Source: an optimization exercise on an open RTL-to-GDS flow (aim: small area). Production flows keep margins and buffers that such runs may drop. RTL that was checked went through simulation tests only; none was proved equivalent to the original. Some runs may be left out. An edit can pass the tests and still lose a function that they never use. Only the layout flow was run in runs 3, 4, 6 and 7; the RTL was not checked for function there. No driver is modelled on the clock port, so clocking that relies on it looks cheaper here than on a real chip. Power is estimated from default activity; no workload was simulated.

===== design/flow/run.sh =====
#!/bin/bash
# synth_recipe.tcl (not shown) runs the flow's synth.tcl, then flattens the netlist and writes it again
# the make line also repeats each setting of config.mk as NAME=value (left out here)
make -C /OpenROAD-flow-scripts/flow DESIGN_CONFIG=/design/flow/config.mk WORK_HOME=/design/flow/orfs CLKGATE_MAP_FILE= SYNTH_SCRIPT=/design/flow/synth_recipe.tcl finish

===== design/flow/config.mk =====
export PLATFORM = sky130hd
export DESIGN_NAME = usb2_packet
export DESIGN_NICKNAME = usb2_packet
export VERILOG_FILES = /design/flow/design.v
export SDC_FILE = /design/flow/constraint.sdc
export NUM_CORES = 4
export LEC_CHECK = 0
export CAP_MARGIN = 20
export CORE_MARGIN = 2
export CORE_UTILIZATION = 40
export PLACE_DENSITY = 0.6
export SLEW_MARGIN = 20

===== design/flow/constraint.sdc =====
create_clock -name core_clock -period 10.0 [get_ports {phy_clk}]
set_input_delay 2.0000 -clock core_clock [delete_from_list [all_inputs] [get_ports {phy_clk}]]
set_output_delay 2.0000 -clock core_clock [all_outputs]
set_load 0.01 [all_outputs]

===== design/flow/design.v =====
module usb2_crc5 (
input	wire	[4:0]	c,
input	wire	[10:0]	data,
output	wire	[4:0]	next_crc
);
	wire	[10:0]	d = { 	data[0], data[1], data[2], data[3], data[4],
							data[5], data[6], data[7], data[8], data[9],
							data[10] };
	wire	[4:0]	q = {
		^d[10:9] ^ ^d[6:5] ^ d[3] ^ d[0] ^ c[0] ^ ^c[4:3],
		d[10] ^ ^d[7:6] ^ d[4] ^ d[1] ^ ^c[1:0] ^ c[4],
		^d[10:7] ^ d[6] ^ ^d[3:2] ^ d[0] ^ ^c[4:0],
		^d[10:7] ^^ d[4:3] ^ d[1] ^ ^c[4:1],
		^d[10:8] ^ ^d[5:4] ^ d[2] ^ ^c[4:2]
	};
	assign	next_crc = ~q;
endmodule
module usb2_crc16 (
input	wire	[15:0]	c,
input	wire	[7:0]	data,
output	wire	[15:0]	next_crc
);
	wire	[7:0]	d = {data[0], data[1], data[2], data[3],
						data[4], data[5], data[6], data[7]};
	assign next_crc = {
		^d[7:0] ^ ^c[15:7],
		c[6],
		c[5],
		c[4],
		c[3],
		c[2],
		d[7] ^ c[1] ^ c[15],
		^d[7:6] ^ ^c[0] ^ ^c[15:14],
		^d[6:5] ^ ^c[14:13],
		^d[5:4] ^ ^c[13:12],
		^d[4:3] ^ ^c[12:11],
		^d[3:2] ^ ^c[11:10],
		^d[2:1] ^ ^c[10:9],
		^d[1:0] ^ ^c[9:8],
		^d[7:1] ^ ^c[15:9],
		^d[7:0] ^ ^c[15:8]
	};
endmodule
module usb2_packet (
input	wire			phy_clk,
input	wire			reset_n,
input	wire			in_act,
input	wire	[7:0]	in_byte,
input	wire			in_latch,
input	wire			out_cts,
input	wire			out_nxt,
output	wire	[7:0]	out_byte,
output	reg				out_latch,
output	reg				out_stp,
output	reg		[3:0]	sel_endp,
output	wire	[8:0]	buf_in_addr,
output	wire	[7:0]	buf_in_data,
output	wire			buf_in_wren,
input	wire			buf_in_ready,
output	reg				buf_in_commit,
output	reg		[9:0]	buf_in_commit_len,
input	wire			buf_in_commit_ack,
output	reg		[9:0]	buf_out_addr,
input	wire	[7:0]	buf_out_q,
input	wire	[9:0]	buf_out_len,
input	wire			buf_out_hasdata,
output	reg				buf_out_arm,
input	wire			buf_out_arm_ack,
input	wire	[1:0]	endp_mode,
output	reg				data_toggle_act,
input	wire	[1:0]	data_toggle,
input	wire	[6:0]	dev_addr,
output	reg				err_crc_pid,
output	reg				err_crc_tok,
output	reg				err_crc_pkt,
output	reg				err_pid_out_of_seq,
output	reg		[10:0]	dbg_frame_num,
output	wire	[2:0]	dbg_pkt_type
);
	reg 			reset_1, reset_2;
	reg				in_act_1;
	reg				out_nxt_1, out_nxt_2;
	wire	[3:0]	pid					= in_byte[7:4];
	wire			pid_valid 			= (pid == ~in_byte[3:0]);
	reg		[3:0]	pid_stored;
	reg		[3:0]	pid_last;
	reg		[3:0]	pid_send;
	parameter [3:0]	PID_TOKEN_OUT		= 4'hE,
					PID_TOKEN_IN		= 4'h6,
					PID_TOKEN_SOF		= 4'hA,
					PID_TOKEN_SETUP		= 4'h2,
					PID_TOKEN_PING		= 4'hB,
					PID_DATA_0			= 4'hC,
					PID_DATA_1			= 4'h4,
					PID_DATA_2			= 4'h8,
					PID_DATA_M			= 4'h0,
					PID_HAND_ACK		= 4'hD,
					PID_HAND_NAK		= 4'h5,
					PID_HAND_STALL		= 4'h1,
					PID_HAND_NYET		= 4'h9,
					PID_SPEC_PREERR		= 4'h3,
					PID_SPEC_SPLIT		= 4'h7,
					PID_SPEC_LPM		= 4'hF;
	reg		[2:0]	pkt_type;
	parameter [2:0]	PKT_TYPE_UNDEF		= 3'h0,
					PKT_TYPE_TOKEN		= 3'h1,
					PKT_TYPE_DATA		= 3'h2,
					PKT_TYPE_HAND		= 3'h3,
					PKT_TYPE_SPEC		= 3'h4;
	reg		[15:0]	packet_crc;
	parameter [1:0]	EP_MODE_CONTROL		= 2'd0,
					EP_MODE_ISOCH		= 2'd1,
					EP_MODE_BULK		= 2'd2,
					EP_MODE_INTERRUPT	= 2'd3;
	wire	[3:0]	data_pid 			= 	data_toggle == DATA_TOGGLE_1 ? PID_DATA_1 :
											data_toggle == DATA_TOGGLE_2 ? PID_DATA_2 :
											data_toggle == DATA_TOGGLE_M ? PID_DATA_M : PID_DATA_0;
	parameter [1:0]	DATA_TOGGLE_0		= 2'b00;
	parameter [1:0]	DATA_TOGGLE_1		= 2'b01;
	parameter [1:0]	DATA_TOGGLE_2		= 2'b10;
	parameter [1:0]	DATA_TOGGLE_M		= 2'b11;
	reg		[15:0]	packet_token;
	wire	[6:0]	packet_token_addr	= packet_token[14:8]  ;
	reg		[6:0]	packet_token_addr_stored;
	wire	[3:0]	packet_token_endp	= {packet_token[2:0], packet_token[15]}  ;
	wire	[4:0]	packet_token_crc5 	= packet_token[7:3];
	wire	[10:0]	packet_token_frame	= {packet_token[2:0], packet_token[15:8]};
	reg		[10:0]	dc;		 
	reg		[10:0]	bc;		 
	reg		[6:0]	local_dev_addr;
	reg		[15:0]	crc16, crc16_1, crc16_2;
	wire	[15:0]	crc16_fix = ~{crc16_2[8], crc16_2[9], crc16_2[10], crc16_2[11], 
									crc16_2[12], crc16_2[13], crc16_2[14], crc16_2[15],
									crc16_2[0], crc16_2[1], crc16_2[2], crc16_2[3], 
									crc16_2[4], crc16_2[5], crc16_2[6], crc16_2[7]}; 
	wire	[15:0]	crc16_fix_out = ~{crc16[8], crc16[9], crc16[10], crc16[11], 
									crc16[12], crc16[13], crc16[14], crc16[15],
									crc16[0], crc16[1], crc16[2], crc16[3], 
									crc16[4], crc16[5], crc16[6], crc16[7]}; 
	assign			buf_in_addr = buf_in_addr_0;
	assign			buf_in_data = buf_in_data_0;
	assign			buf_in_wren = buf_in_wren_0 && (state == ST_IN_1) && (pkt_type == PKT_TYPE_DATA);
	reg		[8:0]	buf_in_addr_2, buf_in_addr_1, buf_in_addr_0;
	reg		[7:0]	buf_in_data_1, buf_in_data_0;
	reg				buf_in_wren_1, buf_in_wren_0;
	reg				buf_in_ready_latch;
	reg				buf_out_ready_latch;
	reg				out_byte_buf;
	reg		[7:0]	out_byte_out;
	reg		[1:0]	out_byte_crc;
	wire	[7:0]	out_crc_mux = 	out_byte_crc[0] ? crc16_fix_out[15:8] : crc16_fix_out[7:0];
	assign			out_byte	= 	out_byte_crc[1] ? out_crc_mux :
									out_byte_buf ? buf_out_q : out_byte_out;
	reg		[5:0]	state;
	parameter [5:0]	ST_RST_0			= 6'd0,
					ST_RST_1			= 6'd1,
					ST_IDLE				= 6'd10,
					ST_IN_1				= 6'd21,
					ST_IN_TOK			= 6'd22,
					ST_IN_TOK_PING		= 6'd23,
					ST_PRE_EOP			= 6'd24,
					ST_WAIT_EOP			= 6'd25,
					ST_DATA_CRC			= 6'd26,
					ST_OUT_PRE_0		= 6'd38,
					ST_OUT_PRE_1		= 6'd39,
					ST_OUT_0			= 6'd40,
					ST_OUT_1			= 6'd41,
					ST_OUT_2			= 6'd42,
					ST_OUT_3			= 6'd43;
	assign dbg_pkt_type = pkt_type;
always @(posedge phy_clk) begin
	in_act_1 <= in_act;
	out_nxt_1 <= out_nxt;
	out_nxt_2 <= out_nxt_1;
	{reset_2, reset_1} <= {reset_1, reset_n};
	if(in_latch) begin
		{buf_in_addr_1, buf_in_addr_0} <= {buf_in_addr_2, buf_in_addr_1};
		{buf_in_data_1, buf_in_data_0} <= {in_byte, buf_in_data_1};
		{buf_in_wren_1, buf_in_wren_0} <= {in_latch && (bc < 512) && buf_in_ready_latch && 
											(packet_token_addr_stored == dev_addr), buf_in_wren_1};
	end
	dc <= dc + 1'b1;
	out_stp <= 0;
	buf_in_commit <= 0;
	buf_out_arm <= 0;
	data_toggle_act <= 0;
	case(state)
	ST_RST_0: begin
		bc <= 0;
		err_crc_pid <= 0;
		err_crc_tok <= 0;
		err_crc_pkt <= 0;
		err_pid_out_of_seq <= 0;
		pid_send <= 0;
		pid_stored <= 0;
		pid_last <= 0;
		local_dev_addr <= 0;
		buf_in_commit <= 0;
		buf_out_arm <= 0;
		pkt_type <= PKT_TYPE_UNDEF;
		packet_token <= 0;
		packet_token_addr_stored <= 0;
		packet_crc <= 0;
		sel_endp <= 0;
		dbg_frame_num <= 0;
		crc16 <= 0;
		crc16_1 <= 0;
		crc16_2 <= 0;
		crc5_data <= 0;
		crc16_byte_sel <= 0;
		dc <= 0;
		{buf_in_addr_2, buf_in_addr_1, buf_in_addr_0} <= 0;
		{buf_in_data_1, buf_in_data_0} <= 0;
		{buf_in_wren_1, buf_in_wren_0} <= 0;
		buf_in_ready_latch <= 0;
		buf_in_commit_len <= 0;
		buf_out_addr <= 0;
		out_byte_buf <= 0;
		out_byte_out <= 0;
		out_byte_crc <= 0;
		out_latch <= 0;
		state <= ST_RST_1;
	end
	ST_RST_1: begin
		state <= ST_IDLE;
	end
	ST_IDLE: begin
		if(in_act) begin
			if(in_latch) begin
				if(pid_valid) begin
					pid_stored <= pid;
					pid_last <= pid_stored;
					case(pid) 
					PID_TOKEN_OUT, 	
					PID_TOKEN_IN, 
					PID_TOKEN_SOF, 
					PID_TOKEN_PING,
					PID_TOKEN_SETUP: pkt_type <= PKT_TYPE_TOKEN;  
					PID_DATA_0,	
					PID_DATA_1, 
					PID_DATA_2,	
					PID_DATA_M:  	pkt_type <= PKT_TYPE_DATA; 	 
					PID_HAND_ACK, 
					PID_HAND_NAK, 
					PID_HAND_STALL, 
					PID_HAND_NYET:  pkt_type <= PKT_TYPE_HAND; 	 
					PID_SPEC_PREERR, 
					PID_SPEC_SPLIT, 
					PID_SPEC_LPM:  	pkt_type <= PKT_TYPE_SPEC; 	 
					endcase
					bc <= 0;
					crc16 <= 16'hffff;
					buf_in_addr_2 <= 0;
					state <= ST_IN_1;
					buf_in_ready_latch <= buf_in_ready;
				end else begin
					err_crc_pid <= 1;
					state <= ST_WAIT_EOP;
				end
			end
		end
	end
	ST_IN_1: begin
		crc16_byte_sel <= 0;
		if(in_latch) begin
			bc <= bc + 1'b1;
			buf_in_addr_2 <= buf_in_addr_2 + 1'b1;
			crc16 <= next_crc16;
			crc16_1 <= crc16;
			crc16_2 <= crc16_1;
			if(pkt_type == PKT_TYPE_TOKEN) begin
				case(bc)
				0: packet_token[15:8] <= in_byte;
				1: begin 
					packet_token[7:0] <= in_byte;
					crc5_data <= {in_byte[2:0], packet_token[15:8]};
					state <= ST_IN_TOK;
				end
				endcase
			end
			packet_crc <= {packet_crc[7:0], in_byte};
		end
		if(~in_act) begin
			state <= ST_IDLE;
			if(packet_token_addr_stored == local_dev_addr) begin
				if(pid_stored == PID_HAND_ACK) begin
					data_toggle_act <= 1;
					if(pid_last == PID_TOKEN_IN) begin
						buf_out_arm <= 1;
					end
				end
			end
			if(packet_token_addr == local_dev_addr) begin
				if(pid_last == PID_TOKEN_OUT && bc == 2) begin
					pid_send <= PID_HAND_ACK;
					bc <= 0;
					state <= ST_OUT_0;
					buf_in_commit <= 1;
					buf_in_commit_len <= 0;
				end else if(pid_last == PID_TOKEN_OUT || pid_last == PID_TOKEN_SETUP) begin
					state <= ST_DATA_CRC;
					buf_in_commit <= 1;
					buf_in_commit_len <= bc-10'h2;
				end
			end
		end
	end
	ST_IN_TOK: begin
		state <= ST_WAIT_EOP;
		if(packet_token_crc5 != next_crc5) begin
			err_crc_tok <= 1;
			state <= ST_PRE_EOP;
		end
		case(pid_stored)
		PID_TOKEN_SOF: begin
			dbg_frame_num <= packet_token_frame;
		end
		endcase
		if(packet_token_addr == local_dev_addr) begin
			case(pid_stored)
			PID_TOKEN_IN: begin
				local_dev_addr <= dev_addr;
				state <= ST_OUT_PRE_0;
			end
			PID_TOKEN_OUT: begin
			end
			PID_TOKEN_SETUP: begin
			end
			PID_TOKEN_PING: begin
				dc <= 0;
				state <= ST_IN_TOK_PING;
			end
			endcase
			if(pid_stored != PID_TOKEN_SOF) begin
				sel_endp <= packet_token_endp;
			end
		end
		if(pid_stored != PID_TOKEN_SOF) begin
			packet_token_addr_stored <= packet_token_addr;
		end
	end
	ST_IN_TOK_PING: begin
		if(dc == 7) begin
			pid_send <= buf_in_ready ? PID_HAND_ACK : PID_HAND_NAK;
			bc <= 0;
			state <= ST_OUT_0;
		end		
	end
	ST_PRE_EOP: begin				
		state <= ST_WAIT_EOP;
	end
	ST_WAIT_EOP: begin
		out_latch <= 0;
		if(~in_act) state <= ST_IDLE;
	end
	ST_DATA_CRC: begin
		if(packet_crc == crc16_fix) begin
			pid_send <= buf_in_ready_latch ? PID_HAND_ACK : PID_HAND_NAK;
			bc <= 0;
			state <= (endp_mode == EP_MODE_ISOCH) ? ST_WAIT_EOP : ST_OUT_0;
		end else begin
			err_crc_pkt <= 1;
			state <= ST_WAIT_EOP;
		end
	end
	ST_OUT_PRE_0: begin
		dc <= 0;
		pid_send <= data_pid;
		state <= ST_OUT_PRE_1;
	end
	ST_OUT_PRE_1: begin
		if(buf_out_hasdata) begin
			bc <= buf_out_len + 11'h2;
			state <= ST_OUT_0;
		end else begin
			if(dc == 31) begin
					pid_send <= PID_HAND_NAK;
					bc <= 0;
				state <= (endp_mode == EP_MODE_ISOCH) ? ST_WAIT_EOP : ST_OUT_0;
			end
		end
	end
	ST_OUT_0: begin
		crc16_byte_sel <= 1;
		crc16 <= 16'hffff;
		out_byte_buf <= 0;
		if(out_cts) state <= ST_OUT_1;
	end
	ST_OUT_1: begin
		out_byte_out <= {4'h4, ~pid_send};
		out_latch <= 1;
		buf_out_addr <= 0;
		state <= ST_OUT_2;
	end
	ST_OUT_2: begin
		out_latch <= 1'b0;
		if(bc > 0) begin
			out_latch <= 1;
			state <= ST_OUT_3;
		end else begin
			if(out_nxt) begin
				out_stp <= 1;
				if(endp_mode == EP_MODE_ISOCH) begin
					data_toggle_act <= 1;
					buf_out_arm <= 1;
				end
				state <= ST_WAIT_EOP;
			end
		end
	end
	ST_OUT_3: begin
		if(out_nxt) begin
			if(bc == 0) begin
				out_stp <= 1;
				state <= ST_WAIT_EOP;
				buf_out_ready_latch <= 0;
				out_byte_crc <= 2'b00;
			end else begin
				out_byte_buf <= 1;
			end
			buf_out_addr <= buf_out_addr + 1'b1;
			bc <= bc - 1'b1;
			if(buf_out_addr > 0 && bc > 1) begin
				crc16 <= next_crc16;
			end
			if(bc == 2) out_byte_crc <= 2'b11;
			if(bc == 1) out_byte_crc <= 2'b10;
		end
		if(~out_nxt & out_nxt_1 ) begin 
			out_byte_out <= buf_out_q;
			out_byte_buf <= 0;
		end
	end
	default: state <= ST_RST_0;
	endcase
	if(~reset_2) begin
		state <= ST_RST_0;
	end
end
	wire	[4:0]	next_crc5;
	reg		[10:0]	crc5_data;
usb2_crc5 ic5 (
	.c			( 5'h1F ),
	.data		( crc5_data ),
	.next_crc	( next_crc5 )
);
	wire	[15:0]	next_crc16;
	reg				crc16_byte_sel;
	wire	[7:0]	crc16_byte	= crc16_byte_sel ? out_byte : in_byte;
usb2_crc16 ic16 ( 
	.c			( crc16 ),
	.data		( crc16_byte ),
	.next_crc	( next_crc16 )
);
endmodule

run_1/final_congestion.png
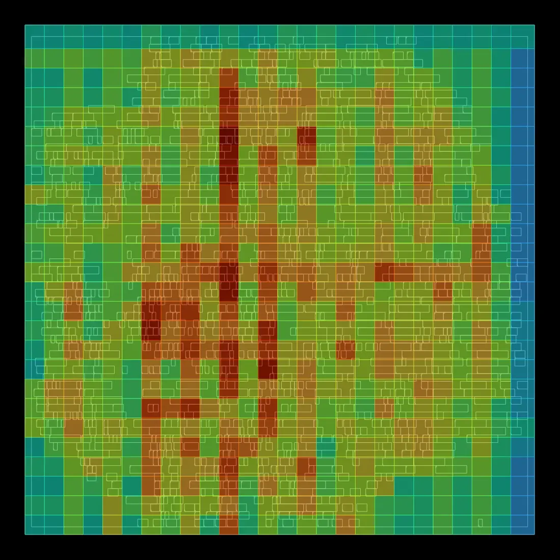
GR peak layer: met2
Finished Core Util: 48.9%
global routing usage summed across all routing layers: 18.4%

run_1/cell_classes.png
Bar = 50 um. Fill, decap, tap and diode cells in gray.
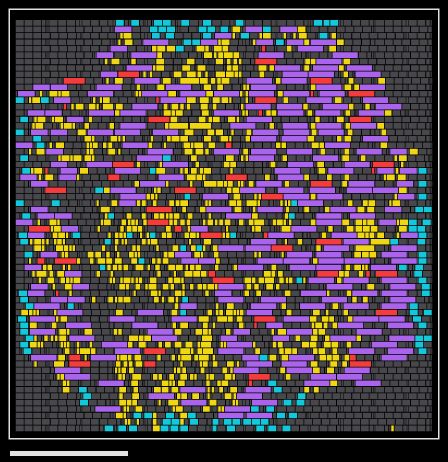
[other buffers and delay cells] cyan | cells: 135 | share of their area: 9.0%
[all other logic] yellow | cells: 823 | share of their area: 37%
[flip-flops] purple | cells: 251 | share of their area: 48%
[clock drivers and dummy loads] red | cells: 51 | share of their area: 6.4%
Seq/total area: 46.2%
cell row count: 64

run_1/wire_density.png
Bar = 50 um. The die is cut into 36 by 36 equal tiles; dark purple is low, yellow is high, scaled to the fullest tile. Values are wire area over tile area, all layers added.
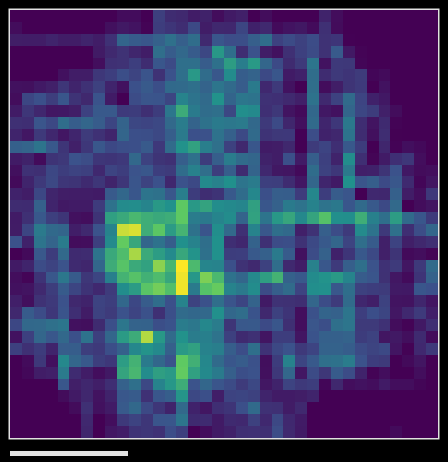
fullest tile: 0.69
mean over tiles: 0.15
densest ninth of the die: center
nearly empty tiles: 16%

==> flow_metrics.env, run 1 <==
export IMPL_status="finished clean"
export IMPL_yosysTopAreaCell="edfxtp_1"
export IMPL_tritoncts="yes"
export IMPL_reg_clk_slew_reported_paths_ns=0.06
export IMPL_p_comb_share_pct=36.3
export IMPL_layout_cells_most_common_list="edfxtp_1 (191), nor2_1 (135), clkdlybuf4s50_1 (115)"
export IMPL_critical_path_arrival_ns=3.56
export IMPL_synth_net_count=1197
export IMPL_core_area_um2=30700
export IMPL_firstDrtPassIters=5
export IMPL_finalWirelength_mm=30.0
export IMPL_post_route_cell_area_um2=15000
export IMPL_post_synth_num_cell_types=70
export IMPL_dieWidth_um=181
export IMPL_hold_ws_ns=0.346
export IMPL_swShare_pct=35.6
export IMPL_slew_headroom_pct=30.1
export IMPL_dominantRegCellSynth="edfxtp_1"
export IMPL_synth_sequential_area_ratio_pct=55.4
export IMPL_setup_tns_final_ns=0
export IMPL_crit_path_end_kind="primary output"
export IMPL_final_period_utilization_pct=55.6
export IMPL_clockBufferDepth=3
export IMPL_grt_setup_unrepaired="no"
export IMPL_synth_most_common_cell="edfxtp_1"
export IMPL_worstPathBufferInverterCount=2
export IMPL_max_cap_violations=0
export IMPL_ys_ff_latch=251
export IMPL_detailroute_via_count=8746
export IMPL_antenna_found_initial=0
export IMPL_leading_cell_type_in_the_layout_fill_and_taps_excluded="edfxtp_1"
export IMPL_synth_warning_count=1
export IMPL_cts_htree_levels=1
export IMPL_achievable_frequency_mhz=180
export IMPL_critical_path_max_stage_delay_ns=0.61
export IMPL_drt_wirelength_per_cell_um=18.1
export IMPL_post_route_drc_count=0
export IMPL_die_h_um=181
export IMPL_synth_area_per_cell_um2=11.0
export IMPL_postSynth_asyncResetShare_pct=0
export IMPL_synth_common_cells="edfxtp_1 (191), nor2_1 (135), and2_1 (94)"
export IMPL_setup_worst_path_start_class="primary input"
export IMPL_io_pin_count=120
export IMPL_cts_num_sinks=251
export IMPL_initial_core_util_pct=40.8
export IMPL_dieArea_um2=32700
export IMPL_final_max_slew_viol_count=0
export IMPL_netlist_instances=1135
export IMPL_area_growth_synth_to_final_pct=19.8
export IMPL_leakage_uw=0.00556
export IMPL_detailedPlacementHpwl_mm=21.0
export IMPL_clk_root_buffer_cell="clkbuf_16"
run 1: worst paths after layout:
check,start,to,cells after the start
worst max-delay path,buf_out_q[0],out_byte[0],4
worst min-delay path,reset_1,reset_2,0
worst max register to register,state[2],sel_endp[3],6
worst min register to register,reset_1,reset_2,0
run 1: layout make-up:
class                   count  area, um2
fillers                  2794      15700
repair buffers            135       1300
multi-input cells         803       5270
clock buffers              34        753
well taps                 396        495
inverters                  20       75.1
flip-flops and latches    251       6940
clock inverters            17        171
run 1: per-layer routing:
metal	part of all wire [%]	track usage, %
met1	46	26.4
met2	46	28.7
met3	6.3	3.43
met4	2.4	4.71
met5	0	0
run 1: state kept, by name, summed over array words and instances, names as in the netlist, 4 cells and up:
| register | flops |
|---|---|
| buf_in_data_0 | 8 |
| dc | 11 |
| out_byte_out | 8 |
| crc16 | 16 |
| buf_in_addr_2 | 9 |
| buf_in_commit_len | 10 |
| buf_in_addr_0 | 9 |
| buf_out_addr | 10 |
| buf_in_data_1 | 8 |
| pid_stored | 4 |
| crc5_data | 11 |
| crc16_2 | 16 |
| dbg_frame_num | 11 |
| local_dev_addr | 7 |
| packet_token | 16 |
| pid_last | 4 |
| buf_in_addr_1 | 9 |
| bc | 11 |
| state | 6 |
| packet_token_addr_stored | 7 |
| crc16_1 | 16 |
| packet_crc | 16 |
| sel_endp | 4 |
run 1: power groups by stage:
stage	logic (uW)	registers [uW]	clock network, uW
global placement	1740	2090	0
finish	1760	2070	1020
detailed placement	1760	2090	0
floorplan	1230	1960	0
global route	1930	2140	1080
CTS	1770	2070	1040
run 1: per-stage QoR:
stage	setup slack, ns	total power [uW]	cells
5_1_grt	4.38	5140	1656
3_5_place_dp	4.42	3850	1604
6_report	4.44	4850	1656
4_1_cts	4.41	4880	1655
2_1_floorplan	5.54	3190	1135
3_3_place_gp	4.40	3830	1604
run 1: cells by family after synthesis:
logic type	count (synthesis)	share of synthesized area (%)
and+or+nand+nor	466	19.0
other	1	0.0300
adders and majority gates	15	1.50
xor gates and xnor gates	128	9.53
buffers and inverters	81	2.62
DFF	251	55.4
AOI/OAI and AO/OA	130	6.81
muxes	63	5.12
--- run 2 (changed files replaced; the others as in run 1) ---
==> design/flow/design.v <==
module usb2_crc16 (
input	wire	[15:0]	c,
input	wire	[7:0]	data,
output	wire	[15:0]	next_crc
);
	wire	[7:0]	d = {data[0], data[1], data[2], data[3],
						data[4], data[5], data[6], data[7]};
	assign next_crc = {
		^d[7:0] ^ ^c[15:7],
		c[6],
		c[5],
		c[4],
		c[3],
		c[2],
		d[7] ^ c[1] ^ c[15],
		^d[7:6] ^ ^c[0] ^ ^c[15:14],
		^d[6:5] ^ ^c[14:13],
		^d[5:4] ^ ^c[13:12],
		^d[4:3] ^ ^c[12:11],
		^d[3:2] ^ ^c[11:10],
		^d[2:1] ^ ^c[10:9],
		^d[1:0] ^ ^c[9:8],
		^d[7:1] ^ ^c[15:9],
		^d[7:0] ^ ^c[15:8]
	};
endmodule
module usb2_crc5 (
input	wire	[4:0]	c,
input	wire	[10:0]	data,
output	wire	[4:0]	next_crc
);
	wire	[10:0]	d = { 	data[0], data[1], data[2], data[3], data[4],
							data[5], data[6], data[7], data[8], data[9],
							data[10] };
	wire	[4:0]	q = {
		^d[10:9] ^ ^d[6:5] ^ d[3] ^ d[0] ^ c[0] ^ ^c[4:3],
		d[10] ^ ^d[7:6] ^ d[4] ^ d[1] ^ ^c[1:0] ^ c[4],
		^d[10:7] ^ d[6] ^ ^d[3:2] ^ d[0] ^ ^c[4:0],
		^d[10:7] ^^ d[4:3] ^ d[1] ^ ^c[4:1],
		^d[10:8] ^ ^d[5:4] ^ d[2] ^ ^c[4:2]
	};
	assign	next_crc = ~q;
endmodule
module usb2_packet (
input	wire			phy_clk,
input	wire			reset_n,
input	wire			in_act,
input	wire	[7:0]	in_byte,
input	wire			in_latch,
input	wire			out_cts,
input	wire			out_nxt,
output	wire	[7:0]	out_byte,
output	reg				out_latch,
output	reg				out_stp,
output	reg		[3:0]	sel_endp,
output	wire	[8:0]	buf_in_addr,
output	wire	[7:0]	buf_in_data,
output	wire			buf_in_wren,
input	wire			buf_in_ready,
output	reg				buf_in_commit,
output	reg		[9:0]	buf_in_commit_len,
input	wire			buf_in_commit_ack,
output	reg		[9:0]	buf_out_addr,
input	wire	[7:0]	buf_out_q,
input	wire	[9:0]	buf_out_len,
input	wire			buf_out_hasdata,
output	reg				buf_out_arm,
input	wire			buf_out_arm_ack,
input	wire	[1:0]	endp_mode,
output	reg				data_toggle_act,
input	wire	[1:0]	data_toggle,
input	wire	[6:0]	dev_addr,
output	reg				err_crc_pid,
output	reg				err_crc_tok,
output	reg				err_crc_pkt,
output	wire			err_pid_out_of_seq,
output	reg		[10:0]	dbg_frame_num,
output	wire	[2:0]	dbg_pkt_type
);
	parameter [3:0]	PID_TOKEN_OUT		= 4'hE,
					PID_TOKEN_IN		= 4'h6,
					PID_TOKEN_SOF		= 4'hA,
					PID_TOKEN_SETUP		= 4'h2,
					PID_TOKEN_PING		= 4'hB,
					PID_DATA_0			= 4'hC,
					PID_DATA_1			= 4'h4,
					PID_DATA_2			= 4'h8,
					PID_DATA_M			= 4'h0,
					PID_HAND_ACK		= 4'hD,
					PID_HAND_NAK		= 4'h5;
	parameter [2:0]	PKT_TYPE_UNDEF		= 3'h0,
					PKT_TYPE_TOKEN		= 3'h1,
					PKT_TYPE_DATA		= 3'h2,
					PKT_TYPE_HAND		= 3'h3,
					PKT_TYPE_SPEC		= 3'h4;
	parameter [1:0]	EP_MODE_ISOCH		= 2'd1;
	parameter [1:0]	PL_OTHER			= 2'd0,
					PL_IN				= 2'd1,
					PL_OUT				= 2'd2,
					PL_SETUP			= 2'd3;
	parameter [3:0]	ST_RST_0			= 4'd0,
					ST_RST_1			= 4'd1,
					ST_IDLE				= 4'd2,
					ST_IN_1				= 4'd3,
					ST_IN_TOK			= 4'd4,
					ST_IN_TOK_PING		= 4'd5,
					ST_PRE_EOP			= 4'd6,
					ST_WAIT_EOP			= 4'd7,
					ST_DATA_CRC			= 4'd8,
					ST_OUT_PRE_0		= 4'd9,
					ST_OUT_PRE_1		= 4'd10,
					ST_OUT_0			= 4'd11,
					ST_OUT_1			= 4'd12,
					ST_OUT_2			= 4'd13,
					ST_OUT_3			= 4'd14;
	reg				reset_1, reset_2;
	reg				out_nxt_1;
	wire	[3:0]	pid			= in_byte[7:4];
	wire			pid_valid	= (pid == ~in_byte[3:0]);
	reg		[3:0]	pid_stored;
	reg		[1:0]	pid_last;
	reg		[3:0]	pid_send;
	reg		[2:0]	pkt_type;
	wire	[3:0]	data_pid	= data_toggle == 2'b01 ? PID_DATA_1 :
								  data_toggle == 2'b10 ? PID_DATA_2 :
								  data_toggle == 2'b11 ? PID_DATA_M : PID_DATA_0;
	reg		[6:0]	tok_addr;
	reg		[6:0]	packet_token_addr_stored;
	reg		[6:0]	local_dev_addr;
	reg		[10:0]	bc;
	wire	[6:0]	tok_addr_now	= buf_in_data_0[6:0];
	wire	[3:0]	tok_endp_now	= {buf_in_data_1[2:0], buf_in_data_0[7]};
	wire	[4:0]	tok_crc5_now	= buf_in_data_1[7:3];
	wire	[10:0]	tok_frame_now	= {buf_in_data_1[2:0], buf_in_data_0};
	reg		[15:0]	crc16;
	reg				crc16_byte_sel;
	reg				crc_v;
	reg		[7:0]	crc_e;
	reg				crc_ok;
	wire	[15:0]	crc16_fix_out = ~{crc16[8], crc16[9], crc16[10], crc16[11],
									crc16[12], crc16[13], crc16[14], crc16[15],
									crc16[0], crc16[1], crc16[2], crc16[3],
									crc16[4], crc16[5], crc16[6], crc16[7]};
	reg		[8:0]	buf_in_addr_2, buf_in_addr_1, buf_in_addr_0;
	reg		[7:0]	buf_in_data_1, buf_in_data_0;
	reg				buf_in_wren_1, buf_in_wren_0;
	reg				buf_in_ready_latch;
	reg		[3:0]	state;
	assign			buf_in_addr = buf_in_addr_0;
	assign			buf_in_data = buf_in_data_0;
	assign			buf_in_wren = buf_in_wren_0 && (state == ST_IN_1) && (pkt_type == PKT_TYPE_DATA);
	reg				out_byte_buf;
	reg		[7:0]	out_byte_out;
	reg		[1:0]	out_byte_crc;
	wire	[7:0]	out_crc_mux = 	out_byte_crc[0] ? crc16_fix_out[15:8] : crc16_fix_out[7:0];
	assign			out_byte	= 	out_byte_crc[1] ? out_crc_mux :
									out_byte_buf ? buf_out_q : out_byte_out;
	assign dbg_pkt_type = pkt_type;
	assign err_pid_out_of_seq = 1'b0;
	wire	[4:0]	next_crc5;
	usb2_crc5 ic5 (
		.c			( 5'h1F ),
		.data		( tok_frame_now ),
		.next_crc	( next_crc5 )
	);
	wire	[15:0]	next_crc16;
	wire	[7:0]	crc16_byte	= crc16_byte_sel ? out_byte : in_byte;
	usb2_crc16 ic16 (
		.c			( crc16 ),
		.data		( crc16_byte ),
		.next_crc	( next_crc16 )
	);
	wire	[15:0]	first_crc16;
	usb2_crc16 ic16f (
		.c			( 16'hffff ),
		.data		( in_byte ),
		.next_crc	( first_crc16 )
	);
	wire	[7:0]	p_hi	= crc16_byte_sel ? first_crc16[15:8] : next_crc16[15:8];
	wire			p_v		= crc16_byte_sel ? (in_byte == 8'h00) : (next_crc16[7:0] == 8'h02);
always @(posedge phy_clk) begin
	out_nxt_1 <= out_nxt;
	{reset_2, reset_1} <= {reset_1, reset_n};
	if(in_latch) begin
		{buf_in_addr_1, buf_in_addr_0} <= {buf_in_addr_2, buf_in_addr_1};
		{buf_in_data_1, buf_in_data_0} <= {in_byte, buf_in_data_1};
		{buf_in_wren_1, buf_in_wren_0} <= {(bc < 512) && buf_in_ready_latch &&
											(packet_token_addr_stored == dev_addr), buf_in_wren_1};
	end
	out_stp <= 0;
	buf_in_commit <= 0;
	buf_out_arm <= 0;
	data_toggle_act <= 0;
	case(state)
	ST_RST_0: begin
		bc <= 0;
		err_crc_pid <= 0;
		err_crc_tok <= 0;
		err_crc_pkt <= 0;
		pid_stored <= 0;
		local_dev_addr <= 0;
		pkt_type <= PKT_TYPE_UNDEF;
		tok_addr <= 0;
		packet_token_addr_stored <= 0;
		sel_endp <= 0;
		dbg_frame_num <= 0;
		crc_v <= 0;
		crc_ok <= 0;
		crc16_byte_sel <= 0;
		{buf_in_addr_2, buf_in_addr_1, buf_in_addr_0} <= 0;
		{buf_in_data_1, buf_in_data_0} <= 0;
		{buf_in_wren_1, buf_in_wren_0} <= 0;
		buf_in_ready_latch <= 0;
		buf_in_commit_len <= 0;
		buf_out_addr <= 0;
		out_byte_buf <= 0;
		out_byte_out <= 0;
		out_byte_crc <= 0;
		out_latch <= 0;
		state <= ST_RST_1;
	end
	ST_RST_1: begin
		state <= ST_IDLE;
	end
	ST_IDLE: begin
		if(in_act & in_latch) begin
			if(pid_valid) begin
				pid_stored <= pid;
				pid_last <= (pid_stored == PID_TOKEN_IN) ? PL_IN :
							(pid_stored == PID_TOKEN_OUT) ? PL_OUT :
							(pid_stored == PID_TOKEN_SETUP) ? PL_SETUP : PL_OTHER;
				case(pid[1:0])
				2'b10:	pkt_type <= PKT_TYPE_TOKEN;
				2'b00:	pkt_type <= PKT_TYPE_DATA;
				2'b01:	pkt_type <= PKT_TYPE_HAND;
				2'b11:	pkt_type <= (pid == PID_TOKEN_PING) ? PKT_TYPE_TOKEN : PKT_TYPE_SPEC;
				endcase
				bc <= 0;
				crc16 <= 16'hffff;
				buf_in_addr_2 <= 0;
				state <= ST_IN_1;
				buf_in_ready_latch <= buf_in_ready;
			end else begin
				err_crc_pid <= 1;
				state <= ST_WAIT_EOP;
			end
		end
	end
	ST_IN_1: begin
		crc16_byte_sel <= 0;
		if(in_latch) begin
			bc <= bc + 1'b1;
			buf_in_addr_2 <= buf_in_addr_2 + 1'b1;
			crc16 <= next_crc16;
			crc_ok <= crc_v && (in_byte == crc_e);
			crc_v <= p_v;
			crc_e <= {p_hi[0], p_hi[1], p_hi[2], p_hi[3], p_hi[4], p_hi[5], p_hi[6], p_hi[7]} ^ 8'hbf;
			if(pkt_type == PKT_TYPE_TOKEN) begin
				if(bc == 0) tok_addr <= in_byte[6:0];
				if(bc == 1) state <= ST_IN_TOK;
			end
		end
		if(~in_act) begin
			state <= ST_IDLE;
			if(packet_token_addr_stored == local_dev_addr) begin
				if(pid_stored == PID_HAND_ACK) begin
					data_toggle_act <= 1;
					if(pid_last == PL_IN) buf_out_arm <= 1;
				end
			end
			if(tok_addr == local_dev_addr) begin
				if(pid_last == PL_OUT && bc == 2) begin
					pid_send <= PID_HAND_ACK;
					bc <= 0;
					state <= ST_OUT_0;
					buf_in_commit <= 1;
					buf_in_commit_len <= 0;
				end else if(pid_last == PL_OUT || pid_last == PL_SETUP) begin
					state <= ST_DATA_CRC;
					buf_in_commit <= 1;
					buf_in_commit_len <= bc - 10'h2;
				end
			end
		end
	end
	ST_IN_TOK: begin
		state <= ST_WAIT_EOP;
		if(tok_crc5_now != next_crc5) begin
			err_crc_tok <= 1;
			state <= ST_PRE_EOP;
		end
		if(pid_stored == PID_TOKEN_SOF)
			dbg_frame_num <= tok_frame_now;
		if(tok_addr_now == local_dev_addr) begin
			case(pid_stored)
			PID_TOKEN_IN: begin
				local_dev_addr <= dev_addr;
				state <= ST_OUT_PRE_0;
			end
			PID_TOKEN_PING: begin
				bc <= 0;
				state <= ST_IN_TOK_PING;
			end
			endcase
			if(pid_stored != PID_TOKEN_SOF)
				sel_endp <= tok_endp_now;
		end
		if(pid_stored != PID_TOKEN_SOF)
			packet_token_addr_stored <= tok_addr_now;
	end
	ST_IN_TOK_PING: begin
		bc <= bc + 1'b1;
		if(bc == 7) begin
			pid_send <= buf_in_ready ? PID_HAND_ACK : PID_HAND_NAK;
			bc <= 0;
			state <= ST_OUT_0;
		end
	end
	ST_PRE_EOP: begin
		state <= ST_WAIT_EOP;
	end
	ST_WAIT_EOP: begin
		out_latch <= 0;
		if(~in_act) state <= ST_IDLE;
	end
	ST_DATA_CRC: begin
		if(crc_ok) begin
			pid_send <= buf_in_ready_latch ? PID_HAND_ACK : PID_HAND_NAK;
			bc <= 0;
			state <= (endp_mode == EP_MODE_ISOCH) ? ST_WAIT_EOP : ST_OUT_0;
		end else begin
			err_crc_pkt <= 1;
			state <= ST_WAIT_EOP;
		end
	end
	ST_OUT_PRE_0: begin
		bc <= 0;
		pid_send <= data_pid;
		state <= ST_OUT_PRE_1;
	end
	ST_OUT_PRE_1: begin
		bc <= bc + 1'b1;
		if(buf_out_hasdata) begin
			bc <= buf_out_len + 11'h2;
			state <= ST_OUT_0;
		end else if(bc == 31) begin
			pid_send <= PID_HAND_NAK;
			bc <= 0;
			state <= (endp_mode == EP_MODE_ISOCH) ? ST_WAIT_EOP : ST_OUT_0;
		end
	end
	ST_OUT_0: begin
		crc16_byte_sel <= 1;
		crc16 <= 16'hffff;
		out_byte_buf <= 0;
		if(out_cts) state <= ST_OUT_1;
	end
	ST_OUT_1: begin
		out_byte_out <= {4'h4, ~pid_send};
		out_latch <= 1;
		buf_out_addr <= 0;
		state <= ST_OUT_2;
	end
	ST_OUT_2: begin
		out_latch <= 1'b0;
		if(bc > 0) begin
			out_latch <= 1;
			state <= ST_OUT_3;
		end else begin
			if(out_nxt) begin
				out_stp <= 1;
				if(endp_mode == EP_MODE_ISOCH) begin
					data_toggle_act <= 1;
					buf_out_arm <= 1;
				end
				state <= ST_WAIT_EOP;
			end
		end
	end
	ST_OUT_3: begin
		if(out_nxt) begin
			if(bc == 0) begin
				out_stp <= 1;
				state <= ST_WAIT_EOP;
				out_byte_crc <= 2'b00;
			end else begin
				out_byte_buf <= 1;
			end
			buf_out_addr <= buf_out_addr + 1'b1;
			bc <= bc - 1'b1;
			if(buf_out_addr > 0 && bc > 1)
				crc16 <= next_crc16;
			if(bc == 2) out_byte_crc <= 2'b11;
			if(bc == 1) out_byte_crc <= 2'b10;
		end
		if(~out_nxt & out_nxt_1) begin
			out_byte_out <= buf_out_q;
			out_byte_buf <= 0;
		end
	end
	default: state <= ST_RST_0;
	endcase
	if(~reset_2) begin
		state <= ST_RST_0;
	end
end
endmodule
==> run 2 against run 1 <==
- still clean on timing, DRC and antenna
- register-to-register slack improved by 0.13 ns
- synthesized cell count decreased by 13%
- setup slack better by 0.033 ns
- die area is 20% lower
- clock power decreased by 39%
- final area fell by 20%
- sequential share of layout area is 5.5 points lower
- count of clock-buffer cells in the layout down 15
- first-iteration DRC count is 18% lower
- critical path type unchanged
- highest routed layer unchanged
==> flow_metrics.env, run 2 <==
export IMPL_leakage_uw=0.00439
export IMPL_total_nets_final=1148
export IMPL_synth_sequential_area_ratio_pct=48.9
export IMPL_clock_share_of_power_pct=16.2
export IMPL_ys_ff_latch=178
export IMPL_final_max_slew_viol_count=0
export IMPL_hold_viol_final=0
export IMPL_area_growth_synth_to_final_pct=20.1
export IMPL_yosys_area_top_type_share_pct=39.5
export IMPL_cts_htree_levels=4
export IMPL_netlist_instances=986
export IMPL_critical_path_slowest_cell="clkdlybuf4s50_1"
export IMPL_yosysTopAreaCell="edfxtp_1"
export IMPL_leading_cell_type_in_the_layout_fill_and_taps_excluded="nor2_1"
export IMPL_swShare_pct=40.6
export IMPL_dieArea_um2=26200
export IMPL_crit_path_end_kind="primary output"
export IMPL_synth_warning_count=1
export IMPL_cts_num_sinks=178
export IMPL_setup_worst_path_start_class="primary input"
export IMPL_placementRows=57
export IMPL_grt_pass1_vias=7399
export IMPL_status="finished clean"
export IMPL_min_delay_start="reset_1"
export IMPL_grt_start_max_net_pins=52
export IMPL_setup_tns_final_ns=0
export IMPL_insertion_delay_ns=0.44
export IMPL_hold_ws_ns=0.336
export IMPL_clockBufferDepth=2
export IMPL_worst_setup_path_startpoint="buf_out_q[3]"
export IMPL_post_cts_resize_count=0
export IMPL_p_comb_share_pct=45.1
export IMPL_io_pin_count=120
export IMPL_critical_path_max_stage_delay_ns=0.60
export IMPL_postCtsHoldBufs=0
export IMPL_reg_top3="crc16 x16, bc x11, dbg_frame_num x11"
export IMPL_largest_register="crc16"
export IMPL_tritoncts_num_buffers=17
export IMPL_final_setup_viol_count=0
export IMPL_post_synth_num_cell_types=71
export IMPL_grt_pass1_wl_mm=41.3
export IMPL_dpl_cell_area_um2=11400
export IMPL_drt_wirelength_per_cell_um=18.5
export IMPL_detailedPlacementHpwl_mm=19.0
export IMPL_layout_cells_most_common_list="nor2_1 (142), edfxtp_1 (131), clkdlybuf4s50_1 (115)"
export IMPL_final_period_utilization_pct=55.3
export IMPL_firstDrtPassIters=6
export IMPL_worst_hold_path_type="register to register"
export IMPL_tritoncts="yes"
export IMPL_detailroute_via_count=7683
export IMPL_final_layout_size_suffix_gt1_share_pct=5.94
export IMPL_largest_reg_flops=16
export IMPL_reg_clk_slew_reported_paths_ns=0.07
export IMPL_slew_headroom_pct=42.3
export IMPL_postSynth_asyncResetShare_pct=0
export IMPL_timing_rr_start="out_byte_crc[0]"
export IMPL_port_buf_inserts=116
export IMPL_sequentialPowerShare_pct=38.7
export IMPL_synth_net_count=1052
export IMPL_dieWidth_um=162
export IMPL_synth_common_cells="nor2_1 (142), edfxtp_1 (131), nand2_1 (80)"
export IMPL_max_cap_violations=0
export IMPL_path_cells="clkdlybuf4s50_1 > mux2i_1 > mux2i_2 > clkdlybuf4s50_1"
export IMPL_achievable_frequency_mhz=181
export IMPL_post_route_drc_count=0
export IMPL_post_cts_repair_setup_buffers=0
export IMPL_timing_hold_worst_path_depth=0
export IMPL_antenna_found_initial=0
export IMPL_grt_setup_unrepaired="no"
export IMPL_dominantRegCellSynth="edfxtp_1"
export IMPL_die_h_um=162
export IMPL_post_route_cell_area_um2=12000
export IMPL_path_common_cell="clkdlybuf4s50_1"
export IMPL_clk_root_buffer_cell="clkbuf_16"
export IMPL_initial_core_util_pct=40.8
export IMPL_grtUsageTotal_pct=20.2
export IMPL_critical_path_arrival_ns=3.53
export IMPL_synth_area_per_cell_um2=10.1
export IMPL_core_area_um2=24400
export IMPL_finalWirelength_mm=26.2
export IMPL_grt_overflow_total=0
export IMPL_synth_most_common_cell="nor2_1"
export IMPL_synth_edff_count=131
export IMPL_timing_reg2reg_worst_path_depth=8
export IMPL_place_congestion=0.905
export IMPL_cell_internal_pwr_uw=2290
export IMPL_timing_final_crit_period_ns=5.53
run 2: logic make-up after synthesis:
logic type      after synthesis  synth area share [%]
compound gates              140                  9.36
other cells                   1                0.0377
fa+ha+maj                    19                  2.39
xor+xnor                    126                  11.2
simple gates                378                  18.1
buf+inv                      82                  3.32
flops                       178                  48.9
mux                          62                  6.61
run 2: power by group through the flow:
stage | sequential, uW | combinational (uW) | clock, uW
floorplan | 1430 | 1140 | 0
global placement | 1510 | 1730 | 0
detailed placement | 1510 | 1730 | 0
CTS | 1490 | 1740 | 636
global route | 1540 | 1910 | 661
finish | 1490 | 1740 | 623
run 2: layout make-up:
class,count,area [um2]
fillers,2296,12400
flip-flops and latches,178,4870
well taps,324,405
repair buffers,133,1280
clock buffers,19,433
inverters,26,97.6
multi-input cells,726,4770
clock inverters,13,98.8
run 2: per-layer routing:
metal | track usage [%] | share of wire [%] | vias up
met5 | 0 | 0 | -
met4 | 7.20 | 2.3 | 0
met3 | 3.91 | 5.6 | 46
met2 | 32.0 | 47 | 232
met1 | 27.7 | 45 | 3689
li1 | - | - | 3716
run 2: final timing paths:
check / endpoint / slack [ns]
worst max-delay path: out_byte[3] / 4.47
worst min-delay path: reset_2 / 0.34
worst max register to register: crc16[15] / 6.68
worst min register to register: reset_2 / 0.34
run 2: metrics by stage:
stage,power [uW],setup WS (ns),util (%),std cells
2_1_floorplan,2570,4.95,-,986
3_3_place_gp,3230,4.48,46.9,1387
3_5_place_dp,3240,4.50,46.9,1387
4_1_cts,3870,4.49,49.0,1419
5_1_grt,4110,4.41,49.0,1419
6_report,3860,4.47,49.0,1419
run 2: critical path, delay by kind of cell:
kind                   cells  cell delay [ns]
buffers and inverters      2             1.11
multiplexers               2             0.41
run_2/wire_density.png
Bar = 50 um. The die is cut into 32 by 32 equal tiles; dark purple is low, yellow is high, scaled to the fullest tile. Values are wire area over tile area, all layers added.
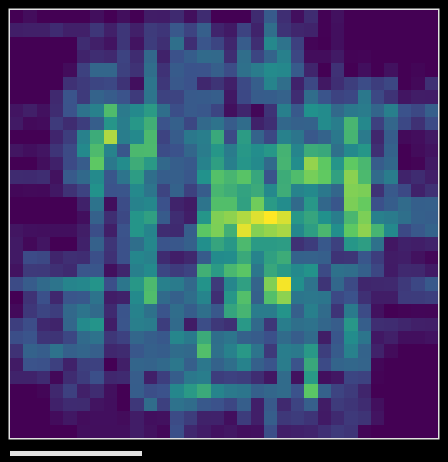
densest ninth of the die: center
nearly empty tiles: 14%
tiles over half the peak: 13%
fullest tile: 0.63

run_2/gate_families.png
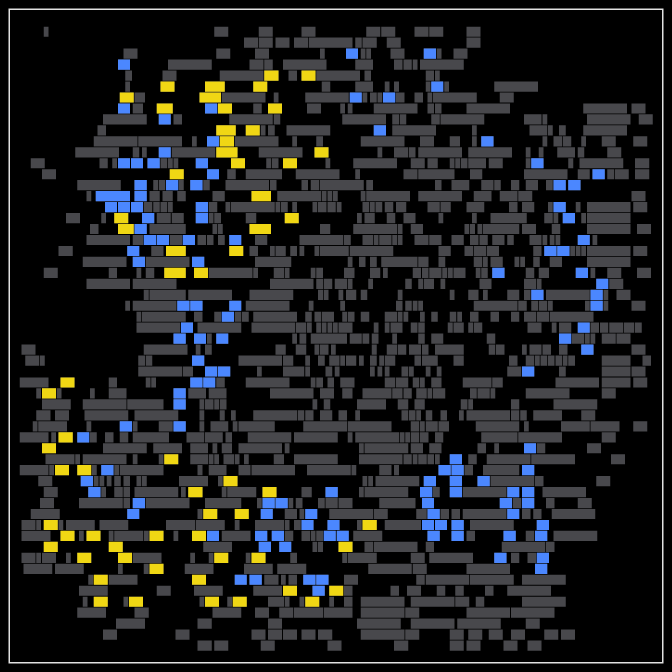
[multiplexers] yellow | cells: 62
[XOR/XNOR gates] blue | cells: 126

==> run 2 -> run 3 <==
--- a/design/flow/design.v
+++ b/design/flow/design.v
@@ -96,2 +96,14 @@
 	parameter [1:0]	EP_MODE_ISOCH		= 2'd1;
+	parameter [3:0]	PC_UNDEF			= 4'b0000,
+					PC_DATA				= 4'b0010,
+					PC_HAND				= 4'b0011,
+					PC_ACK				= 4'b0111,
+					PC_SPEC				= 4'b0100,
+					PC_IN				= 4'b1001,
+					PC_OUT				= 4'b1010,
+					PC_SETUP			= 4'b1011,
+					PC_SOF				= 4'b1100,
+					PC_PING				= 4'b1101;
+	parameter [2:0]	PS_ACK				= 3'b111,
+					PS_NAK				= 3'b011;
 	parameter [1:0]	PL_OTHER			= 2'd0,
@@ -119,9 +131,9 @@
 	wire			pid_valid	= (pid == ~in_byte[3:0]);
-	reg		[3:0]	pid_stored;
+	reg		[3:0]	pid_code;
 	reg		[1:0]	pid_last;
-	reg		[3:0]	pid_send;
-	reg		[2:0]	pkt_type;
-	wire	[3:0]	data_pid	= data_toggle == 2'b01 ? PID_DATA_1 :
-								  data_toggle == 2'b10 ? PID_DATA_2 :
-								  data_toggle == 2'b11 ? PID_DATA_M : PID_DATA_0;
+	reg		[2:0]	pid_send;
+	wire	[2:0]	pkt_type = {~pid_code[3] & pid_code[2] & ~pid_code[1],
+								~pid_code[3] & pid_code[1],
+								pid_code[3] | (pid_code[1] & pid_code[0])};
+	wire	[2:0]	data_pid	= {~data_toggle[0], ~data_toggle[1], 1'b0};
 	reg		[6:0]	tok_addr;
@@ -199,5 +211,4 @@
 		err_crc_pkt <= 0;
-		pid_stored <= 0;
+		pid_code <= PC_UNDEF;
 		local_dev_addr <= 0;
-		pkt_type <= PKT_TYPE_UNDEF;
 		tok_addr <= 0;
@@ -227,11 +238,16 @@
 			if(pid_valid) begin
-				pid_stored <= pid;
-				pid_last <= (pid_stored == PID_TOKEN_IN) ? PL_IN :
-							(pid_stored == PID_TOKEN_OUT) ? PL_OUT :
-							(pid_stored == PID_TOKEN_SETUP) ? PL_SETUP : PL_OTHER;
-				case(pid[1:0])
-				2'b10:	pkt_type <= PKT_TYPE_TOKEN;
-				2'b00:	pkt_type <= PKT_TYPE_DATA;
-				2'b01:	pkt_type <= PKT_TYPE_HAND;
-				2'b11:	pkt_type <= (pid == PID_TOKEN_PING) ? PKT_TYPE_TOKEN : PKT_TYPE_SPEC;
+				pid_last <= (pid_code[3:2] == 2'b10) ? pid_code[1:0] : PL_OTHER;
+				case(pid)
+				PID_TOKEN_OUT:		pid_code <= PC_OUT;
+				PID_TOKEN_IN:		pid_code <= PC_IN;
+				PID_TOKEN_SOF:		pid_code <= PC_SOF;
+				PID_TOKEN_SETUP:	pid_code <= PC_SETUP;
+				PID_TOKEN_PING:		pid_code <= PC_PING;
+				PID_HAND_ACK:		pid_code <= PC_ACK;
+				default:
+					case(pid[1:0])
+					2'b00:	pid_code <= PC_DATA;
+					2'b01:	pid_code <= PC_HAND;
+					default:	pid_code <= PC_SPEC;
+					endcase
 				endcase
@@ -265,3 +281,3 @@
 			if(packet_token_addr_stored == local_dev_addr) begin
-				if(pid_stored == PID_HAND_ACK) begin
+				if(pid_code == PC_ACK) begin
 					data_toggle_act <= 1;
@@ -272,3 +288,3 @@
 				if(pid_last == PL_OUT && bc == 2) begin
-					pid_send <= PID_HAND_ACK;
+					pid_send <= PS_ACK;
 					bc <= 0;
@@ -291,7 +307,7 @@
 		end
-		if(pid_stored == PID_TOKEN_SOF)
+		if(pid_code == PC_SOF)
 			dbg_frame_num <= tok_frame_now;
 		if(tok_addr_now == local_dev_addr) begin
-			case(pid_stored)
-			PID_TOKEN_IN: begin
+			case(pid_code)
+			PC_IN: begin
 				local_dev_addr <= dev_addr;
@@ -299,3 +315,3 @@
 			end
-			PID_TOKEN_PING: begin
+			PC_PING: begin
 				bc <= 0;
@@ -304,6 +320,6 @@
 			endcase
-			if(pid_stored != PID_TOKEN_SOF)
+			if(pid_code != PC_SOF)
 				sel_endp <= tok_endp_now;
 		end
-		if(pid_stored != PID_TOKEN_SOF)
+		if(pid_code != PC_SOF)
 			packet_token_addr_stored <= tok_addr_now;
@@ -313,3 +329,3 @@
 		if(bc == 7) begin
-			pid_send <= buf_in_ready ? PID_HAND_ACK : PID_HAND_NAK;
+			pid_send <= buf_in_ready ? PS_ACK : PS_NAK;
 			bc <= 0;
@@ -327,3 +343,3 @@
 		if(crc_ok) begin
-			pid_send <= buf_in_ready_latch ? PID_HAND_ACK : PID_HAND_NAK;
+			pid_send <= buf_in_ready_latch ? PS_ACK : PS_NAK;
 			bc <= 0;
@@ -346,3 +362,3 @@
 		end else if(bc == 31) begin
-			pid_send <= PID_HAND_NAK;
+			pid_send <= PS_NAK;
 			bc <= 0;
@@ -358,3 +374,3 @@
 	ST_OUT_1: begin
-		out_byte_out <= {4'h4, ~pid_send};
+		out_byte_out <= {4'h4, ~pid_send[2:1], 1'b1, ~pid_send[0]};
 		out_latch <= 1;
==> design/flow/flow/run.sh (new file) <==
#!/bin/bash
# Own layout flow: the standard synthesis, then an area-oriented re-mapping of
# the combinational logic only (every register instance is kept as it is),
# then the standard ORFS layout with smaller port buffers and a leaner clock tree.
set -euo pipefail
WORK=$(pwd)
FLOWDIR=$WORK/flow
LIB=$FLOW_HOME/platforms/sky130hd/lib/sky130_fd_sc_hd__tt_025C_1v80.lib
R=$WORK/orfs/results/sky130hd/usb2_packet/base

# 1. standard synthesis
bash standard.sh synth > $WORK/log_synth_std.txt 2>&1
cp $R/1_2_yosys.v $WORK/std_netlist.v

# 2. re-map the combinational logic for area, several ABC seeds, keep the best
FLOPS=$(grep -o "sky130_fd_sc_hd__[a-z0-9_]*" $WORK/std_netlist.v | sort -u | grep -E "__(df|edf|sdf|dl[a-z]|sedf|conb)" | tr '\n' ' ')
DU="-dont_use *lpflow* -dont_use *probe* -dont_use *clkdly* -dont_use *dlygate* -dont_use *dlymetal* -dont_use *clkbuf* -dont_use *clkinv*"
for S in $(seq 1 ${RESYN_SEEDS:-4}); do
  cat > $WORK/resyn_$S.abc <<EOA
strash; &get -n; &st; &deepsyn -T ${RESYN_T:-30} -S $S; &dch -f; &nf -R 1000; &put; strash; &get -n; &st; &dch -f; &nf -R 1000; &put
EOA
  cat > $WORK/resyn_$S.ys <<EOY
read_liberty -ignore_miss_func $LIB
setattr -mod -set blackbox 1 $FLOPS
read_verilog $WORK/std_netlist.v
hierarchy -top $FLOW_TOP
flatten
opt -purge
abc -liberty $LIB $DU -script $WORK/resyn_$S.abc
opt_clean -purge
hilomap -singleton -hicell sky130_fd_sc_hd__conb_1 HI -locell sky130_fd_sc_hd__conb_1 LO
splitnets
opt_clean -purge
tee -o $WORK/resyn_$S.stat stat -liberty $LIB
select $FLOW_TOP
write_verilog -noattr -selected $WORK/resyn_$S.v
EOY
  ( yosys -l $WORK/log_resyn_$S.txt $WORK/resyn_$S.ys > /dev/null 2>&1 || true ) &
done
wait
BEST=""; BESTA=1e18
for S in $(seq 1 ${RESYN_SEEDS:-4}); do
  [[ -f $WORK/resyn_$S.v && -f $WORK/resyn_$S.stat ]] || continue
  A=$(grep "Chip area" $WORK/resyn_$S.stat | awk '{print $NF}')
  # prove the re-mapped netlist equals the standard one (registers paired by name)
  cat > $WORK/eqv_$S.ys <<EOY
read_liberty -ignore_miss_func $LIB
read_verilog $WORK/std_netlist.v
rename $FLOW_TOP gold
read_verilog $WORK/resyn_$S.v
rename $FLOW_TOP gate
flatten gold gate
opt_clean
equiv_make gold gate equiv
hierarchy -top equiv
equiv_simple -seq 2
equiv_induct
equiv_status -assert
EOY
  if yosys -l $WORK/log_eqv_$S.txt $WORK/eqv_$S.ys > /dev/null 2>&1; then
    if python3 -c "import sys; sys.exit(0 if float('$A') < float('$BESTA') else 1)"; then BEST=$S; BESTA=$A; fi
  fi
done
echo "resyn best seed: ${BEST:-none} area ${BESTA}" > $WORK/log_resyn_choice.txt
if [[ -n "$BEST" ]]; then
  cp $WORK/resyn_$BEST.v $R/1_2_yosys.v
  touch $R/1_2_yosys.v
  rm -f $R/1_synth.odb $R/1_synth.sdc
  bash standard.sh synth > $WORK/log_synth_odb.txt 2>&1
fi

# 3. layout
export BUFFER_PORTS_ARGS="-buffer_cell sky130_fd_sc_hd__buf_1"
if [[ -n "${OWN_CTS_ARGS:-}" ]]; then export CTS_ARGS="$OWN_CTS_ARGS"; fi
bash standard.sh > $WORK/log_layout.txt 2>&1
==> design/flow/standard.sh (new file) <==
#!/bin/bash
# synth_recipe.tcl (not shown) runs the flow's synth.tcl, then flattens the netlist and writes it again
# the make line also repeats each setting of config.mk as NAME=value (left out here)
make -C /OpenROAD-flow-scripts/flow DESIGN_CONFIG=/design/flow/config.mk WORK_HOME=/design/flow/orfs CLKGATE_MAP_FILE= SYNTH_SCRIPT=/design/flow/synth_recipe.tcl "${@:-finish}"
removed: design/flow/run.sh
==> run 3 against run 2 <==
- clock skew is 0.0056 ns higher
- synthesized area is 16% lower
- still clean
- register-to-register slack worse by 0.28 ns
- critical path type unchanged
- global-route usage is 0.70 points higher
- utilization is 0.58 points lower
- final cell count is 15% lower
- combinational power is 19% lower
- clock power is 16% higher
- wire length is 13% lower
==> flow_metrics.env, run 3 <==
export IMPL_status="finished clean"
export IMPL_worst_hold_path_ep="reset_2"
export IMPL_total_nets_final=968
export IMPL_tritoncts_num_buffers=17
export IMPL_hold_ws_ns=0.333
export IMPL_synth_area_per_cell_um2=10.8
export IMPL_critical_path_arrival_ns=2.89
export IMPL_swShare_pct=41.6
export IMPL_clockBufferDepth=2
export IMPL_max_cap_violations=0
export IMPL_insertion_delay_ns=0.44
export IMPL_clock_share_of_power_pct=20.3
export IMPL_place_congestion=0.960
export IMPL_cts_htree_levels=4
export IMPL_sequentialPowerShare_pct=40.1
export IMPL_crit_path_end_kind="primary output"
export IMPL_cts_num_sinks=175
export IMPL_final_setup_viol_count=0
export IMPL_post_cts_resize_count=0
export IMPL_worst_setup_path_startpoint="buf_out_q[6]"
export IMPL_dieArea_um2=22100
export IMPL_die_h_um=149
export IMPL_area_growth_synth_to_final_pct=18.1
export IMPL_antenna_found_initial=0
export IMPL_slew_headroom_pct=32.3
export IMPL_port_buf_inserts=116
export IMPL_detailedPlacementHpwl_mm=16.0
export IMPL_dp_cells=1172
export IMPL_final_period_utilization_pct=48.9
export IMPL_netlist_instances=775
export IMPL_largest_register="crc16"
export IMPL_worst_hold_path_type="register to register"
export IMPL_io_pin_count=120
export IMPL_leading_cell_type_in_the_layout_fill_and_taps_excluded="edfxtp_1"
export IMPL_dieWidth_um=149
export IMPL_final_max_slew_viol_count=0
export IMPL_layout_cells_most_common_list="edfxtp_1 (128), buf_1 (116), nor2_1 (73)"
export IMPL_p_comb_share_pct=39.7
export IMPL_setup_slack_of_the_worst_register_to_register_path_ns=6.40
export IMPL_grt_setup_unrepaired="no"
export IMPL_detailroute_via_count=6804
export IMPL_grt_start_max_net_pins=37
export IMPL_synth_warning_count=1
export IMPL_timing_final_crit_period_ns=4.89
export IMPL_cell_internal_pwr_uw=2080
export IMPL_post_layout_cell_count=1205
export IMPL_timing_rr_start="bc[9]"
export IMPL_postCtsHoldBufs=0
export IMPL_tritoncts="yes"
export IMPL_firstDrtPassIters=5
export IMPL_reg_top3="crc16 x16, bc x11, dbg_frame_num x11"
export IMPL_synth_net_count=822
export IMPL_timing_reg2reg_worst_path_depth=13
export IMPL_reg_clk_slew_reported_paths_ns=0.07
export IMPL_post_route_drc_count=0
export IMPL_clk_root_buffer_cell="clkbuf_16"
export IMPL_largest_reg_flops=16
export IMPL_r2r_end="bc[6]"
export IMPL_timing_hold_worst_path_depth=0
export IMPL_setup_worst_path_start_class="primary input"
export IMPL_min_delay_start="reset_1"
export IMPL_leakage_uw=0.00357
export IMPL_grt_pass1_vias=6366
export IMPL_grt_pass1_wl_mm=35.8
export IMPL_grt_overflow_total=0
export IMPL_setup_tns_final_ns=0
export IMPL_achievable_frequency_mhz=204
export IMPL_initial_core_util_pct=41.0
export IMPL_post_cts_repair_setup_buffers=0
export IMPL_final_layout_size_suffix_gt1_share_pct=4.93
export IMPL_hold_viol_final=0
## run 3: layout make-up
type / count / area, um2
tap: 270 / 338
fill: 1935 / 10500
multi-input combinational: 576 / 3520
clock inverter: 15 / 220
inverter: 24 / 90.1
clock buffer: 17 / 425
antenna: 1 / 2.50
timing repair buffer: 127 / 518
sequential: 175 / 4780
## run 3: worst max-delay path, stage by stage
cell      delay (ns)
buf_1           0.15
o22ai_1         0.14
a221oi_1        0.37
buf_1           0.23
## run 3: worst max path at each step
stage | depth (start not counted) | endpoint
4_1_cts | 4 | out_byte[1]
5_1_grt | 4 | out_byte[2]
6_report | 4 | out_byte[6]
3_3_place_gp | 4 | out_byte[2]
3_5_place_dp | 4 | out_byte[1]
2_1_floorplan | 2 | out_byte[0]
## run 3: layer usage
layer / vias up / wire [um] / global-route usage (%)
met5: - / 0 / 0
met4: 0 / 330 / 6.38
met3: 25 / 1420 / 3.70
met2: 268 / 10100 / 30.8
met1: 3282 / 10800 / 31.5
li1: 3229 / - / -
## run 3: power by group through the flow
stage	clock, uW	sequential [uW]	combinational (uW)
finish	721	1420	1410
detailed placement	0	1440	1390
floorplan	0	1430	894
CTS	733	1430	1400
global placement	0	1430	1390
global route	764	1470	1560
## run 3: per-stage QoR
stage	power [uW]	utilization, %	instance area [um2]	setup WS (ns)
2_1_floorplan	2330	-	8380	5.52
3_3_place_gp	2820	45.3	9250	5.14
3_5_place_dp	2830	45.3	9250	5.15
4_1_cts	3560	48.4	9890	5.15
5_1_grt	3790	48.4	9900	5.04
6_report	3560	48.5	9900	5.11
run_3/cell_classes.png
Bar = 50 um. Fill, decap, tap and diode cells in gray.
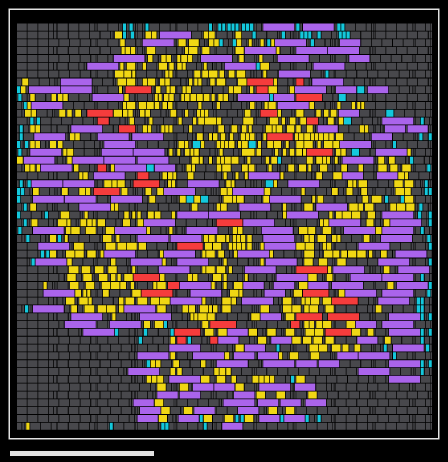
[other buffers and delay cells] cyan | cells: 127 | share of their area: 5.4%
[clock drivers and dummy loads] red | cells: 32 | share of their area: 6.8%
[flip-flops] purple | cells: 175 | share of their area: 50%
[all other logic] yellow | cells: 600 | share of their area: 38%
final standard cell area without fillers: 9900 um2
Finished Core Util: 48.5%
Seq/total area: 48.3%
Core Area: 20400 um2
cell row count: 52

run_3/wire_density.png
Bar = 50 um. The die is cut into 30 by 30 equal tiles; dark purple is low, yellow is high, scaled to the fullest tile. Values are wire area over tile area, all layers added.
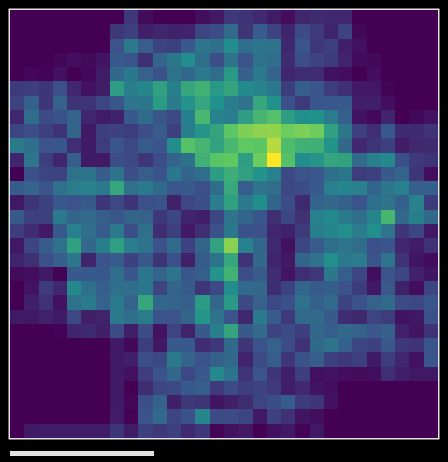
emptiest ninth of the die: lower left
fullest tile: 0.73
mean over tiles: 0.16
densest ninth of the die: top center
total length of routed wires: 22.7 mm
average wire length per cell after detail routing: 18.8 um
global routing usage summed across all routing layers: 20.9%

==> run 3 -> run 4 <==
--- a/design/flow/flow/run.sh
+++ b/design/flow/flow/run.sh
@@ -73,3 +73,3 @@
 export BUFFER_PORTS_ARGS="-buffer_cell sky130_fd_sc_hd__buf_1"
-if [[ -n "${OWN_CTS_ARGS:-}" ]]; then export CTS_ARGS="$OWN_CTS_ARGS"; fi
+export CTS_ARGS="-sink_clustering_enable -repair_clock_nets -dont_use_dummy_load"
 bash standard.sh > $WORK/log_layout.txt 2>&1
==> run 4 against run 3 <==
- global-route usage decreased by 0.055 points
- setup slack lost 0.034 ns
- non-clock buffer count stayed put
- sequential share of layout area is 1.1 points higher
- power fell by 5.1%
- largest cell class unchanged
==> flow_metrics.env, run 4 <==
export IMPL_preCtsSetupSlack_ns=5.15
export IMPL_final_critical_path_setup_slack_ns=5.07
export IMPL_post_cts_repair_setup_buffers=0
export IMPL_finalWirelength_mm=22.6
export IMPL_leakage_uw=0.00347
export IMPL_cts_htree_levels=4
export IMPL_multi_input_area_um2=3520
export IMPL_postCtsHoldBufs=0
export IMPL_place_congestion=0.960
export IMPL_setup_slack_of_the_worst_register_to_register_path_ns=6.35
export IMPL_tritoncts_num_buffers=17
export IMPL_path_common_cell="buf_1"
export IMPL_placementRows=52
export IMPL_dieWidth_um=149
export IMPL_total_nets_final=968
export IMPL_io_pin_count=120
export IMPL_reg_clk_slew_reported_paths_ns=0.06
export IMPL_detailroute_via_count=6753
export IMPL_die_h_um=149
export IMPL_final_max_slew_viol_count=0
export IMPL_slew_headroom_pct=31.2
export IMPL_grt_pass1_wl_mm=35.7
export IMPL_dp_cells=1172
export IMPL_worstPathBufferInverterCount=2
export IMPL_critical_path_arrival_ns=2.93
export IMPL_insertedDiodeCount=0
export IMPL_largest_register="crc16"
export IMPL_dieArea_um2=22100
export IMPL_setup_worst_path_start_class="primary input"
export IMPL_detailedPlacementHpwl_mm=16.0
export IMPL_status="finished clean"
export IMPL_grt_setup_unrepaired="no"
export IMPL_leading_cell_type_in_the_layout_fill_and_taps_excluded="edfxtp_1"
export IMPL_firstDrtPassIters=5
export IMPL_crit_path_end_kind="primary output"
export IMPL_reg_top3="crc16 x16, bc x11, dbg_frame_num x11"
export IMPL_final_layout_size_suffix_gt1_share_pct=3.37
export IMPL_setup_tns_final_ns=0
export IMPL_grt_overflow_total=0
export IMPL_port_buf_inserts=116
export IMPL_tritoncts="yes"
export IMPL_synth_net_count=822
export IMPL_clockBufferDepth=2
export IMPL_post_route_drc_count=0
export IMPL_post_cts_resize_count=0
export IMPL_path_cells="buf_1 > o21ai_0 > a211oi_1 > buf_1"
export IMPL_cts_num_sinks=175
export IMPL_netlist_instances=775
export IMPL_largest_reg_flops=16
export IMPL_dpl_cell_area_um2=9250
export IMPL_final_setup_viol_count=0
export IMPL_final_period_utilization_pct=49.3
export IMPL_insertion_delay_ns=0.43
export IMPL_critical_path_max_stage_delay_ns=0.51
export IMPL_clk_root_buffer_cell="clkbuf_16"
export IMPL_max_cap_violations=0
run 4: cell count changes in the layout (fill, tap and decap cells not counted):
cell        previous run  this run
bufinv_16              3         0
clkinv_4               1         0
clkinv_8               2         0
clkinvlp_4             2         0
diode_2                1         0
inv_6                  2         0
inv_8                  5         0
run 4: metal layers:
layer / vias to the layer above / routed length [um] / share of wire, % / GRT usage [%]
met5: - / 0 / 0 / 0
met4: 0 / 387 / 1.7 / 6.29
met3: 24 / 1460 / 6.5 / 3.55
met2: 266 / 9960 / 44 / 30.9
met1: 3254 / 10800 / 48 / 31.4
li1: 3209 / - / - / -
run 4: metrics by stage:
stage	total power, uW	utilization, %
2_1_floorplan	2330	-
3_5_place_dp	2830	45.3
3_3_place_gp	2820	45.3
6_report	3380	47.4
4_1_cts	3380	47.3
5_1_grt	3610	47.4
run 4: final cells by class:
class,count,area share (%)
inverters,24,0.931
well taps,270,3.49
multi-input cells,576,36.4
flip-flops and latches,175,49.5
repair buffers,127,5.35
clock buffers,17,4.40
run 4: worst register-to-register path, delay by kind of cell (launching register included):
| kind | cells | cell delay [ns] |
|---|---|---|
| AND/OR/NAND/NOR | 9 | 1.90 |
| flip-flops | 1 | 0.47 |
| buffers and inverters | 1 | 0.20 |
| AO/OA/AOI/OAI | 3 | 0.83 |
run 4: where the power goes:
| group | switching, uW | internal, uW |
|---|---|---|
| Sequential | 251 | 1170 |
| Clock | 242 | 295 |
| Combinational | 917 | 497 |
| Total | 1410 | 1970 |
run 4: worst paths after layout:
check	from	cells past startpoint	to
setup reg to reg	bc[9]	13	bc[6]
hold / removal	reset_1	0	reset_2
hold reg to reg	reset_1	0	reset_2
setup / recovery	buf_out_q[2]	4	out_byte[2]
run_4/final_congestion.png
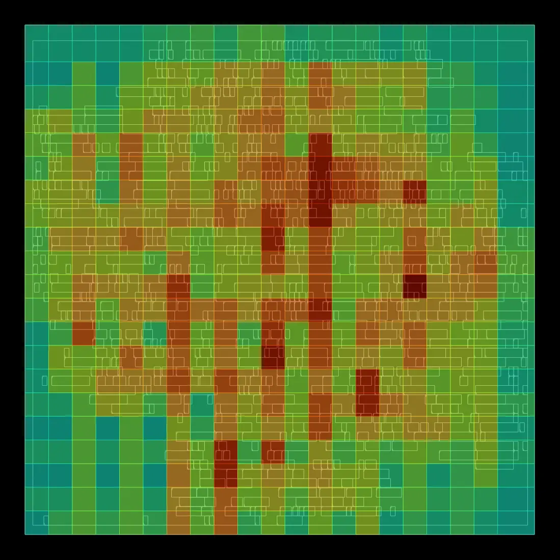
global routing usage summed across all routing layers: 20.9%
met2 Use GR: 30.9%
met3 global-route usage: 3.55%
average wire length per cell after detail routing: 19.0 um
GR peak layer: met1

run_4/cell_classes.png
Bar = 50 um. Fill, decap, tap and diode cells in gray.
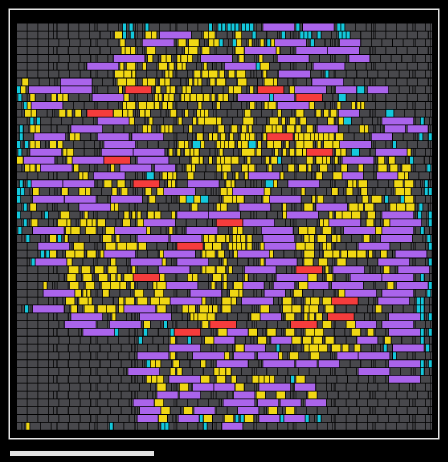
[cells driving clock nets] red | cells: 17 | share of their area: 4.6%
[all other logic] yellow | cells: 600 | share of their area: 39%
[other buffers and delay cells] cyan | cells: 127 | share of their area: 5.5%
[flip-flops] purple | cells: 175 | share of their area: 51%

==> run 4 -> run 5 <==
--- a/design/flow/design.v
+++ b/design/flow/design.v
@@ -142,3 +142,2 @@
 	reg		[10:0]	bc;
-	wire	[6:0]	tok_addr_now	= buf_in_data_0[6:0];
 	wire	[3:0]	tok_endp_now	= {buf_in_data_1[2:0], buf_in_data_0[7]};
@@ -162,3 +161,3 @@
 	assign			buf_in_data = buf_in_data_0;
-	assign			buf_in_wren = buf_in_wren_0 && (state == ST_IN_1) && (pkt_type == PKT_TYPE_DATA);
+	assign			buf_in_wren = buf_in_wren_0 && (state == ST_IN_1) && (pid_code == PC_DATA);
 	reg				out_byte_buf;
@@ -273,3 +272,3 @@
 			crc_e <= {p_hi[0], p_hi[1], p_hi[2], p_hi[3], p_hi[4], p_hi[5], p_hi[6], p_hi[7]} ^ 8'hbf;
-			if(pkt_type == PKT_TYPE_TOKEN) begin
+			if(pid_code[3]) begin
 				if(bc == 0) tok_addr <= in_byte[6:0];
@@ -309,3 +308,3 @@
 			dbg_frame_num <= tok_frame_now;
-		if(tok_addr_now == local_dev_addr) begin
+		if(tok_addr == local_dev_addr) begin
 			case(pid_code)
@@ -324,3 +323,3 @@
 		if(pid_code != PC_SOF)
-			packet_token_addr_stored <= tok_addr_now;
+			packet_token_addr_stored <= tok_addr;
 	end
--- a/design/flow/flow/run.sh
+++ b/design/flow/flow/run.sh
@@ -73,3 +73,3 @@
 export BUFFER_PORTS_ARGS="-buffer_cell sky130_fd_sc_hd__buf_1"
-export CTS_ARGS="-sink_clustering_enable -repair_clock_nets -dont_use_dummy_load"
+export CTS_ARGS="-sink_clustering_enable -repair_clock_nets -dont_use_dummy_load -buf_list sky130_fd_sc_hd__clkbuf_8"
 bash standard.sh > $WORK/log_layout.txt 2>&1
==> run 5 against run 4 <==
- still clean on timing, DRC and antenna
- register-to-register slack got worse by 0.59 ns
- count of clock-buffer cells in the layout did not move
- final area fell by 2.4%
- die area fell by 0.26%
- synthesized area fell by 0.27%
- power fell by 8.5%
- sequential cell count did not move
- critical path type unchanged
- critical path depth rose by 2
- fmax fell by 2.4%
- via count fell by 1.6%
==> flow_metrics.env, run 5 <==
export IMPL_cts_htree_levels=4
export IMPL_clockBufferDepth=2
export IMPL_grt_overflow_total=0
export IMPL_post_cts_resize_count=0
export IMPL_reg_top3="crc16 x16, bc x11, dbg_frame_num x11"
export IMPL_timing_hold_worst_path_depth=0
export IMPL_place_congestion=0.926
export IMPL_antenna_found_initial=0
export IMPL_post_route_cell_area_um2=9440
export IMPL_placementRows=52
export IMPL_detailedPlacementHpwl_mm=15.8
export IMPL_crit_path_end_kind="primary output"
export IMPL_tritoncts="yes"
export IMPL_timing_final_crit_period_ns=5.05
export IMPL_timing_worst_setup_path_type="primary input to primary output"
export IMPL_achievable_frequency_mhz=198
export IMPL_timing_critical_path_required_ns=8.00
export IMPL_grt_pass1_wl_mm=34.7
export IMPL_largest_register="crc16"
export IMPL_post_layout_cell_count=1197
export IMPL_grt_start_max_net_pins=42
export IMPL_final_setup_viol_count=0
export IMPL_postCtsHoldBufs=0
export IMPL_worst_hold_path_type="register to register"
export IMPL_insertedDiodeCount=0
export IMPL_timing_reg2reg_worst_path_depth=8
export IMPL_drt_antenna_violating_nets=0
export IMPL_initial_core_util_pct=41.0
export IMPL_insertion_delay_ns=0.46
export IMPL_core_area_um2=20400
export IMPL_largest_reg_flops=16
export IMPL_clk_root_buffer_cell="clkbuf_8"
export IMPL_dieWidth_um=149
export IMPL_dieArea_um2=22100
export IMPL_max_cap_violations=0
export IMPL_leading_cell_type_in_the_layout_fill_and_taps_excluded="edfxtp_1"
export IMPL_total_nets_final=976
export IMPL_layout_cells_most_common_list="edfxtp_1 (128), buf_1 (116), nand2_1 (77)"
export IMPL_status="finished clean"
export IMPL_synth_area_per_cell_um2=10.6
export IMPL_post_route_drc_count=0
export IMPL_grt_setup_unrepaired="no"
export IMPL_tritoncts_num_buffers=17
export IMPL_setup_slack_of_the_worst_register_to_register_path_ns=5.76
export IMPL_die_h_um=149
export IMPL_tightest_slew_ns=1.09
export IMPL_detailroute_via_count=6647
export IMPL_slew_headroom_pct=26.9
export IMPL_synth_warning_count=1
export IMPL_post_synth_instance_area_um2=8360
export IMPL_setup_tns_final_ns=0
export IMPL_dpl_cell_area_um2=9210
export IMPL_dp_cells=1180
export IMPL_synth_net_count=832
export IMPL_setup_worst_path_start_class="primary input"
export IMPL_firstDrtPassIters=5
export IMPL_power_per_cell_area_nw_per_um2=327
export IMPL_final_max_slew_viol_count=0
export IMPL_final_layout_size_suffix_gt1_share_pct=3.02
export IMPL_ir_worst_vdd_v=0.000130
export IMPL_netlist_instances=785
export IMPL_cts_num_sinks=175
export IMPL_grt_pass1_vias=6374
export IMPL_post_cts_repair_setup_buffers=0
export IMPL_fin_skew_ns=0.0277
export IMPL_hold_viol_final=0
export IMPL_drt_iter0_drc=583
export IMPL_leakage_uw=0.00339
export IMPL_critical_path_arrival_ns=3.05
export IMPL_final_period_utilization_pct=50.5
export IMPL_area_growth_synth_to_final_pct=12.9
export IMPL_reg_clk_slew_reported_paths_ns=0.07
export IMPL_viasPerCell=5.55
export IMPL_port_buf_inserts=116
export IMPL_critical_path_peak_fanout=2
export IMPL_io_pin_count=120
-- run 5: worst paths after layout --
path	to	startpoint
worst min register to register	reset_2	reset_1
worst max-delay path	out_byte[6]	buf_out_q[6]
worst max register to register	crc16[8]	state[0]
worst min-delay path	reset_2	reset_1
-- run 5: where the power goes --
part / switching [uW] / internal [uW] / leakage [uW]
clock: 225 / 151 / 0.000122
sequential: 249 / 1180 / 0.00161
combinational: 836 / 452 / 0.00166
total: 1310 / 1780 / 0.00339
-- run 5: layout make-up --
type                            count  area [um2]
Timing Repair Buffer              125         503
Multi-Input combinational cell    585        3490
Inverter                           25        93.8
Tap cell                          270         338
Sequential cell                   175        4780
Fill cell                        1954       10900
Clock buffer                       17         234
-- run 5: per-stage QoR --
step                      util (%)  worst slack [ns]  power (uW)  hold slack [ns]
final                         46.4              4.95        3090            0.367
after global routing          46.4              4.87        3300            0.376
after CTS                     46.4              5.00        3100            0.366
after detailed placement      45.2              4.63        2720            0.359
after global placement        45.2              4.71        2710            0.353
after floorplan                  -              5.35        2260            0.310
-- run 5: critical path, cell delays in order --
cell	delay (ns)
buf_1	0.11
inv_1	0.06
a221oi_1	0.33
inv_1	0.07
a31oi_1	0.28
buf_1	0.20
-- run 5: metal layers --
metal | GRT usage [%] | vias up | part of all wire, %
met1 | 29.9 | 3181 | 48
met2 | 30.4 | 223 | 44
met3 | 3.31 | 33 | 6.0
met5 | 0 | - | 0
li1 | - | 3210 | -
met4 | 6.33 | 0 | 1.9
run_5/wire_density.png
Bar = 50 um. The die is cut into 30 by 30 equal tiles; dark purple is low, yellow is high, scaled to the fullest tile. Values are wire area over tile area, all layers added.
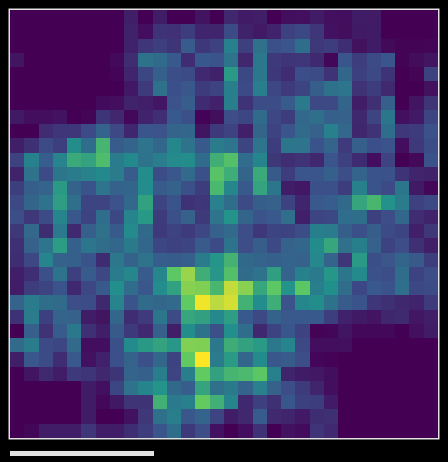
fullest tile: 0.69
mean over tiles: 0.16
tiles over half the peak: 8.0%
total length of routed wires: 21.9 mm
average wire length per cell after detail routing: 18.3 um
global routing usage summed across all routing layers: 20.2%

run_5/gate_families.png
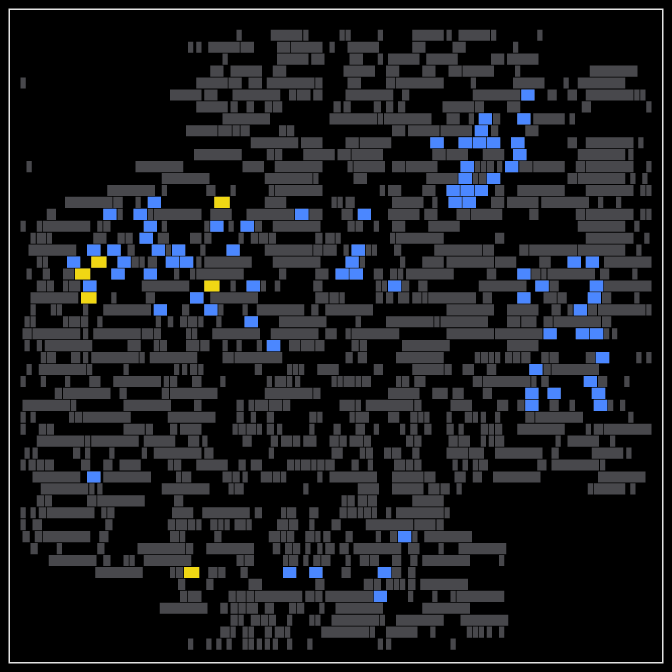
[XOR/XNOR gates] blue | cells: 76
[multiplexers] yellow | cells: 6

==> run 5 -> run 6 <==
--- a/design/flow/design.v
+++ b/design/flow/design.v
@@ -128,2 +128,6 @@
 	reg				reset_1, reset_2;
+	reg		[8:0]	buf_in_addr_2, buf_in_addr_1, buf_in_addr_0;
+	reg		[7:0]	buf_in_data_1, buf_in_data_0;
+	reg				buf_in_wren_1, buf_in_wren_0;
+	reg				buf_in_ready_latch;
 	reg				out_nxt_1;
@@ -142,2 +146,3 @@
 	reg		[10:0]	bc;
+	wire	[10:0]	bc_inc = bc + 1'b1;
 	wire	[3:0]	tok_endp_now	= {buf_in_data_1[2:0], buf_in_data_0[7]};
@@ -154,6 +159,2 @@
 									crc16[4], crc16[5], crc16[6], crc16[7]};
-	reg		[8:0]	buf_in_addr_2, buf_in_addr_1, buf_in_addr_0;
-	reg		[7:0]	buf_in_data_1, buf_in_data_0;
-	reg				buf_in_wren_1, buf_in_wren_0;
-	reg				buf_in_ready_latch;
 	reg		[3:0]	state;
@@ -166,4 +167,4 @@
 	wire	[7:0]	out_crc_mux = 	out_byte_crc[0] ? crc16_fix_out[15:8] : crc16_fix_out[7:0];
-	assign			out_byte	= 	out_byte_crc[1] ? out_crc_mux :
-									out_byte_buf ? buf_out_q : out_byte_out;
+	wire	[7:0]	tx_byte		= out_byte_buf ? buf_out_q : out_byte_out;
+	assign			out_byte	= 	out_byte_crc[1] ? out_crc_mux : tx_byte;
 	assign dbg_pkt_type = pkt_type;
@@ -177,3 +178,3 @@
 	wire	[15:0]	next_crc16;
-	wire	[7:0]	crc16_byte	= crc16_byte_sel ? out_byte : in_byte;
+	wire	[7:0]	crc16_byte	= crc16_byte_sel ? tx_byte : in_byte;
 	usb2_crc16 ic16 (
@@ -206,3 +207,3 @@
 	ST_RST_0: begin
-		bc <= 0;
+		bc[10:9] <= 0;
 		err_crc_pid <= 0;
@@ -221,3 +222,3 @@
 		{buf_in_data_1, buf_in_data_0} <= 0;
-		{buf_in_wren_1, buf_in_wren_0} <= 0;
+		buf_in_wren_1 <= 0;
 		buf_in_ready_latch <= 0;
@@ -266,4 +267,4 @@
 		if(in_latch) begin
-			bc <= bc + 1'b1;
-			buf_in_addr_2 <= buf_in_addr_2 + 1'b1;
+			bc <= bc_inc;
+			buf_in_addr_2 <= bc_inc[8:0];
 			crc16 <= next_crc16;
@@ -326,3 +327,3 @@
 	ST_IN_TOK_PING: begin
-		bc <= bc + 1'b1;
+		bc <= bc_inc;
 		if(bc == 7) begin
@@ -356,3 +357,3 @@
 	ST_OUT_PRE_1: begin
-		bc <= bc + 1'b1;
+		bc <= bc_inc;
 		if(buf_out_hasdata) begin
==> design/flow/flow/run.sh (replaced) <==
#!/bin/bash
# Own layout flow:
#  1. the standard synthesis (bash standard.sh synth);
#  2. a second synthesis of the same design with an area-oriented ABC script in
#     place of ORFS's speed script (everything before ABC, and so every
#     register, is the same as in the standard synthesis);
#  3. area-oriented re-mapping of the combinational logic of both netlists with
#     several ABC seeds, registers kept as they are; each candidate is proved
#     equivalent to the standard netlist (registers paired by name) and the
#     smallest one replaces the standard netlist;
#  4. the standard ORFS layout from there, with buf_1 port buffers and a clock
#     tree built from clkbuf_8.
# Every tool writes its full output to a log_*.txt file in this folder.
set -uo pipefail
WORK=$(pwd)
LIB=$FLOW_HOME/platforms/sky130hd/lib/sky130_fd_sc_hd__tt_025C_1v80.lib
R=$WORK/orfs/results/sky130hd/usb2_packet/base
TOP=$FLOW_TOP
DU="-dont_use *lpflow* -dont_use *probe* -dont_use *clkdly* -dont_use *dlygate* -dont_use *dlymetal* -dont_use *clkbuf* -dont_use *clkinv*"

# 1. standard synthesis
bash standard.sh synth > $WORK/log_synth_std.txt 2>&1 || exit 1
cp $R/1_2_yosys.v $WORK/std_netlist.v

regs() { grep -oE "sky130_fd_sc_hd__(df|edf|sdf|dl|sedf)[a-z0-9_]* +[^ ]+ *\(" "$1" | sed 's/ *($//' | sort; }
regs $WORK/std_netlist.v > $WORK/std_regs.txt

# 2. area-oriented synthesis
cat > $WORK/my_abc.script <<'EOA'
strash; &get -n; &st; &deepsyn -T 30; &dch -f; &nf -R 1000; &put; strash; &get -n; &st; &dch -f; &nf -R 1000; &put
EOA
cat > $WORK/my_synth.tcl <<EOT
proc abc {args} {
  set out {}
  set skip 0
  foreach a \$args {
    if {\$skip} { set skip 0; continue }
    if {\$a eq "-script"} { set skip 1; lappend out -script $WORK/my_abc.script; continue }
    if {\$a eq "-D"} { set skip 1; continue }
    lappend out \$a
  }
  yosys abc {*}\$out
}
source $WORK/synth_recipe.tcl
EOT
sed -e "s|WORK_HOME=[^ ]*|WORK_HOME=$WORK/myorfs|" -e "s|SYNTH_SCRIPT=[^ ]*|SYNTH_SCRIPT=$WORK/my_synth.tcl|" -e '/^if /,$d' standard.sh > $WORK/my_synth.sh
CANDS="std"
if bash $WORK/my_synth.sh synth > $WORK/log_synth_my.txt 2>&1; then
  cp $WORK/myorfs/results/sky130hd/usb2_packet/base/1_2_yosys.v $WORK/my_netlist.v
  regs $WORK/my_netlist.v > $WORK/my_regs.txt
  if cmp -s $WORK/std_regs.txt $WORK/my_regs.txt; then CANDS="std my"; fi
fi

resyn() { # resyn IN.v TAG SEED
  local IN=$1 TAG=$2 S=$3
  local FLOPS
  FLOPS=$(grep -o "sky130_fd_sc_hd__[a-z0-9_]*" $IN | sort -u | grep -E "__(df|edf|sdf|dl[a-z]|sedf|conb)" | tr '\n' ' ')
  echo "strash; &get -n; &st; &deepsyn -T 30 -S $S; &dch -f; &nf -R 1000; &put; strash; &get -n; &st; &dch -f; &nf -R 1000; &put" > $WORK/rs_$TAG.abc
  cat > $WORK/rs_$TAG.ys <<EOY
read_liberty -ignore_miss_func $LIB
setattr -mod -set blackbox 1 $FLOPS
read_verilog $IN
hierarchy -top $TOP
flatten
opt -purge
abc -liberty $LIB $DU -script $WORK/rs_$TAG.abc
opt_clean -purge
hilomap -singleton -hicell sky130_fd_sc_hd__conb_1 HI -locell sky130_fd_sc_hd__conb_1 LO
splitnets
opt_clean -purge
tee -o $WORK/rs_$TAG.stat stat -liberty $LIB
select $TOP
write_verilog -noattr -selected $WORK/rs_$TAG.v
EOY
  yosys -l $WORK/log_rs_$TAG.txt $WORK/rs_$TAG.ys > /dev/null 2>&1
}
check() { # check CAND.v TAG -> prints area if equivalent to std netlist with the same registers
  local V=$1 TAG=$2
  [[ -f $V ]] || return 1
  regs $V > $WORK/regs_$TAG.txt
  cmp -s $WORK/std_regs.txt $WORK/regs_$TAG.txt || return 1
  cat > $WORK/eq_$TAG.ys <<EOY
read_liberty -ignore_miss_func $LIB
read_verilog $WORK/std_netlist.v
rename $TOP gold
read_verilog $V
rename $TOP gate
flatten gold gate
opt_clean
equiv_make gold gate equiv
hierarchy -top equiv
equiv_simple -seq 2
equiv_induct
equiv_status -assert
EOY
  yosys -l $WORK/log_eq_$TAG.txt $WORK/eq_$TAG.ys > /dev/null 2>&1 || return 1
  return 0
}
area() { grep "Chip area" $1 | awk '{print $NF}'; }

# 3. round 1: 4 seeds on each starting netlist
for C in $CANDS; do
  for S in 1 2 3 4; do resyn $WORK/${C}_netlist.v r1_${C}_$S $S & done
done
wait
BEST=""; BESTA=1e18
pick() { # pick TAG
  local TAG=$1 A
  [[ -f $WORK/rs_$TAG.stat ]] || return
  A=$(area $WORK/rs_$TAG.stat)
  if python3 -c "import sys; sys.exit(0 if float('$A') < float('$BESTA') else 1)"; then
    if check $WORK/rs_$TAG.v $TAG; then BEST=$TAG; BESTA=$A; fi
  fi
}
for C in $CANDS; do for S in 1 2 3 4; do pick r1_${C}_$S; done; done
echo "round 1 best: ${BEST:-none} $BESTA" >> $WORK/log_resyn_choice.txt
if [[ -n "$BEST" ]]; then
  B1=$BEST
  for S in 5 6 7 8; do resyn $WORK/rs_$B1.v r2_$S $S & done
  wait
  for S in 5 6 7 8; do pick r2_$S; done
  echo "round 2 best: $BEST $BESTA" >> $WORK/log_resyn_choice.txt
  cp $WORK/rs_$BEST.v $R/1_2_yosys.v
  touch $R/1_2_yosys.v
  rm -f $R/1_synth.odb $R/1_synth.sdc
  bash standard.sh synth > $WORK/log_synth_odb.txt 2>&1 || exit 1
fi

# 4. layout
export BUFFER_PORTS_ARGS="-buffer_cell sky130_fd_sc_hd__buf_1"
export CTS_ARGS="-sink_clustering_enable -repair_clock_nets -dont_use_dummy_load -buf_list sky130_fd_sc_hd__clkbuf_8"
bash standard.sh > $WORK/log_layout.txt 2>&1
==> run 6 against run 5 <==
- critical path type is now register to primary output
- first-iteration DRC count shrank 10%
- combinational power decreased by 9%
- critical path depth unchanged
- worst hold slack worse by 0.0015 ns
- clock power is 1% lower
- synthesized area is essentially flat
- final cell count down 1.8%
- sequential cell count unchanged
- sequential share of layout area grew 0.093 points
- largest power group unchanged
- fmax shrank 1.0%
==> flow_metrics.env, run 6 <==
export IMPL_crit_path_end_kind="primary output"
export IMPL_timing_final_crit_period_ns=5.10
export IMPL_detailroute_via_count=6486
export IMPL_synth_warning_count=1
export IMPL_viasPerCell=5.52
export IMPL_grt_pass1_vias=6069
export IMPL_drt_iter0_drc=523
export IMPL_fin_skew_ns=0.0271
export IMPL_cts_num_sinks=175
export IMPL_timing_reg2reg_worst_path_depth=8
export IMPL_max_cap_violations=0
export IMPL_tightest_slew_ns=0.987
export IMPL_firstDrtPassIters=7
export IMPL_postCtsHoldBufs=0
export IMPL_dp_cells=1158
export IMPL_place_congestion=0.888
export IMPL_regArea_um2=4790
export IMPL_tritoncts="yes"
export IMPL_placementRows=52
export IMPL_layout_cells_most_common_list="edfxtp_1 (129), buf_1 (116), nor2_1 (69)"
export IMPL_setup_worst_path_start_class="register"
export IMPL_cts_htree_levels=4
export IMPL_grt_overflow_total=0
export IMPL_io_pin_count=120
export IMPL_post_layout_cell_count=1175
export IMPL_final_max_slew_viol_count=0
export IMPL_slew_headroom_pct=33.6
export IMPL_post_cts_repair_setup_buffers=0
export IMPL_largest_reg_flops=16
export IMPL_antenna_found_initial=0
export IMPL_critical_path_peak_fanout=13
export IMPL_insertion_delay_ns=0.46
export IMPL_grtUsageTotal_pct=19.5
export IMPL_reg_clk_slew_reported_paths_ns=0.07
export IMPL_synth_area_per_cell_um2=10.9
export IMPL_critical_path_arrival_ns=3.10
export IMPL_hold_ws_ns=0.365
export IMPL_ir_worst_vdd_v=0.000156
export IMPL_insertedDiodeCount=0
export IMPL_reg_top3="crc16 x16, bc x11, dbg_frame_num x11"
export IMPL_final_setup_viol_count=0
export IMPL_setup_tns_final_ns=0
export IMPL_dieArea_um2=22100
export IMPL_grt_setup_unrepaired="no"
export IMPL_post_route_cell_area_um2=9440
export IMPL_timing_worst_setup_path_type="register to primary output"
export IMPL_tritoncts_num_buffers=17
export IMPL_clk_root_buffer_cell="clkbuf_8"
export IMPL_initial_core_util_pct=41.0
export IMPL_status="finished clean"
export IMPL_timing_critical_path_required_ns=8.00
export IMPL_finalWirelength_mm=21.6
export IMPL_port_buf_inserts=116
export IMPL_die_h_um=149
export IMPL_grt_start_max_net_pins=39
export IMPL_post_synth_instance_area_um2=8360
==> run 6: layout make-up <==
type                    count  area share, %
clock buffers              17           2.48
well taps                 270           3.58
multi-input cells         566           37.0
repair buffers            124           5.25
inverters                  23          0.914
flip-flops and latches    175           50.8
==> run 6: metal layers <==
layer | GRT usage (%) | share of wire (%)
met5 | 0 | 0
met4 | 4.24 | 1.1
met3 | 4.79 | 8.0
met2 | 29.7 | 44
met1 | 28.4 | 47
==> run 6: metrics by stage <==
| stage | utilization (%) | setup slack, ns |
|---|---|---|
| finish | 46.4 | 4.90 |
| global route | 46.4 | 4.69 |
| CTS | 46.4 | 4.94 |
| detailed placement | 45.2 | 5.08 |
| global placement | 45.2 | 5.11 |
| floorplan | - | 5.50 |
==> run 6: final timing paths <==
path	startpoint	endpoint	slack [ns]
min	reset_1	reset_2	0.37
max	state[1]	buf_in_wren	4.90
min reg2reg	reset_1	reset_2	0.37
max reg2reg	state[1]	bc[9]	6.25
==> run 6: worst max-delay path, stage by stage (launching register included) <==
cell	delay, ns
dfxtp_1	0.66
inv_1	0.20
nor2_1	0.49
nand2_1	0.18
nor2_1	0.63
and4_1	0.33
buf_1	0.17
==> run 6: where the power goes <==
part	leakage, uW	total, uW	internal, uW	switching (uW)
sequential	0.00163	1420	1160	260
clock	0.000122	370	150	220
combinational	0.00166	1180	433	751
run_6/final_congestion.png
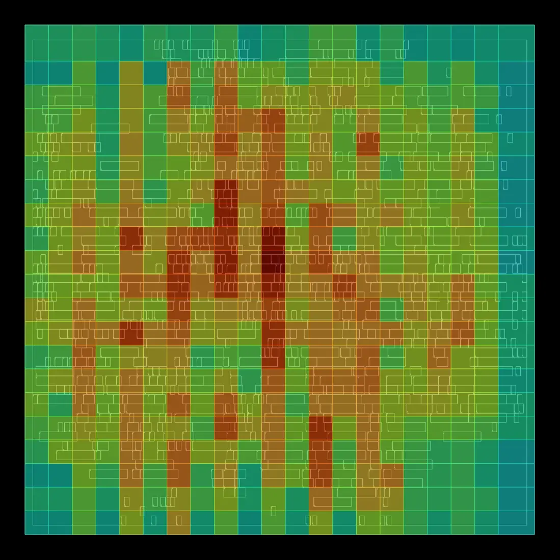
met1 demand-to-capacity share in global routing: 28.4%
GR peak layer: met2
met2 Use GR: 29.7%
Finished Core Util: 46.4%

run_6/cell_classes.png
Bar = 50 um. Fill, decap, tap and diode cells in gray.
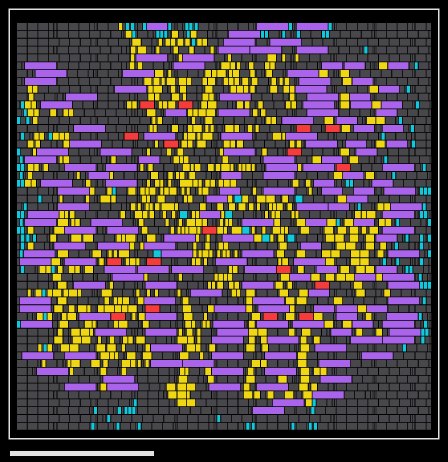
[all other logic] yellow | cells: 589 | share of their area: 39%
[flip-flops] purple | cells: 175 | share of their area: 53%
[cells driving clock nets] red | cells: 17 | share of their area: 2.6%
[other buffers and delay cells] cyan | cells: 124 | share of their area: 5.4%
Core Area: 20400 um2
Seq/total area: 50.8%

==> run 6 -> run 7 <==
--- a/design/flow/config.mk
+++ b/design/flow/config.mk
@@ -7,6 +7,6 @@
 export LEC_CHECK = 0
-export CAP_MARGIN = 20
+export CAP_MARGIN = 0
 export CORE_MARGIN = 2
-export CORE_UTILIZATION = 40
-export PLACE_DENSITY = 0.6
-export SLEW_MARGIN = 20
+export CORE_UTILIZATION = 65
+export PLACE_DENSITY = 0.8
+export SLEW_MARGIN = 0
==> run 7 against run 6 <==
- fmax is 3.2% higher
- wire length is 6.4% lower
- sequential cell count stayed put
- worst hold slack worse by 0.016 ns
- critical path type is now primary input to primary output
==> flow_metrics.env, run 7 <==
export IMPL_status="finished clean"
export IMPL_fin_skew_ns=0.0233
export IMPL_antenna_found_initial=0
export IMPL_grtUsageTotal_pct=30.0
export IMPL_achievable_frequency_mhz=202
export IMPL_netlist_instances=767
export IMPL_worst_setup_path_startpoint="buf_out_q[6]"
export IMPL_firstDrtPassIters=7
export IMPL_post_route_drc_count=0
export IMPL_port_buf_inserts=116
export IMPL_post_cts_repair_setup_buffers=0
export IMPL_detailroute_via_count=6751
export IMPL_setup_worst_path_start_class="primary input"
export IMPL_final_layout_size_suffix_gt1_share_pct=3.19
export IMPL_clockBufferDepth=2
export IMPL_grt_pass1_vias=5936
export IMPL_timing_reg2reg_worst_path_depth=9
export IMPL_r2r_end="bc[10]"
export IMPL_critical_path_max_stage_delay_ns=0.28
export IMPL_hold_viol_final=0
export IMPL_setup_slack_of_the_worst_register_to_register_path_ns=6.38
export IMPL_synth_net_count=814
export IMPL_drt_wirelength_per_cell_um=18.7
export IMPL_dp_cells=1063
export IMPL_setup_tns_final_ns=0
export IMPL_power_per_cell_area_nw_per_um2=331
export IMPL_placementRows=41
export IMPL_critical_path_slowest_cell="a221oi_1"
export IMPL_final_critical_path_setup_slack_ns=5.06
export IMPL_finalWirelength_mm=20.2
export IMPL_postCtsHoldBufs=0
export IMPL_hold_ws_ns=0.349
export IMPL_synth_warning_count=1
export IMPL_io_pin_count=120
export IMPL_post_route_util_pct=73.9
export IMPL_largest_reg_flops=16
export IMPL_post_cts_resize_count=0
export IMPL_cts_htree_levels=4
export IMPL_path_common_cell="buf_1"
export IMPL_drt_iter0_drc=845
export IMPL_dieArea_um2=13700
export IMPL_leakage_uw=0.00337
export IMPL_layout_cells_most_common_list="edfxtp_1 (129), buf_1 (116), nor2_1 (73)"
export IMPL_area_growth_synth_to_final_pct=11.5
export IMPL_place_congestion=0.986
export IMPL_critical_path_arrival_ns=2.94
export IMPL_reg_clk_slew_reported_paths_ns=0.08
export IMPL_insertedDiodeCount=0
export IMPL_max_cap_violations=0
export IMPL_worstPathBufferInverterCount=3
export IMPL_initial_core_util_pct=66.3
export IMPL_final_period_utilization_pct=49.4
export IMPL_grt_pass1_wl_mm=30.9
export IMPL_final_max_slew_viol_count=0
export IMPL_final_setup_viol_count=0
export IMPL_path_cells="buf_1 > inv_1 > a21oi_1 > nor2_1 > a221oi_1 > buf_1"
export IMPL_timing_critical_path_required_ns=8.00
export IMPL_viasPerCell=6.25
export IMPL_clk_root_buffer_cell="clkbuf_8"
export IMPL_worst_hold_path_type="register to register"
export IMPL_grt_overflow_total=0
export IMPL_grt_start_max_net_pins=41
export IMPL_synth_area_per_cell_um2=10.9
export IMPL_critPathTopFamily="compound AO/OA/AOI/OAI gates"
export IMPL_post_synth_instance_area_um2=8330
export IMPL_crit_path_end_kind="primary output"
export IMPL_largest_register="crc16"
export IMPL_critical_path_peak_fanout=3
export IMPL_timing_rr_start="state[0]"
export IMPL_slew_headroom_pct=16.3
export IMPL_timing_final_crit_period_ns=4.94
export IMPL_timing_critical_path_to="out_byte[6]"
[run 7: routing by layer]
metal / global-route usage (%) / vias up / routed length (um)
li1: - / 3163 / -
met1: 43.2 / 3188 / 8710
met2: 45.8 / 358 / 9360
met3: 5.72 / 42 / 1650
met4: 10.7 / 0 / 453
met5: 0 / - / 0
[run 7: worst register-to-register path, cell delays in order, from the launching register on]
cell	delay [ns]
dfxtp_1	0.70
nor2b_1	0.62
nand2_1	0.16
buf_4	0.27
nor3_1	0.53
nand2_1	0.14
o21ai_0	0.40
nand2_1	0.18
a22oi_1	0.25
xnor2_1	0.10
[run 7: where the power goes]
group | switching [uW] | internal [uW]
combinational | 805 | 459
clock | 215 | 150
sequential | 273 | 1170
[run 7: final cells by class]
type,instances,area [um2]
Sequential cell,175,4790
Multi-Input combinational cell,570,3470
Fill cell,925,3280
Timing Repair Buffer,124,495
Clock buffer,17,234
Tap cell,172,215
Inverter,22,82.6
[run 7: how the worst min path moves through the flow]
stage | endpoint | slack (ns) | depth (start not counted)
2_1_floorplan | reset_2 | 0.31 | 0
3_3_place_gp | reset_2 | 0.31 | 0
3_5_place_dp | reset_2 | 0.33 | 0
4_1_cts | reset_2 | 0.35 | 0
5_1_grt | reset_2 | 0.36 | 0
6_report | reset_2 | 0.35 | 0
[run 7: metrics by stage]
stage	total power (uW)	area, um2
global route	3270	9290
finish	3080	9290
detailed placement	2700	9060
global placement	2660	9060
CTS	3060	9290
floorplan	2260	8330
run_7/pdn.png
Pins as bars on the die edge.
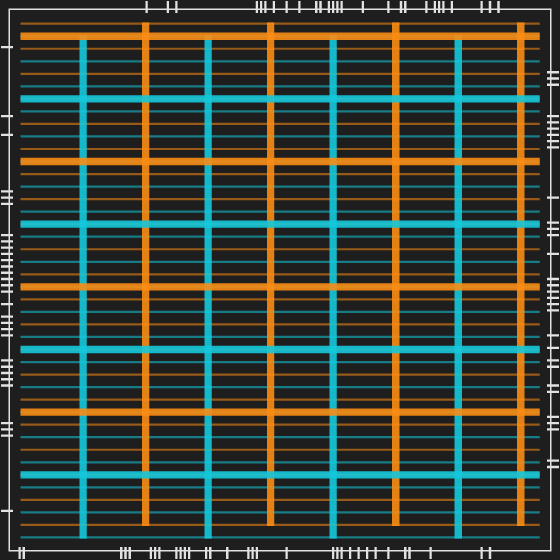
[VDD] orange
[VSS] cyan
met1 rails: 42
signal pins: 120
rows: 41
met4 straps: 8
met5 straps: 8
die height: 117 um
IR drop worst, VDD: 0.000338 V
Die Width: 117 um
Core Area: 12600 um2

run_7/gate_families.png
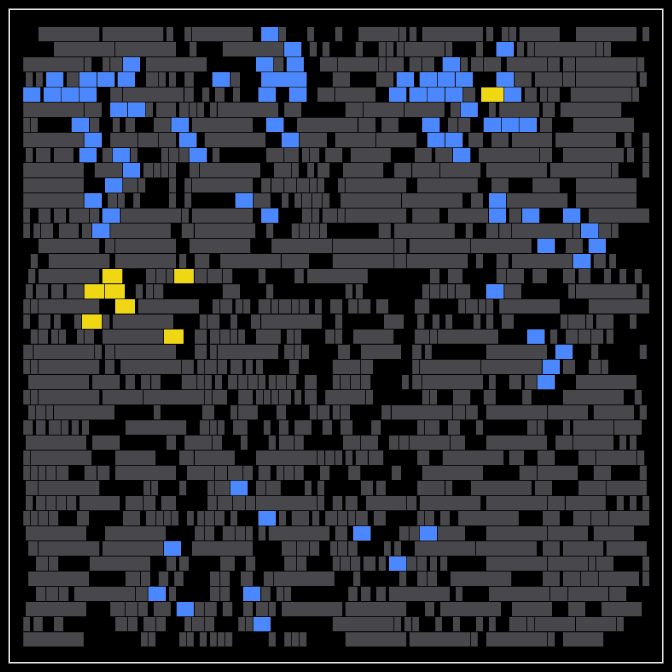
[XOR/XNOR gates] blue | cells: 78 | where: widely spread
[multiplexers] yellow | cells: 8 | where: middle left
leading cell type in the layout, fill and taps excluded: edfxtp_1
fraction of area in multi-input gates: 37.4%
Post-Layout Cell Count: 1080

==> run 7 -> run 8 <==
--- a/design/flow/design.v
+++ b/design/flow/design.v
@@ -146,3 +146,5 @@
 	reg		[10:0]	bc;
+	reg				bc_neg;
 	wire	[10:0]	bc_inc = bc + 1'b1;
+	wire			bc_lt512 = bc_neg ? ((bc == 0) || (bc > 11'd1536)) : (bc < 512);
 	wire	[3:0]	tok_endp_now	= {buf_in_data_1[2:0], buf_in_data_0[7]};
@@ -198,3 +200,3 @@
 		{buf_in_data_1, buf_in_data_0} <= {in_byte, buf_in_data_1};
-		{buf_in_wren_1, buf_in_wren_0} <= {(bc < 512) && buf_in_ready_latch &&
+		{buf_in_wren_1, buf_in_wren_0} <= {bc_lt512 && buf_in_ready_latch &&
 											(packet_token_addr_stored == dev_addr), buf_in_wren_1};
@@ -208,2 +210,3 @@
 		bc[10:9] <= 0;
+		bc_neg <= 0;
 		err_crc_pid <= 0;
@@ -254,2 +257,3 @@
 				bc <= 0;
+				bc_neg <= 0;
 				crc16 <= 16'hffff;
@@ -359,3 +363,4 @@
 		if(buf_out_hasdata) begin
-			bc <= buf_out_len + 11'h2;
+			bc <= ~({1'b0, buf_out_len} + 11'h1);
+			bc_neg <= 1;
 			state <= ST_OUT_0;
@@ -405,7 +410,7 @@
 			buf_out_addr <= buf_out_addr + 1'b1;
-			bc <= bc - 1'b1;
-			if(buf_out_addr > 0 && bc > 1)
+			bc <= bc_inc;
+			if(buf_out_addr > 0 && bc != 0 && bc != 11'h7ff)
 				crc16 <= next_crc16;
-			if(bc == 2) out_byte_crc <= 2'b11;
-			if(bc == 1) out_byte_crc <= 2'b10;
+			if(bc == 11'h7fe) out_byte_crc <= 2'b11;
+			if(bc == 11'h7ff) out_byte_crc <= 2'b10;
 		end
==> run 8 against run 7 <==
- still clean on timing, DRC and antenna
- register-to-register slack got worse by 0.12 ns
- sequential share of layout area rose by 0.64 points
- die area is 0.54% lower
- critical path type is now register to primary output
- largest power group unchanged
==> flow_metrics.env, run 8 <==
export IMPL_sequentialPowerShare_pct=48.4
export IMPL_insertedDiodeCount=0
export IMPL_critical_path_max_stage_delay_ns=0.81
export IMPL_timing_critical_path_required_ns=8.00
export IMPL_cts_num_sinks=176
export IMPL_clockBufferDepth=2
export IMPL_design_power_total_uw=2920
export IMPL_reg_top3="crc16 x16, bc x11, dbg_frame_num x11"
export IMPL_swShare_pct=41.0
export IMPL_grt_busiest_layer="met2"
export IMPL_cts_htree_levels=4
export IMPL_fin_skew_ns=0.0269
export IMPL_leading_cell_type_in_the_layout_fill_and_taps_excluded="edfxtp_1"
export IMPL_grt_pass1_wl_mm=31.9
export IMPL_final_layout_size_suffix_gt1_share_pct=3.02
export IMPL_layout_cells_most_common_list="edfxtp_1 (130), buf_1 (116), nor2_1 (73)"
export IMPL_fillers=934
export IMPL_setup_slack_of_the_worst_register_to_register_path_ns=6.26
export IMPL_viasPerCell=6.32
export IMPL_status="finished clean"
export IMPL_dieArea_um2=13700
export IMPL_place_congestion=0.947
export IMPL_post_route_drc_count=0
export IMPL_worst_hold_path_type="register to register"
export IMPL_post_cts_repair_setup_buffers=0
export IMPL_largest_reg_flops=16
export IMPL_clock_share_of_power_pct=12.6
export IMPL_drt_antenna_violating_nets=0
export IMPL_detailroute_via_count=6748
export IMPL_finalWirelength_mm=20.8
export IMPL_power_net_switching_uw=1200
export IMPL_grt_setup_unrepaired="no"
export IMPL_tritoncts_num_buffers=17
export IMPL_die_h_um=117
export IMPL_regArea_um2=4820
export IMPL_total_nets_final=944
export IMPL_area_growth_synth_to_final_pct=11.5
export IMPL_grt_overflow_total=0
export IMPL_path_cells="nand2_1 > or3_1 > nor4_1 > buf_1"
export IMPL_power_per_cell_area_nw_per_um2=316
export IMPL_insertion_delay_ns=0.46
export IMPL_grt_pass1_vias=6205
export IMPL_firstDrtPassIters=5
export IMPL_critical_path_arrival_ns=3.10
export IMPL_setup_worst_path_start_class="register"
export IMPL_initial_core_util_pct=66.2
export IMPL_detailedPlacementHpwl_mm=15.1
export IMPL_post_cts_resize_count=0
export IMPL_slew_headroom_pct=31.8
export IMPL_reg_clk_slew_reported_paths_ns=0.07
export IMPL_antenna_found_initial=0
export IMPL_post_synth_instance_area_um2=8280
export IMPL_postCtsHoldBufs=0
export IMPL_grt_start_max_net_pins=36
export IMPL_netlist_instances=754
export IMPL_drt_iter0_drc=881
export IMPL_max_cap_violations=0
export IMPL_synth_warning_count=1
export IMPL_tightest_slew_ns=1.02
export IMPL_dieWidth_um=117
export IMPL_final_max_slew_viol_count=0
export IMPL_final_period_utilization_pct=51.0
export IMPL_ir_worst_vdd_v=0.000214
export IMPL_cell_internal_pwr_uw=1720
export IMPL_drt_wirelength_per_cell_um=19.5
export IMPL_timing_worst_setup_path_type="register to primary output"
export IMPL_timing_final_crit_period_ns=5.10
export IMPL_clk_root_buffer_cell="clkbuf_8"
export IMPL_port_buf_inserts=116
export IMPL_tritoncts="yes"
export IMPL_multi_input_area_um2=3380
export IMPL_achievable_frequency_mhz=196
export IMPL_critical_path_peak_fanout=24
export IMPL_final_setup_viol_count=0
export IMPL_hold_viol_final=0
export IMPL_global_route_usage_met1_pct=40.6
export IMPL_p_comb_share_pct=39.0
export IMPL_setup_tns_final_ns=0
## run 8: cell type report
class,count,share of cell area (%)
Timing Repair Buffer,124,5.36
Inverter,24,0.975
Tap cell,172,2.33
Sequential cell,176,52.2
Multi-Input combinational cell,554,36.6
Clock buffer,17,2.53
## run 8: per-stage QoR
step	instances	hold WS [ns]	cell area [um2]	setup WS [ns]
final	1067	0.356	9240	4.90
after global routing	1067	0.357	9240	4.75
after CTS	1067	0.360	9240	4.95
after detailed placement	1050	0.337	9000	5.13
after global placement	1050	0.313	9000	5.16
after floorplan	754	0.310	8280	5.46
## run 8: path summary, 6_finish.rpt
path,endpoint,cells past startpoint,start
worst min-delay path,reset_2,0,reset_1
worst max register to register,pid_send[1],8,state[1]
worst min register to register,reset_2,0,reset_1
worst max-delay path,buf_in_wren,4,state[1]
## run 8: power by group through the flow
| stage | clock network (uW) | registers [uW] | logic, uW |
|---|---|---|---|
| floorplan | 0 | 1400 | 745 |
| global placement | 0 | 1400 | 1090 |
| detailed placement | 0 | 1420 | 1120 |
| CTS | 368 | 1400 | 1130 |
| global route | 395 | 1450 | 1250 |
| finish | 368 | 1410 | 1140 |
## run 8: critical path: cells and delay by family, from the launching register on
family                 cells  cell delay [ns]
and+or+nand+nor            3             1.61
DFF                        1             0.81
buffers and inverters      1             0.21
## run 8: routing by layer
layer,vias up,part of all wire (%)
met5,-,0
met3,54,8.4
li1,3080,-
met1,3239,39
met4,0,2.6
met2,375,50
run_8/cell_classes.png
Bar = 20 um. Fill, decap, tap and diode cells in gray.
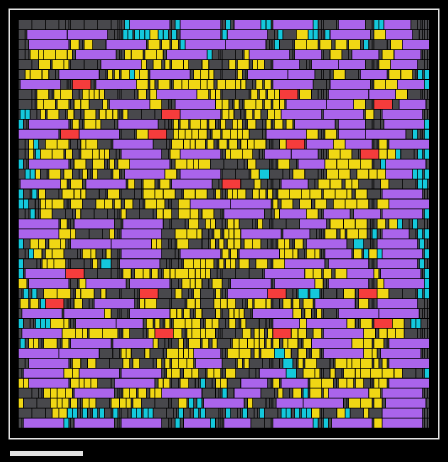
[all other logic] yellow | cells: 578 | share of their area: 38%
[cells driving clock nets] red | cells: 17 | share of their area: 2.6%
[flip-flops] purple | cells: 176 | share of their area: 53%
[other buffers and delay cells] cyan | cells: 124 | share of their area: 5.5%
Core Area: 12500 um2
final standard cell area without fillers: 9240 um2
cell row count: 41
Seq/total area: 52.2%

run_8/final_congestion.png
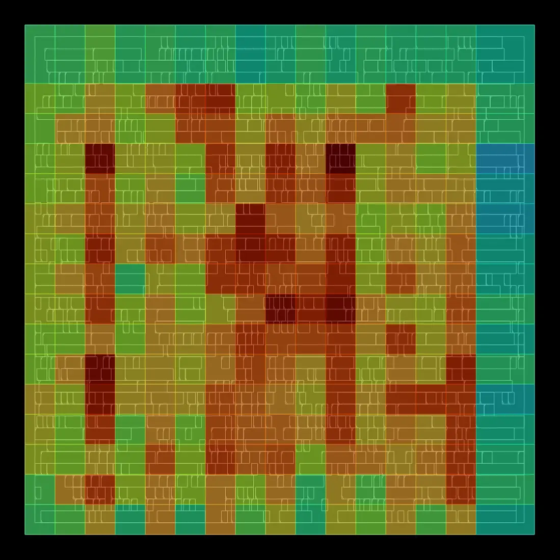
met3 global-route usage: 7.21%
Finished Core Util: 73.8%
global routing usage summed across all routing layers: 30.8%

==> run 8 -> run 9 <==
--- a/design/flow/design.v
+++ b/design/flow/design.v
@@ -148,3 +148,4 @@
 	wire	[10:0]	bc_inc = bc + 1'b1;
-	wire			bc_lt512 = bc_neg ? ((bc == 0) || (bc > 11'd1536)) : (bc < 512);
+	wire			bc_hi0 = (bc[8:1] == 0);
+	wire			bc_lt512 = bc_neg ? ((bc_hi0 && bc[10:9] == 0) || (bc >= 11'd1538)) : (bc < 512);
 	wire	[3:0]	tok_endp_now	= {buf_in_data_1[2:0], buf_in_data_0[7]};
@@ -186,10 +187,6 @@
 	);
-	wire	[15:0]	first_crc16;
-	usb2_crc16 ic16f (
-		.c			( 16'hffff ),
-		.data		( in_byte ),
-		.next_crc	( first_crc16 )
-	);
-	wire	[7:0]	p_hi	= crc16_byte_sel ? first_crc16[15:8] : next_crc16[15:8];
 	wire			p_v		= crc16_byte_sel ? (in_byte == 8'h00) : (next_crc16[7:0] == 8'h02);
+	wire	[7:0]	p_e		= crc16_byte_sel ? 8'h00 :
+								({next_crc16[8], next_crc16[9], next_crc16[10], next_crc16[11],
+								  next_crc16[12], next_crc16[13], next_crc16[14], next_crc16[15]} ^ 8'hbf);
 always @(posedge phy_clk) begin
@@ -276,3 +273,3 @@
 			crc_v <= p_v;
-			crc_e <= {p_hi[0], p_hi[1], p_hi[2], p_hi[3], p_hi[4], p_hi[5], p_hi[6], p_hi[7]} ^ 8'hbf;
+			crc_e <= p_e;
 			if(pid_code[3]) begin
@@ -300,3 +297,4 @@
 					buf_in_commit <= 1;
-					buf_in_commit_len <= bc - 10'h2;
+					buf_in_commit_len <= {bc[9] ^ bc_hi0,
+						bc_hi0 ? {8'hff, bc[0]} : buf_in_addr_0};
 				end
@@ -363,3 +361,3 @@
 		if(buf_out_hasdata) begin
-			bc <= ~({1'b0, buf_out_len} + 11'h1);
+			bc <= {1'b1, ~buf_out_len};
 			bc_neg <= 1;
@@ -386,3 +384,3 @@
 		out_latch <= 1'b0;
-		if(bc > 0) begin
+		if(bc != {10'd0, bc_neg}) begin
 			out_latch <= 1;
@@ -402,3 +400,3 @@
 		if(out_nxt) begin
-			if(bc == 0) begin
+			if(bc == 1) begin
 				out_stp <= 1;
@@ -411,6 +409,6 @@
 			bc <= bc_inc;
-			if(buf_out_addr > 0 && bc != 0 && bc != 11'h7ff)
+			if(buf_out_addr > 0 && (bc[10:1] != 0))
 				crc16 <= next_crc16;
-			if(bc == 11'h7fe) out_byte_crc <= 2'b11;
-			if(bc == 11'h7ff) out_byte_crc <= 2'b10;
+			if(bc == 11'h7ff) out_byte_crc <= 2'b11;
+			if(bc == 11'h000) out_byte_crc <= 2'b10;
 		end
--- a/design/flow/flow/run.sh
+++ b/design/flow/flow/run.sh
@@ -11,3 +11,3 @@
 #  4. the standard ORFS layout from there, with buf_1 port buffers and a clock
-#     tree built from clkbuf_8.
+#     tree built from clkbuf_8, then sized down where the clock slew allows.
 # Every tool writes its full output to a log_*.txt file in this folder.
@@ -131,2 +131,3 @@
 export CTS_ARGS="-sink_clustering_enable -repair_clock_nets -dont_use_dummy_load -buf_list sky130_fd_sc_hd__clkbuf_8"
+export POST_CTS_TCL=$WORK/flow/post_cts.tcl
 bash standard.sh > $WORK/log_layout.txt 2>&1
==> design/flow/flow/post_cts.tcl (new file) <==
proc clk_max_slew {} {
  set ms 0
  foreach pin [get_pins -hierarchical */CLK] { set s [get_property $pin slew_max]; if {$s > $ms} {set ms $s} }
  return $ms
}
proc clk_downsize {limit smaller_list} {
  set changed 0
  foreach inst [get_cells *] {
    set m [get_property $inst ref_name]
    if {![string match "sky130_fd_sc_hd__clkbuf_*" $m]} continue
    foreach cand $smaller_list {
      set ca [get_property [get_lib_cells */$cand] area]
      set ma [get_property [get_lib_cells */$m] area]
      if {$ca >= $ma} continue
      replace_cell $inst [get_lib_cells */$cand]
      estimate_parasitics -placement
      if {[clk_max_slew] <= $limit} { set m $cand; incr changed; break } else { replace_cell $inst [get_lib_cells */$m]; estimate_parasitics -placement }
    }
  }
  return $changed
}
estimate_parasitics -placement
puts "post_cts: clock slew before [clk_max_slew]"
set n [clk_downsize 0.100 {sky130_fd_sc_hd__clkbuf_2 sky130_fd_sc_hd__clkbuf_4}]
puts "post_cts: downsized $n clock buffers, clock slew now [clk_max_slew]"
detailed_placement
estimate_parasitics -placement
==> run 9 against run 8 <==
- worst hold slack got worse by 0.0072 ns
- first-iteration DRC count rose by 10%
- largest power group unchanged
- global-route usage rose by 0.61 points
- register-to-register slack got worse by 0.15 ns
- critical endpoint is now out_byte[2]
- sequential cell count did not move
==> flow_metrics.env, run 9 <==
export IMPL_status="finished clean"
export IMPL_port_buf_inserts=116
export IMPL_total_nets_final=925
export IMPL_final_critical_path_setup_slack_ns=5.15
export IMPL_dieArea_um2=13500
export IMPL_grt_setup_unrepaired="no"
export IMPL_viasPerCell=6.30
export IMPL_grt_pass1_wl_mm=32.1
export IMPL_leakage_uw=0.00333
export IMPL_achievable_frequency_mhz=206
export IMPL_firstDrtPassIters=8
export IMPL_insertedDiodeCount=0
export IMPL_synth_warning_count=1
export IMPL_setup_tns_final_ns=0
export IMPL_synth_area_per_cell_um2=11.1
export IMPL_place_congestion=0.957
export IMPL_tritoncts="yes"
export IMPL_worst_hold_path_type="register to register"
export IMPL_drt_antenna_violating_nets=0
export IMPL_final_layout_size_suffix_gt1_share_pct=2.85
export IMPL_tightest_slew_ns=1.33
export IMPL_setup_worst_path_start_class="primary input"
export IMPL_detailroute_via_count=6580
export IMPL_critical_path_peak_fanout=3
export IMPL_slew_headroom_pct=10.4
export IMPL_critical_path_arrival_ns=2.85
export IMPL_post_synth_instance_area_um2=8190
export IMPL_regArea_um2=4820
export IMPL_final_max_slew_viol_count=0
export IMPL_reg_top3="crc16 x16, bc x11, dbg_frame_num x11"
export IMPL_cts_num_sinks=176
export IMPL_insertion_delay_ns=0.62
export IMPL_reg_clk_slew_reported_paths_ns=0.08
export IMPL_antenna_found_initial=0
export IMPL_preCtsSetupSlack_ns=5.19
export IMPL_fin_skew_ns=0.0408
export IMPL_timing_final_crit_period_ns=4.85
export IMPL_final_period_utilization_pct=48.5
export IMPL_fillers=895
export IMPL_grt_overflow_total=0
==> run 9: final cells by class <==
cell class / count / share of cell area [%]
clock buffer: 17 / 2.30
inverter: 28 / 1.16
tap: 168 / 2.31
multi-input combinational: 533 / 35.9
timing repair buffer: 122 / 5.28
sequential: 176 / 53.1
==> run 9: final timing paths <==
| check | start | endpoint | slack, ns | cells past startpoint |
|---|---|---|---|---|
| max | buf_out_q[2] | out_byte[2] | 5.15 | 5 |
| min reg2reg | reset_1 | reset_2 | 0.35 | 0 |
| max reg2reg | bc[5] | pid_send[1] | 6.11 | 7 |
| min | reset_1 | reset_2 | 0.35 | 0 |
==> run 9: layer usage <==
metal / share of wire [%] / vias up / global-route usage, %
met1: 40 / 3114 / 42.0
met3: 8.8 / 48 / 6.64
met5: 0 / - / 0
met2: 49 / 381 / 51.0
met4: 2.6 / 0 / 11.9
li1: - / 3037 / -
==> run 9: worst max-delay path: stages <==
cell	delay (ns)
buf_1	0.13
mux2_1	0.20
nor2_1	0.05
a221oi_1	0.28
buf_1	0.19
==> run 9: through the flow <==
stage,std cells,hold WS [ns],util [%],power [uW]
floorplan,737,0.310,-,2140
global placement,1027,0.311,73.0,2500
detailed placement,1027,0.337,73.0,2540
global route,1044,0.364,74.8,3070
finish,1044,0.349,74.8,2890
==> run 9: where the power goes <==
| part | internal (uW) | switching, uW |
|---|---|---|
| registers | 1160 | 242 |
| clock network | 132 | 213 |
| logic | 405 | 738 |
run_9/final_congestion.png
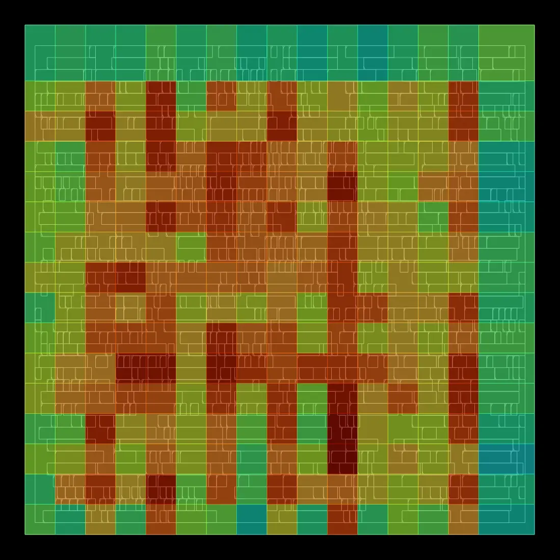
met1 demand-to-capacity share in global routing: 42.0%
met2 Use GR: 51.0%

run_9/pdn.png
Pins as bars on the die edge.
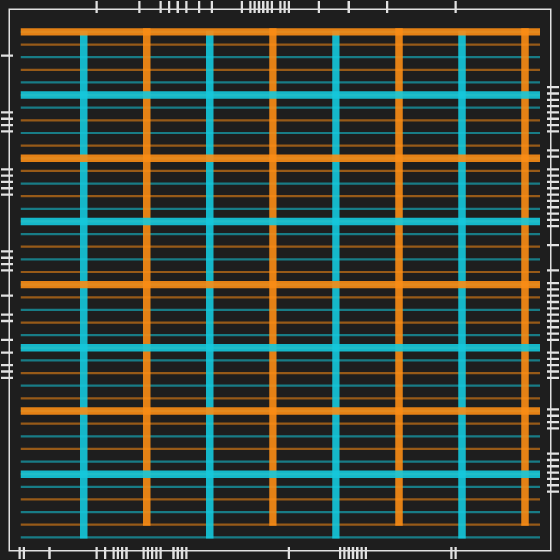
[VSS] cyan
[VDD] orange
rows: 40
met1 rails: 41
met4 straps: 8
Die Width: 116 um
Core Area: 12200 um2
IR drop worst, VDD: 0.000206 V
die height: 116 um


==> gallery <==
Gate families picked out.
Plate I
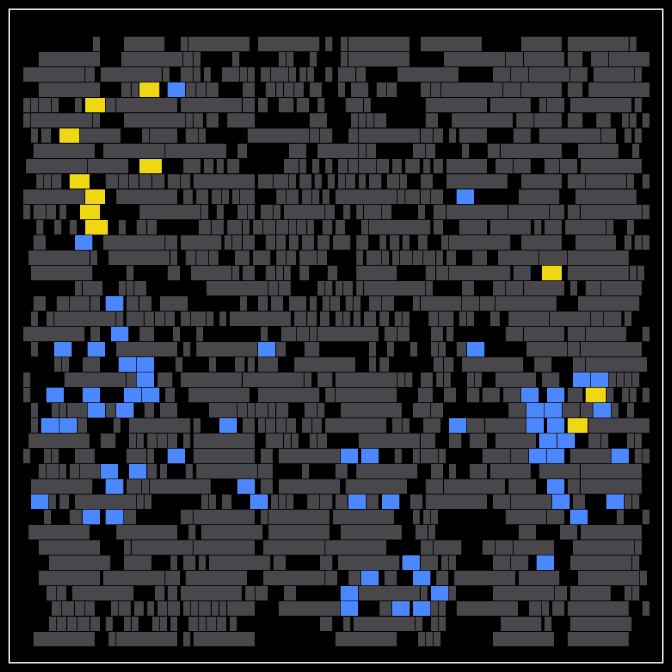
Plate II
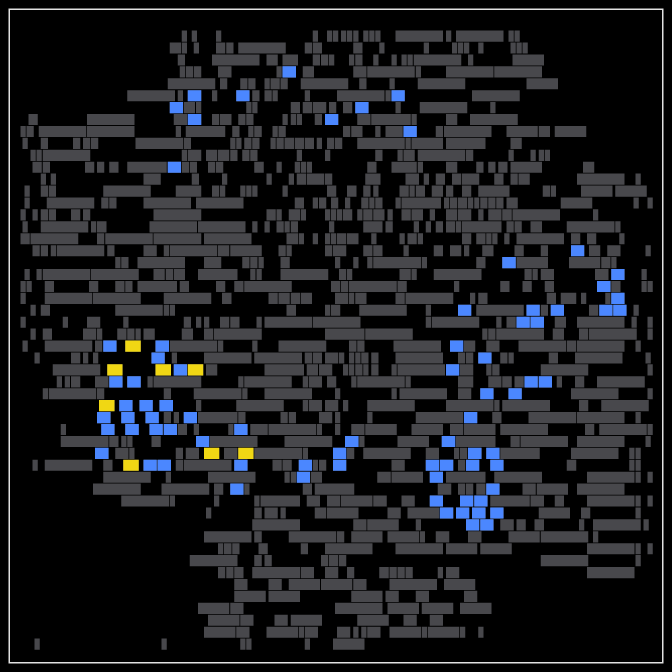
Plate III
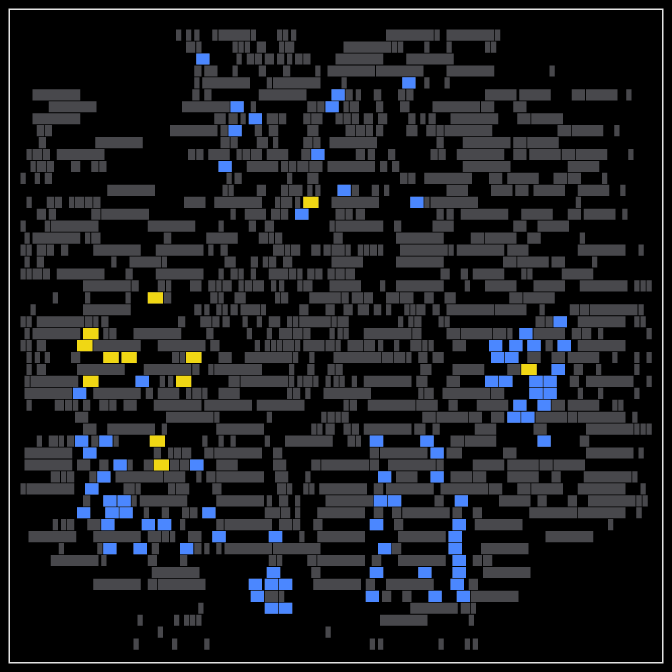
Plate IV
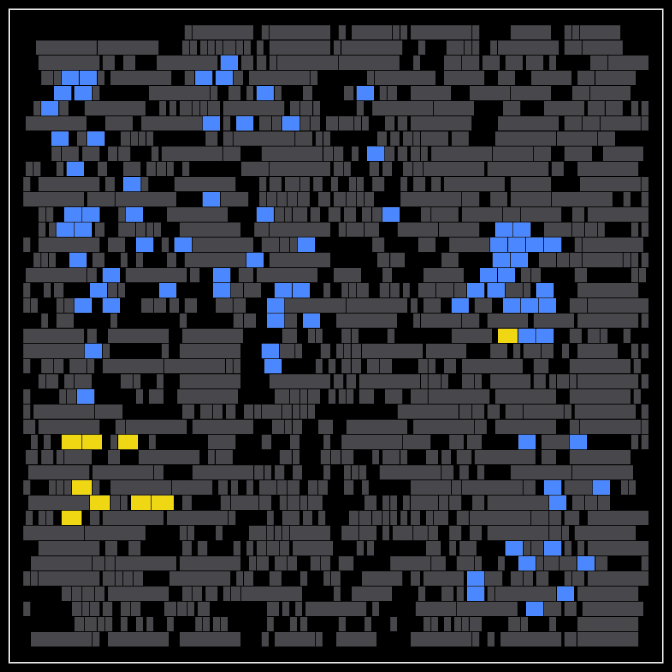
Plate V
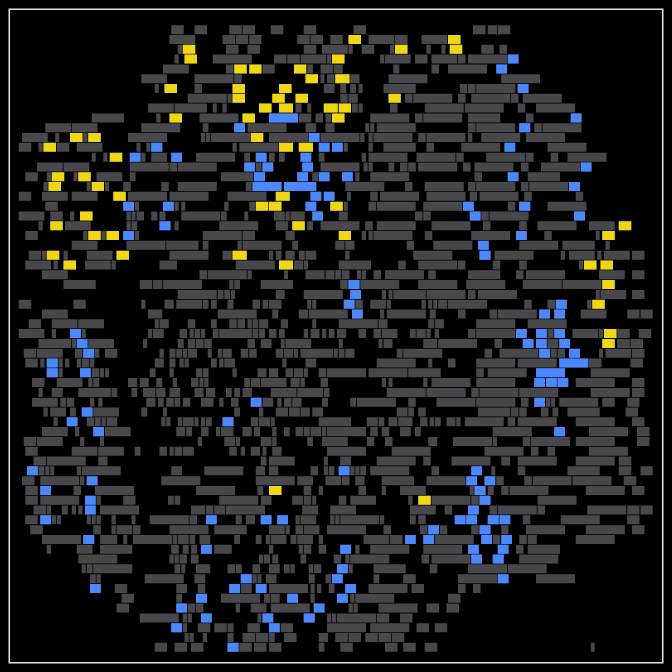
Of these, most cells: Plate V
- Plate V = run 1
- Plate III = run 6
- Plate I = run 9
- Plate II = run 3
- Plate IV = run 8


==> gallery <==
Power grid.
Pins as bars on the die edge.
panel A
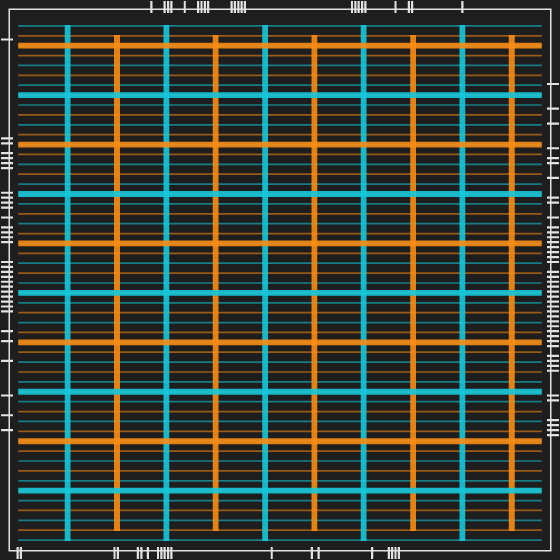
panel B
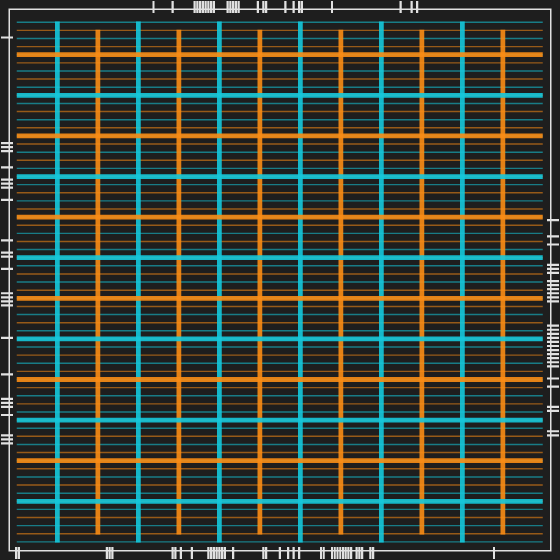
panel C
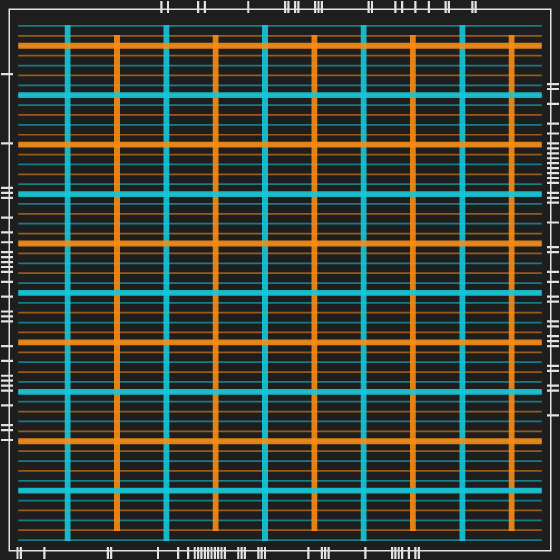
panel D
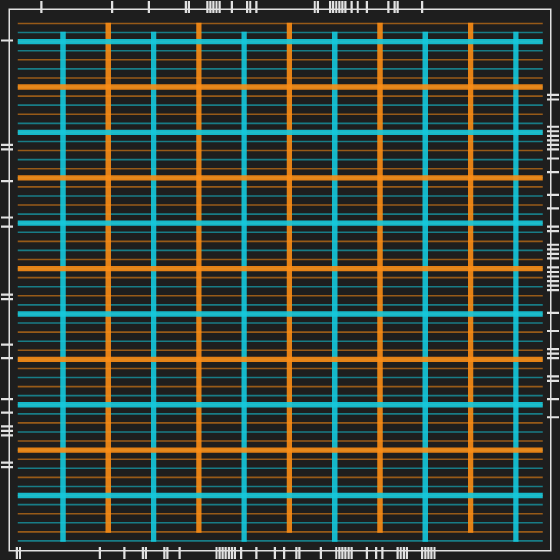
panel B: run 1
panel C: run 5
panel A: run 6
panel D: run 2
Of these, largest die: panel B

Key to panel C:
[VDD] orange
[VSS] cyan
signal pins: 120
met5 straps: 10
rows: 52

## re-timing with driven ports
The flow's constraints put no driver on any port. The routed layouts listed below were extracted and timed again, unchanged, in two steps.
Step 1 sets driving cells, clkbuf_16 on the clock port and buf_2 on the other inputs (assumed; they add their load-dependent delay and slew).
Step 2 moves the port delays by t, midway between the first and last clock arrival at a register: inputs arrive t later, outputs are due t later. That takes back most of the time a late clock gives input paths.
a / b / c = ideal ports / drivers / drivers and shift; a / b = the first two.
run	t (ns)	setup slack, ns	hold WS [ns]	worst setup path at the end	worst data-port slew with drivers (ns)
run 1	0.600	4.441 / 4.375 / 4.375	0.346 / 0.346 / 0.346	input to output	0.07
run 2	0.480	4.473 / 4.443 / 4.443	0.336 / 0.336 / 0.336	input to output	0.06
run 3	0.472	5.107 / 5.085 / 5.085	0.333 / 0.333 / 0.333	input to output	0.07
run 4	0.463	5.073 / 5.043 / 5.043	0.330 / 0.330 / 0.330	input to output	0.06
run 5	0.483	4.950 / 4.927 / 4.687	0.367 / 0.367 / 0.367	input to register	0.05
run 6	0.483	4.899 / 4.858 / 5.124	0.365 / 0.365 / 0.365	input to register	0.05
run 7	0.490	5.058 / 5.037 / 5.037	0.349 / 0.349 / 0.349	input to output	0.05
run 8	0.490	4.903 / 4.865 / 5.103	0.356 / 0.356 / 0.356	input to output	0.04
run 9	0.639	5.149 / 5.126 / 5.126	0.349 / 0.349 / 0.349	input to output	0.05
After both steps setup and hold are still met in every run listed. The setup slack of run 5, which loses most, moves by -0.023 ns with the drivers and by -0.263 ns with both steps.
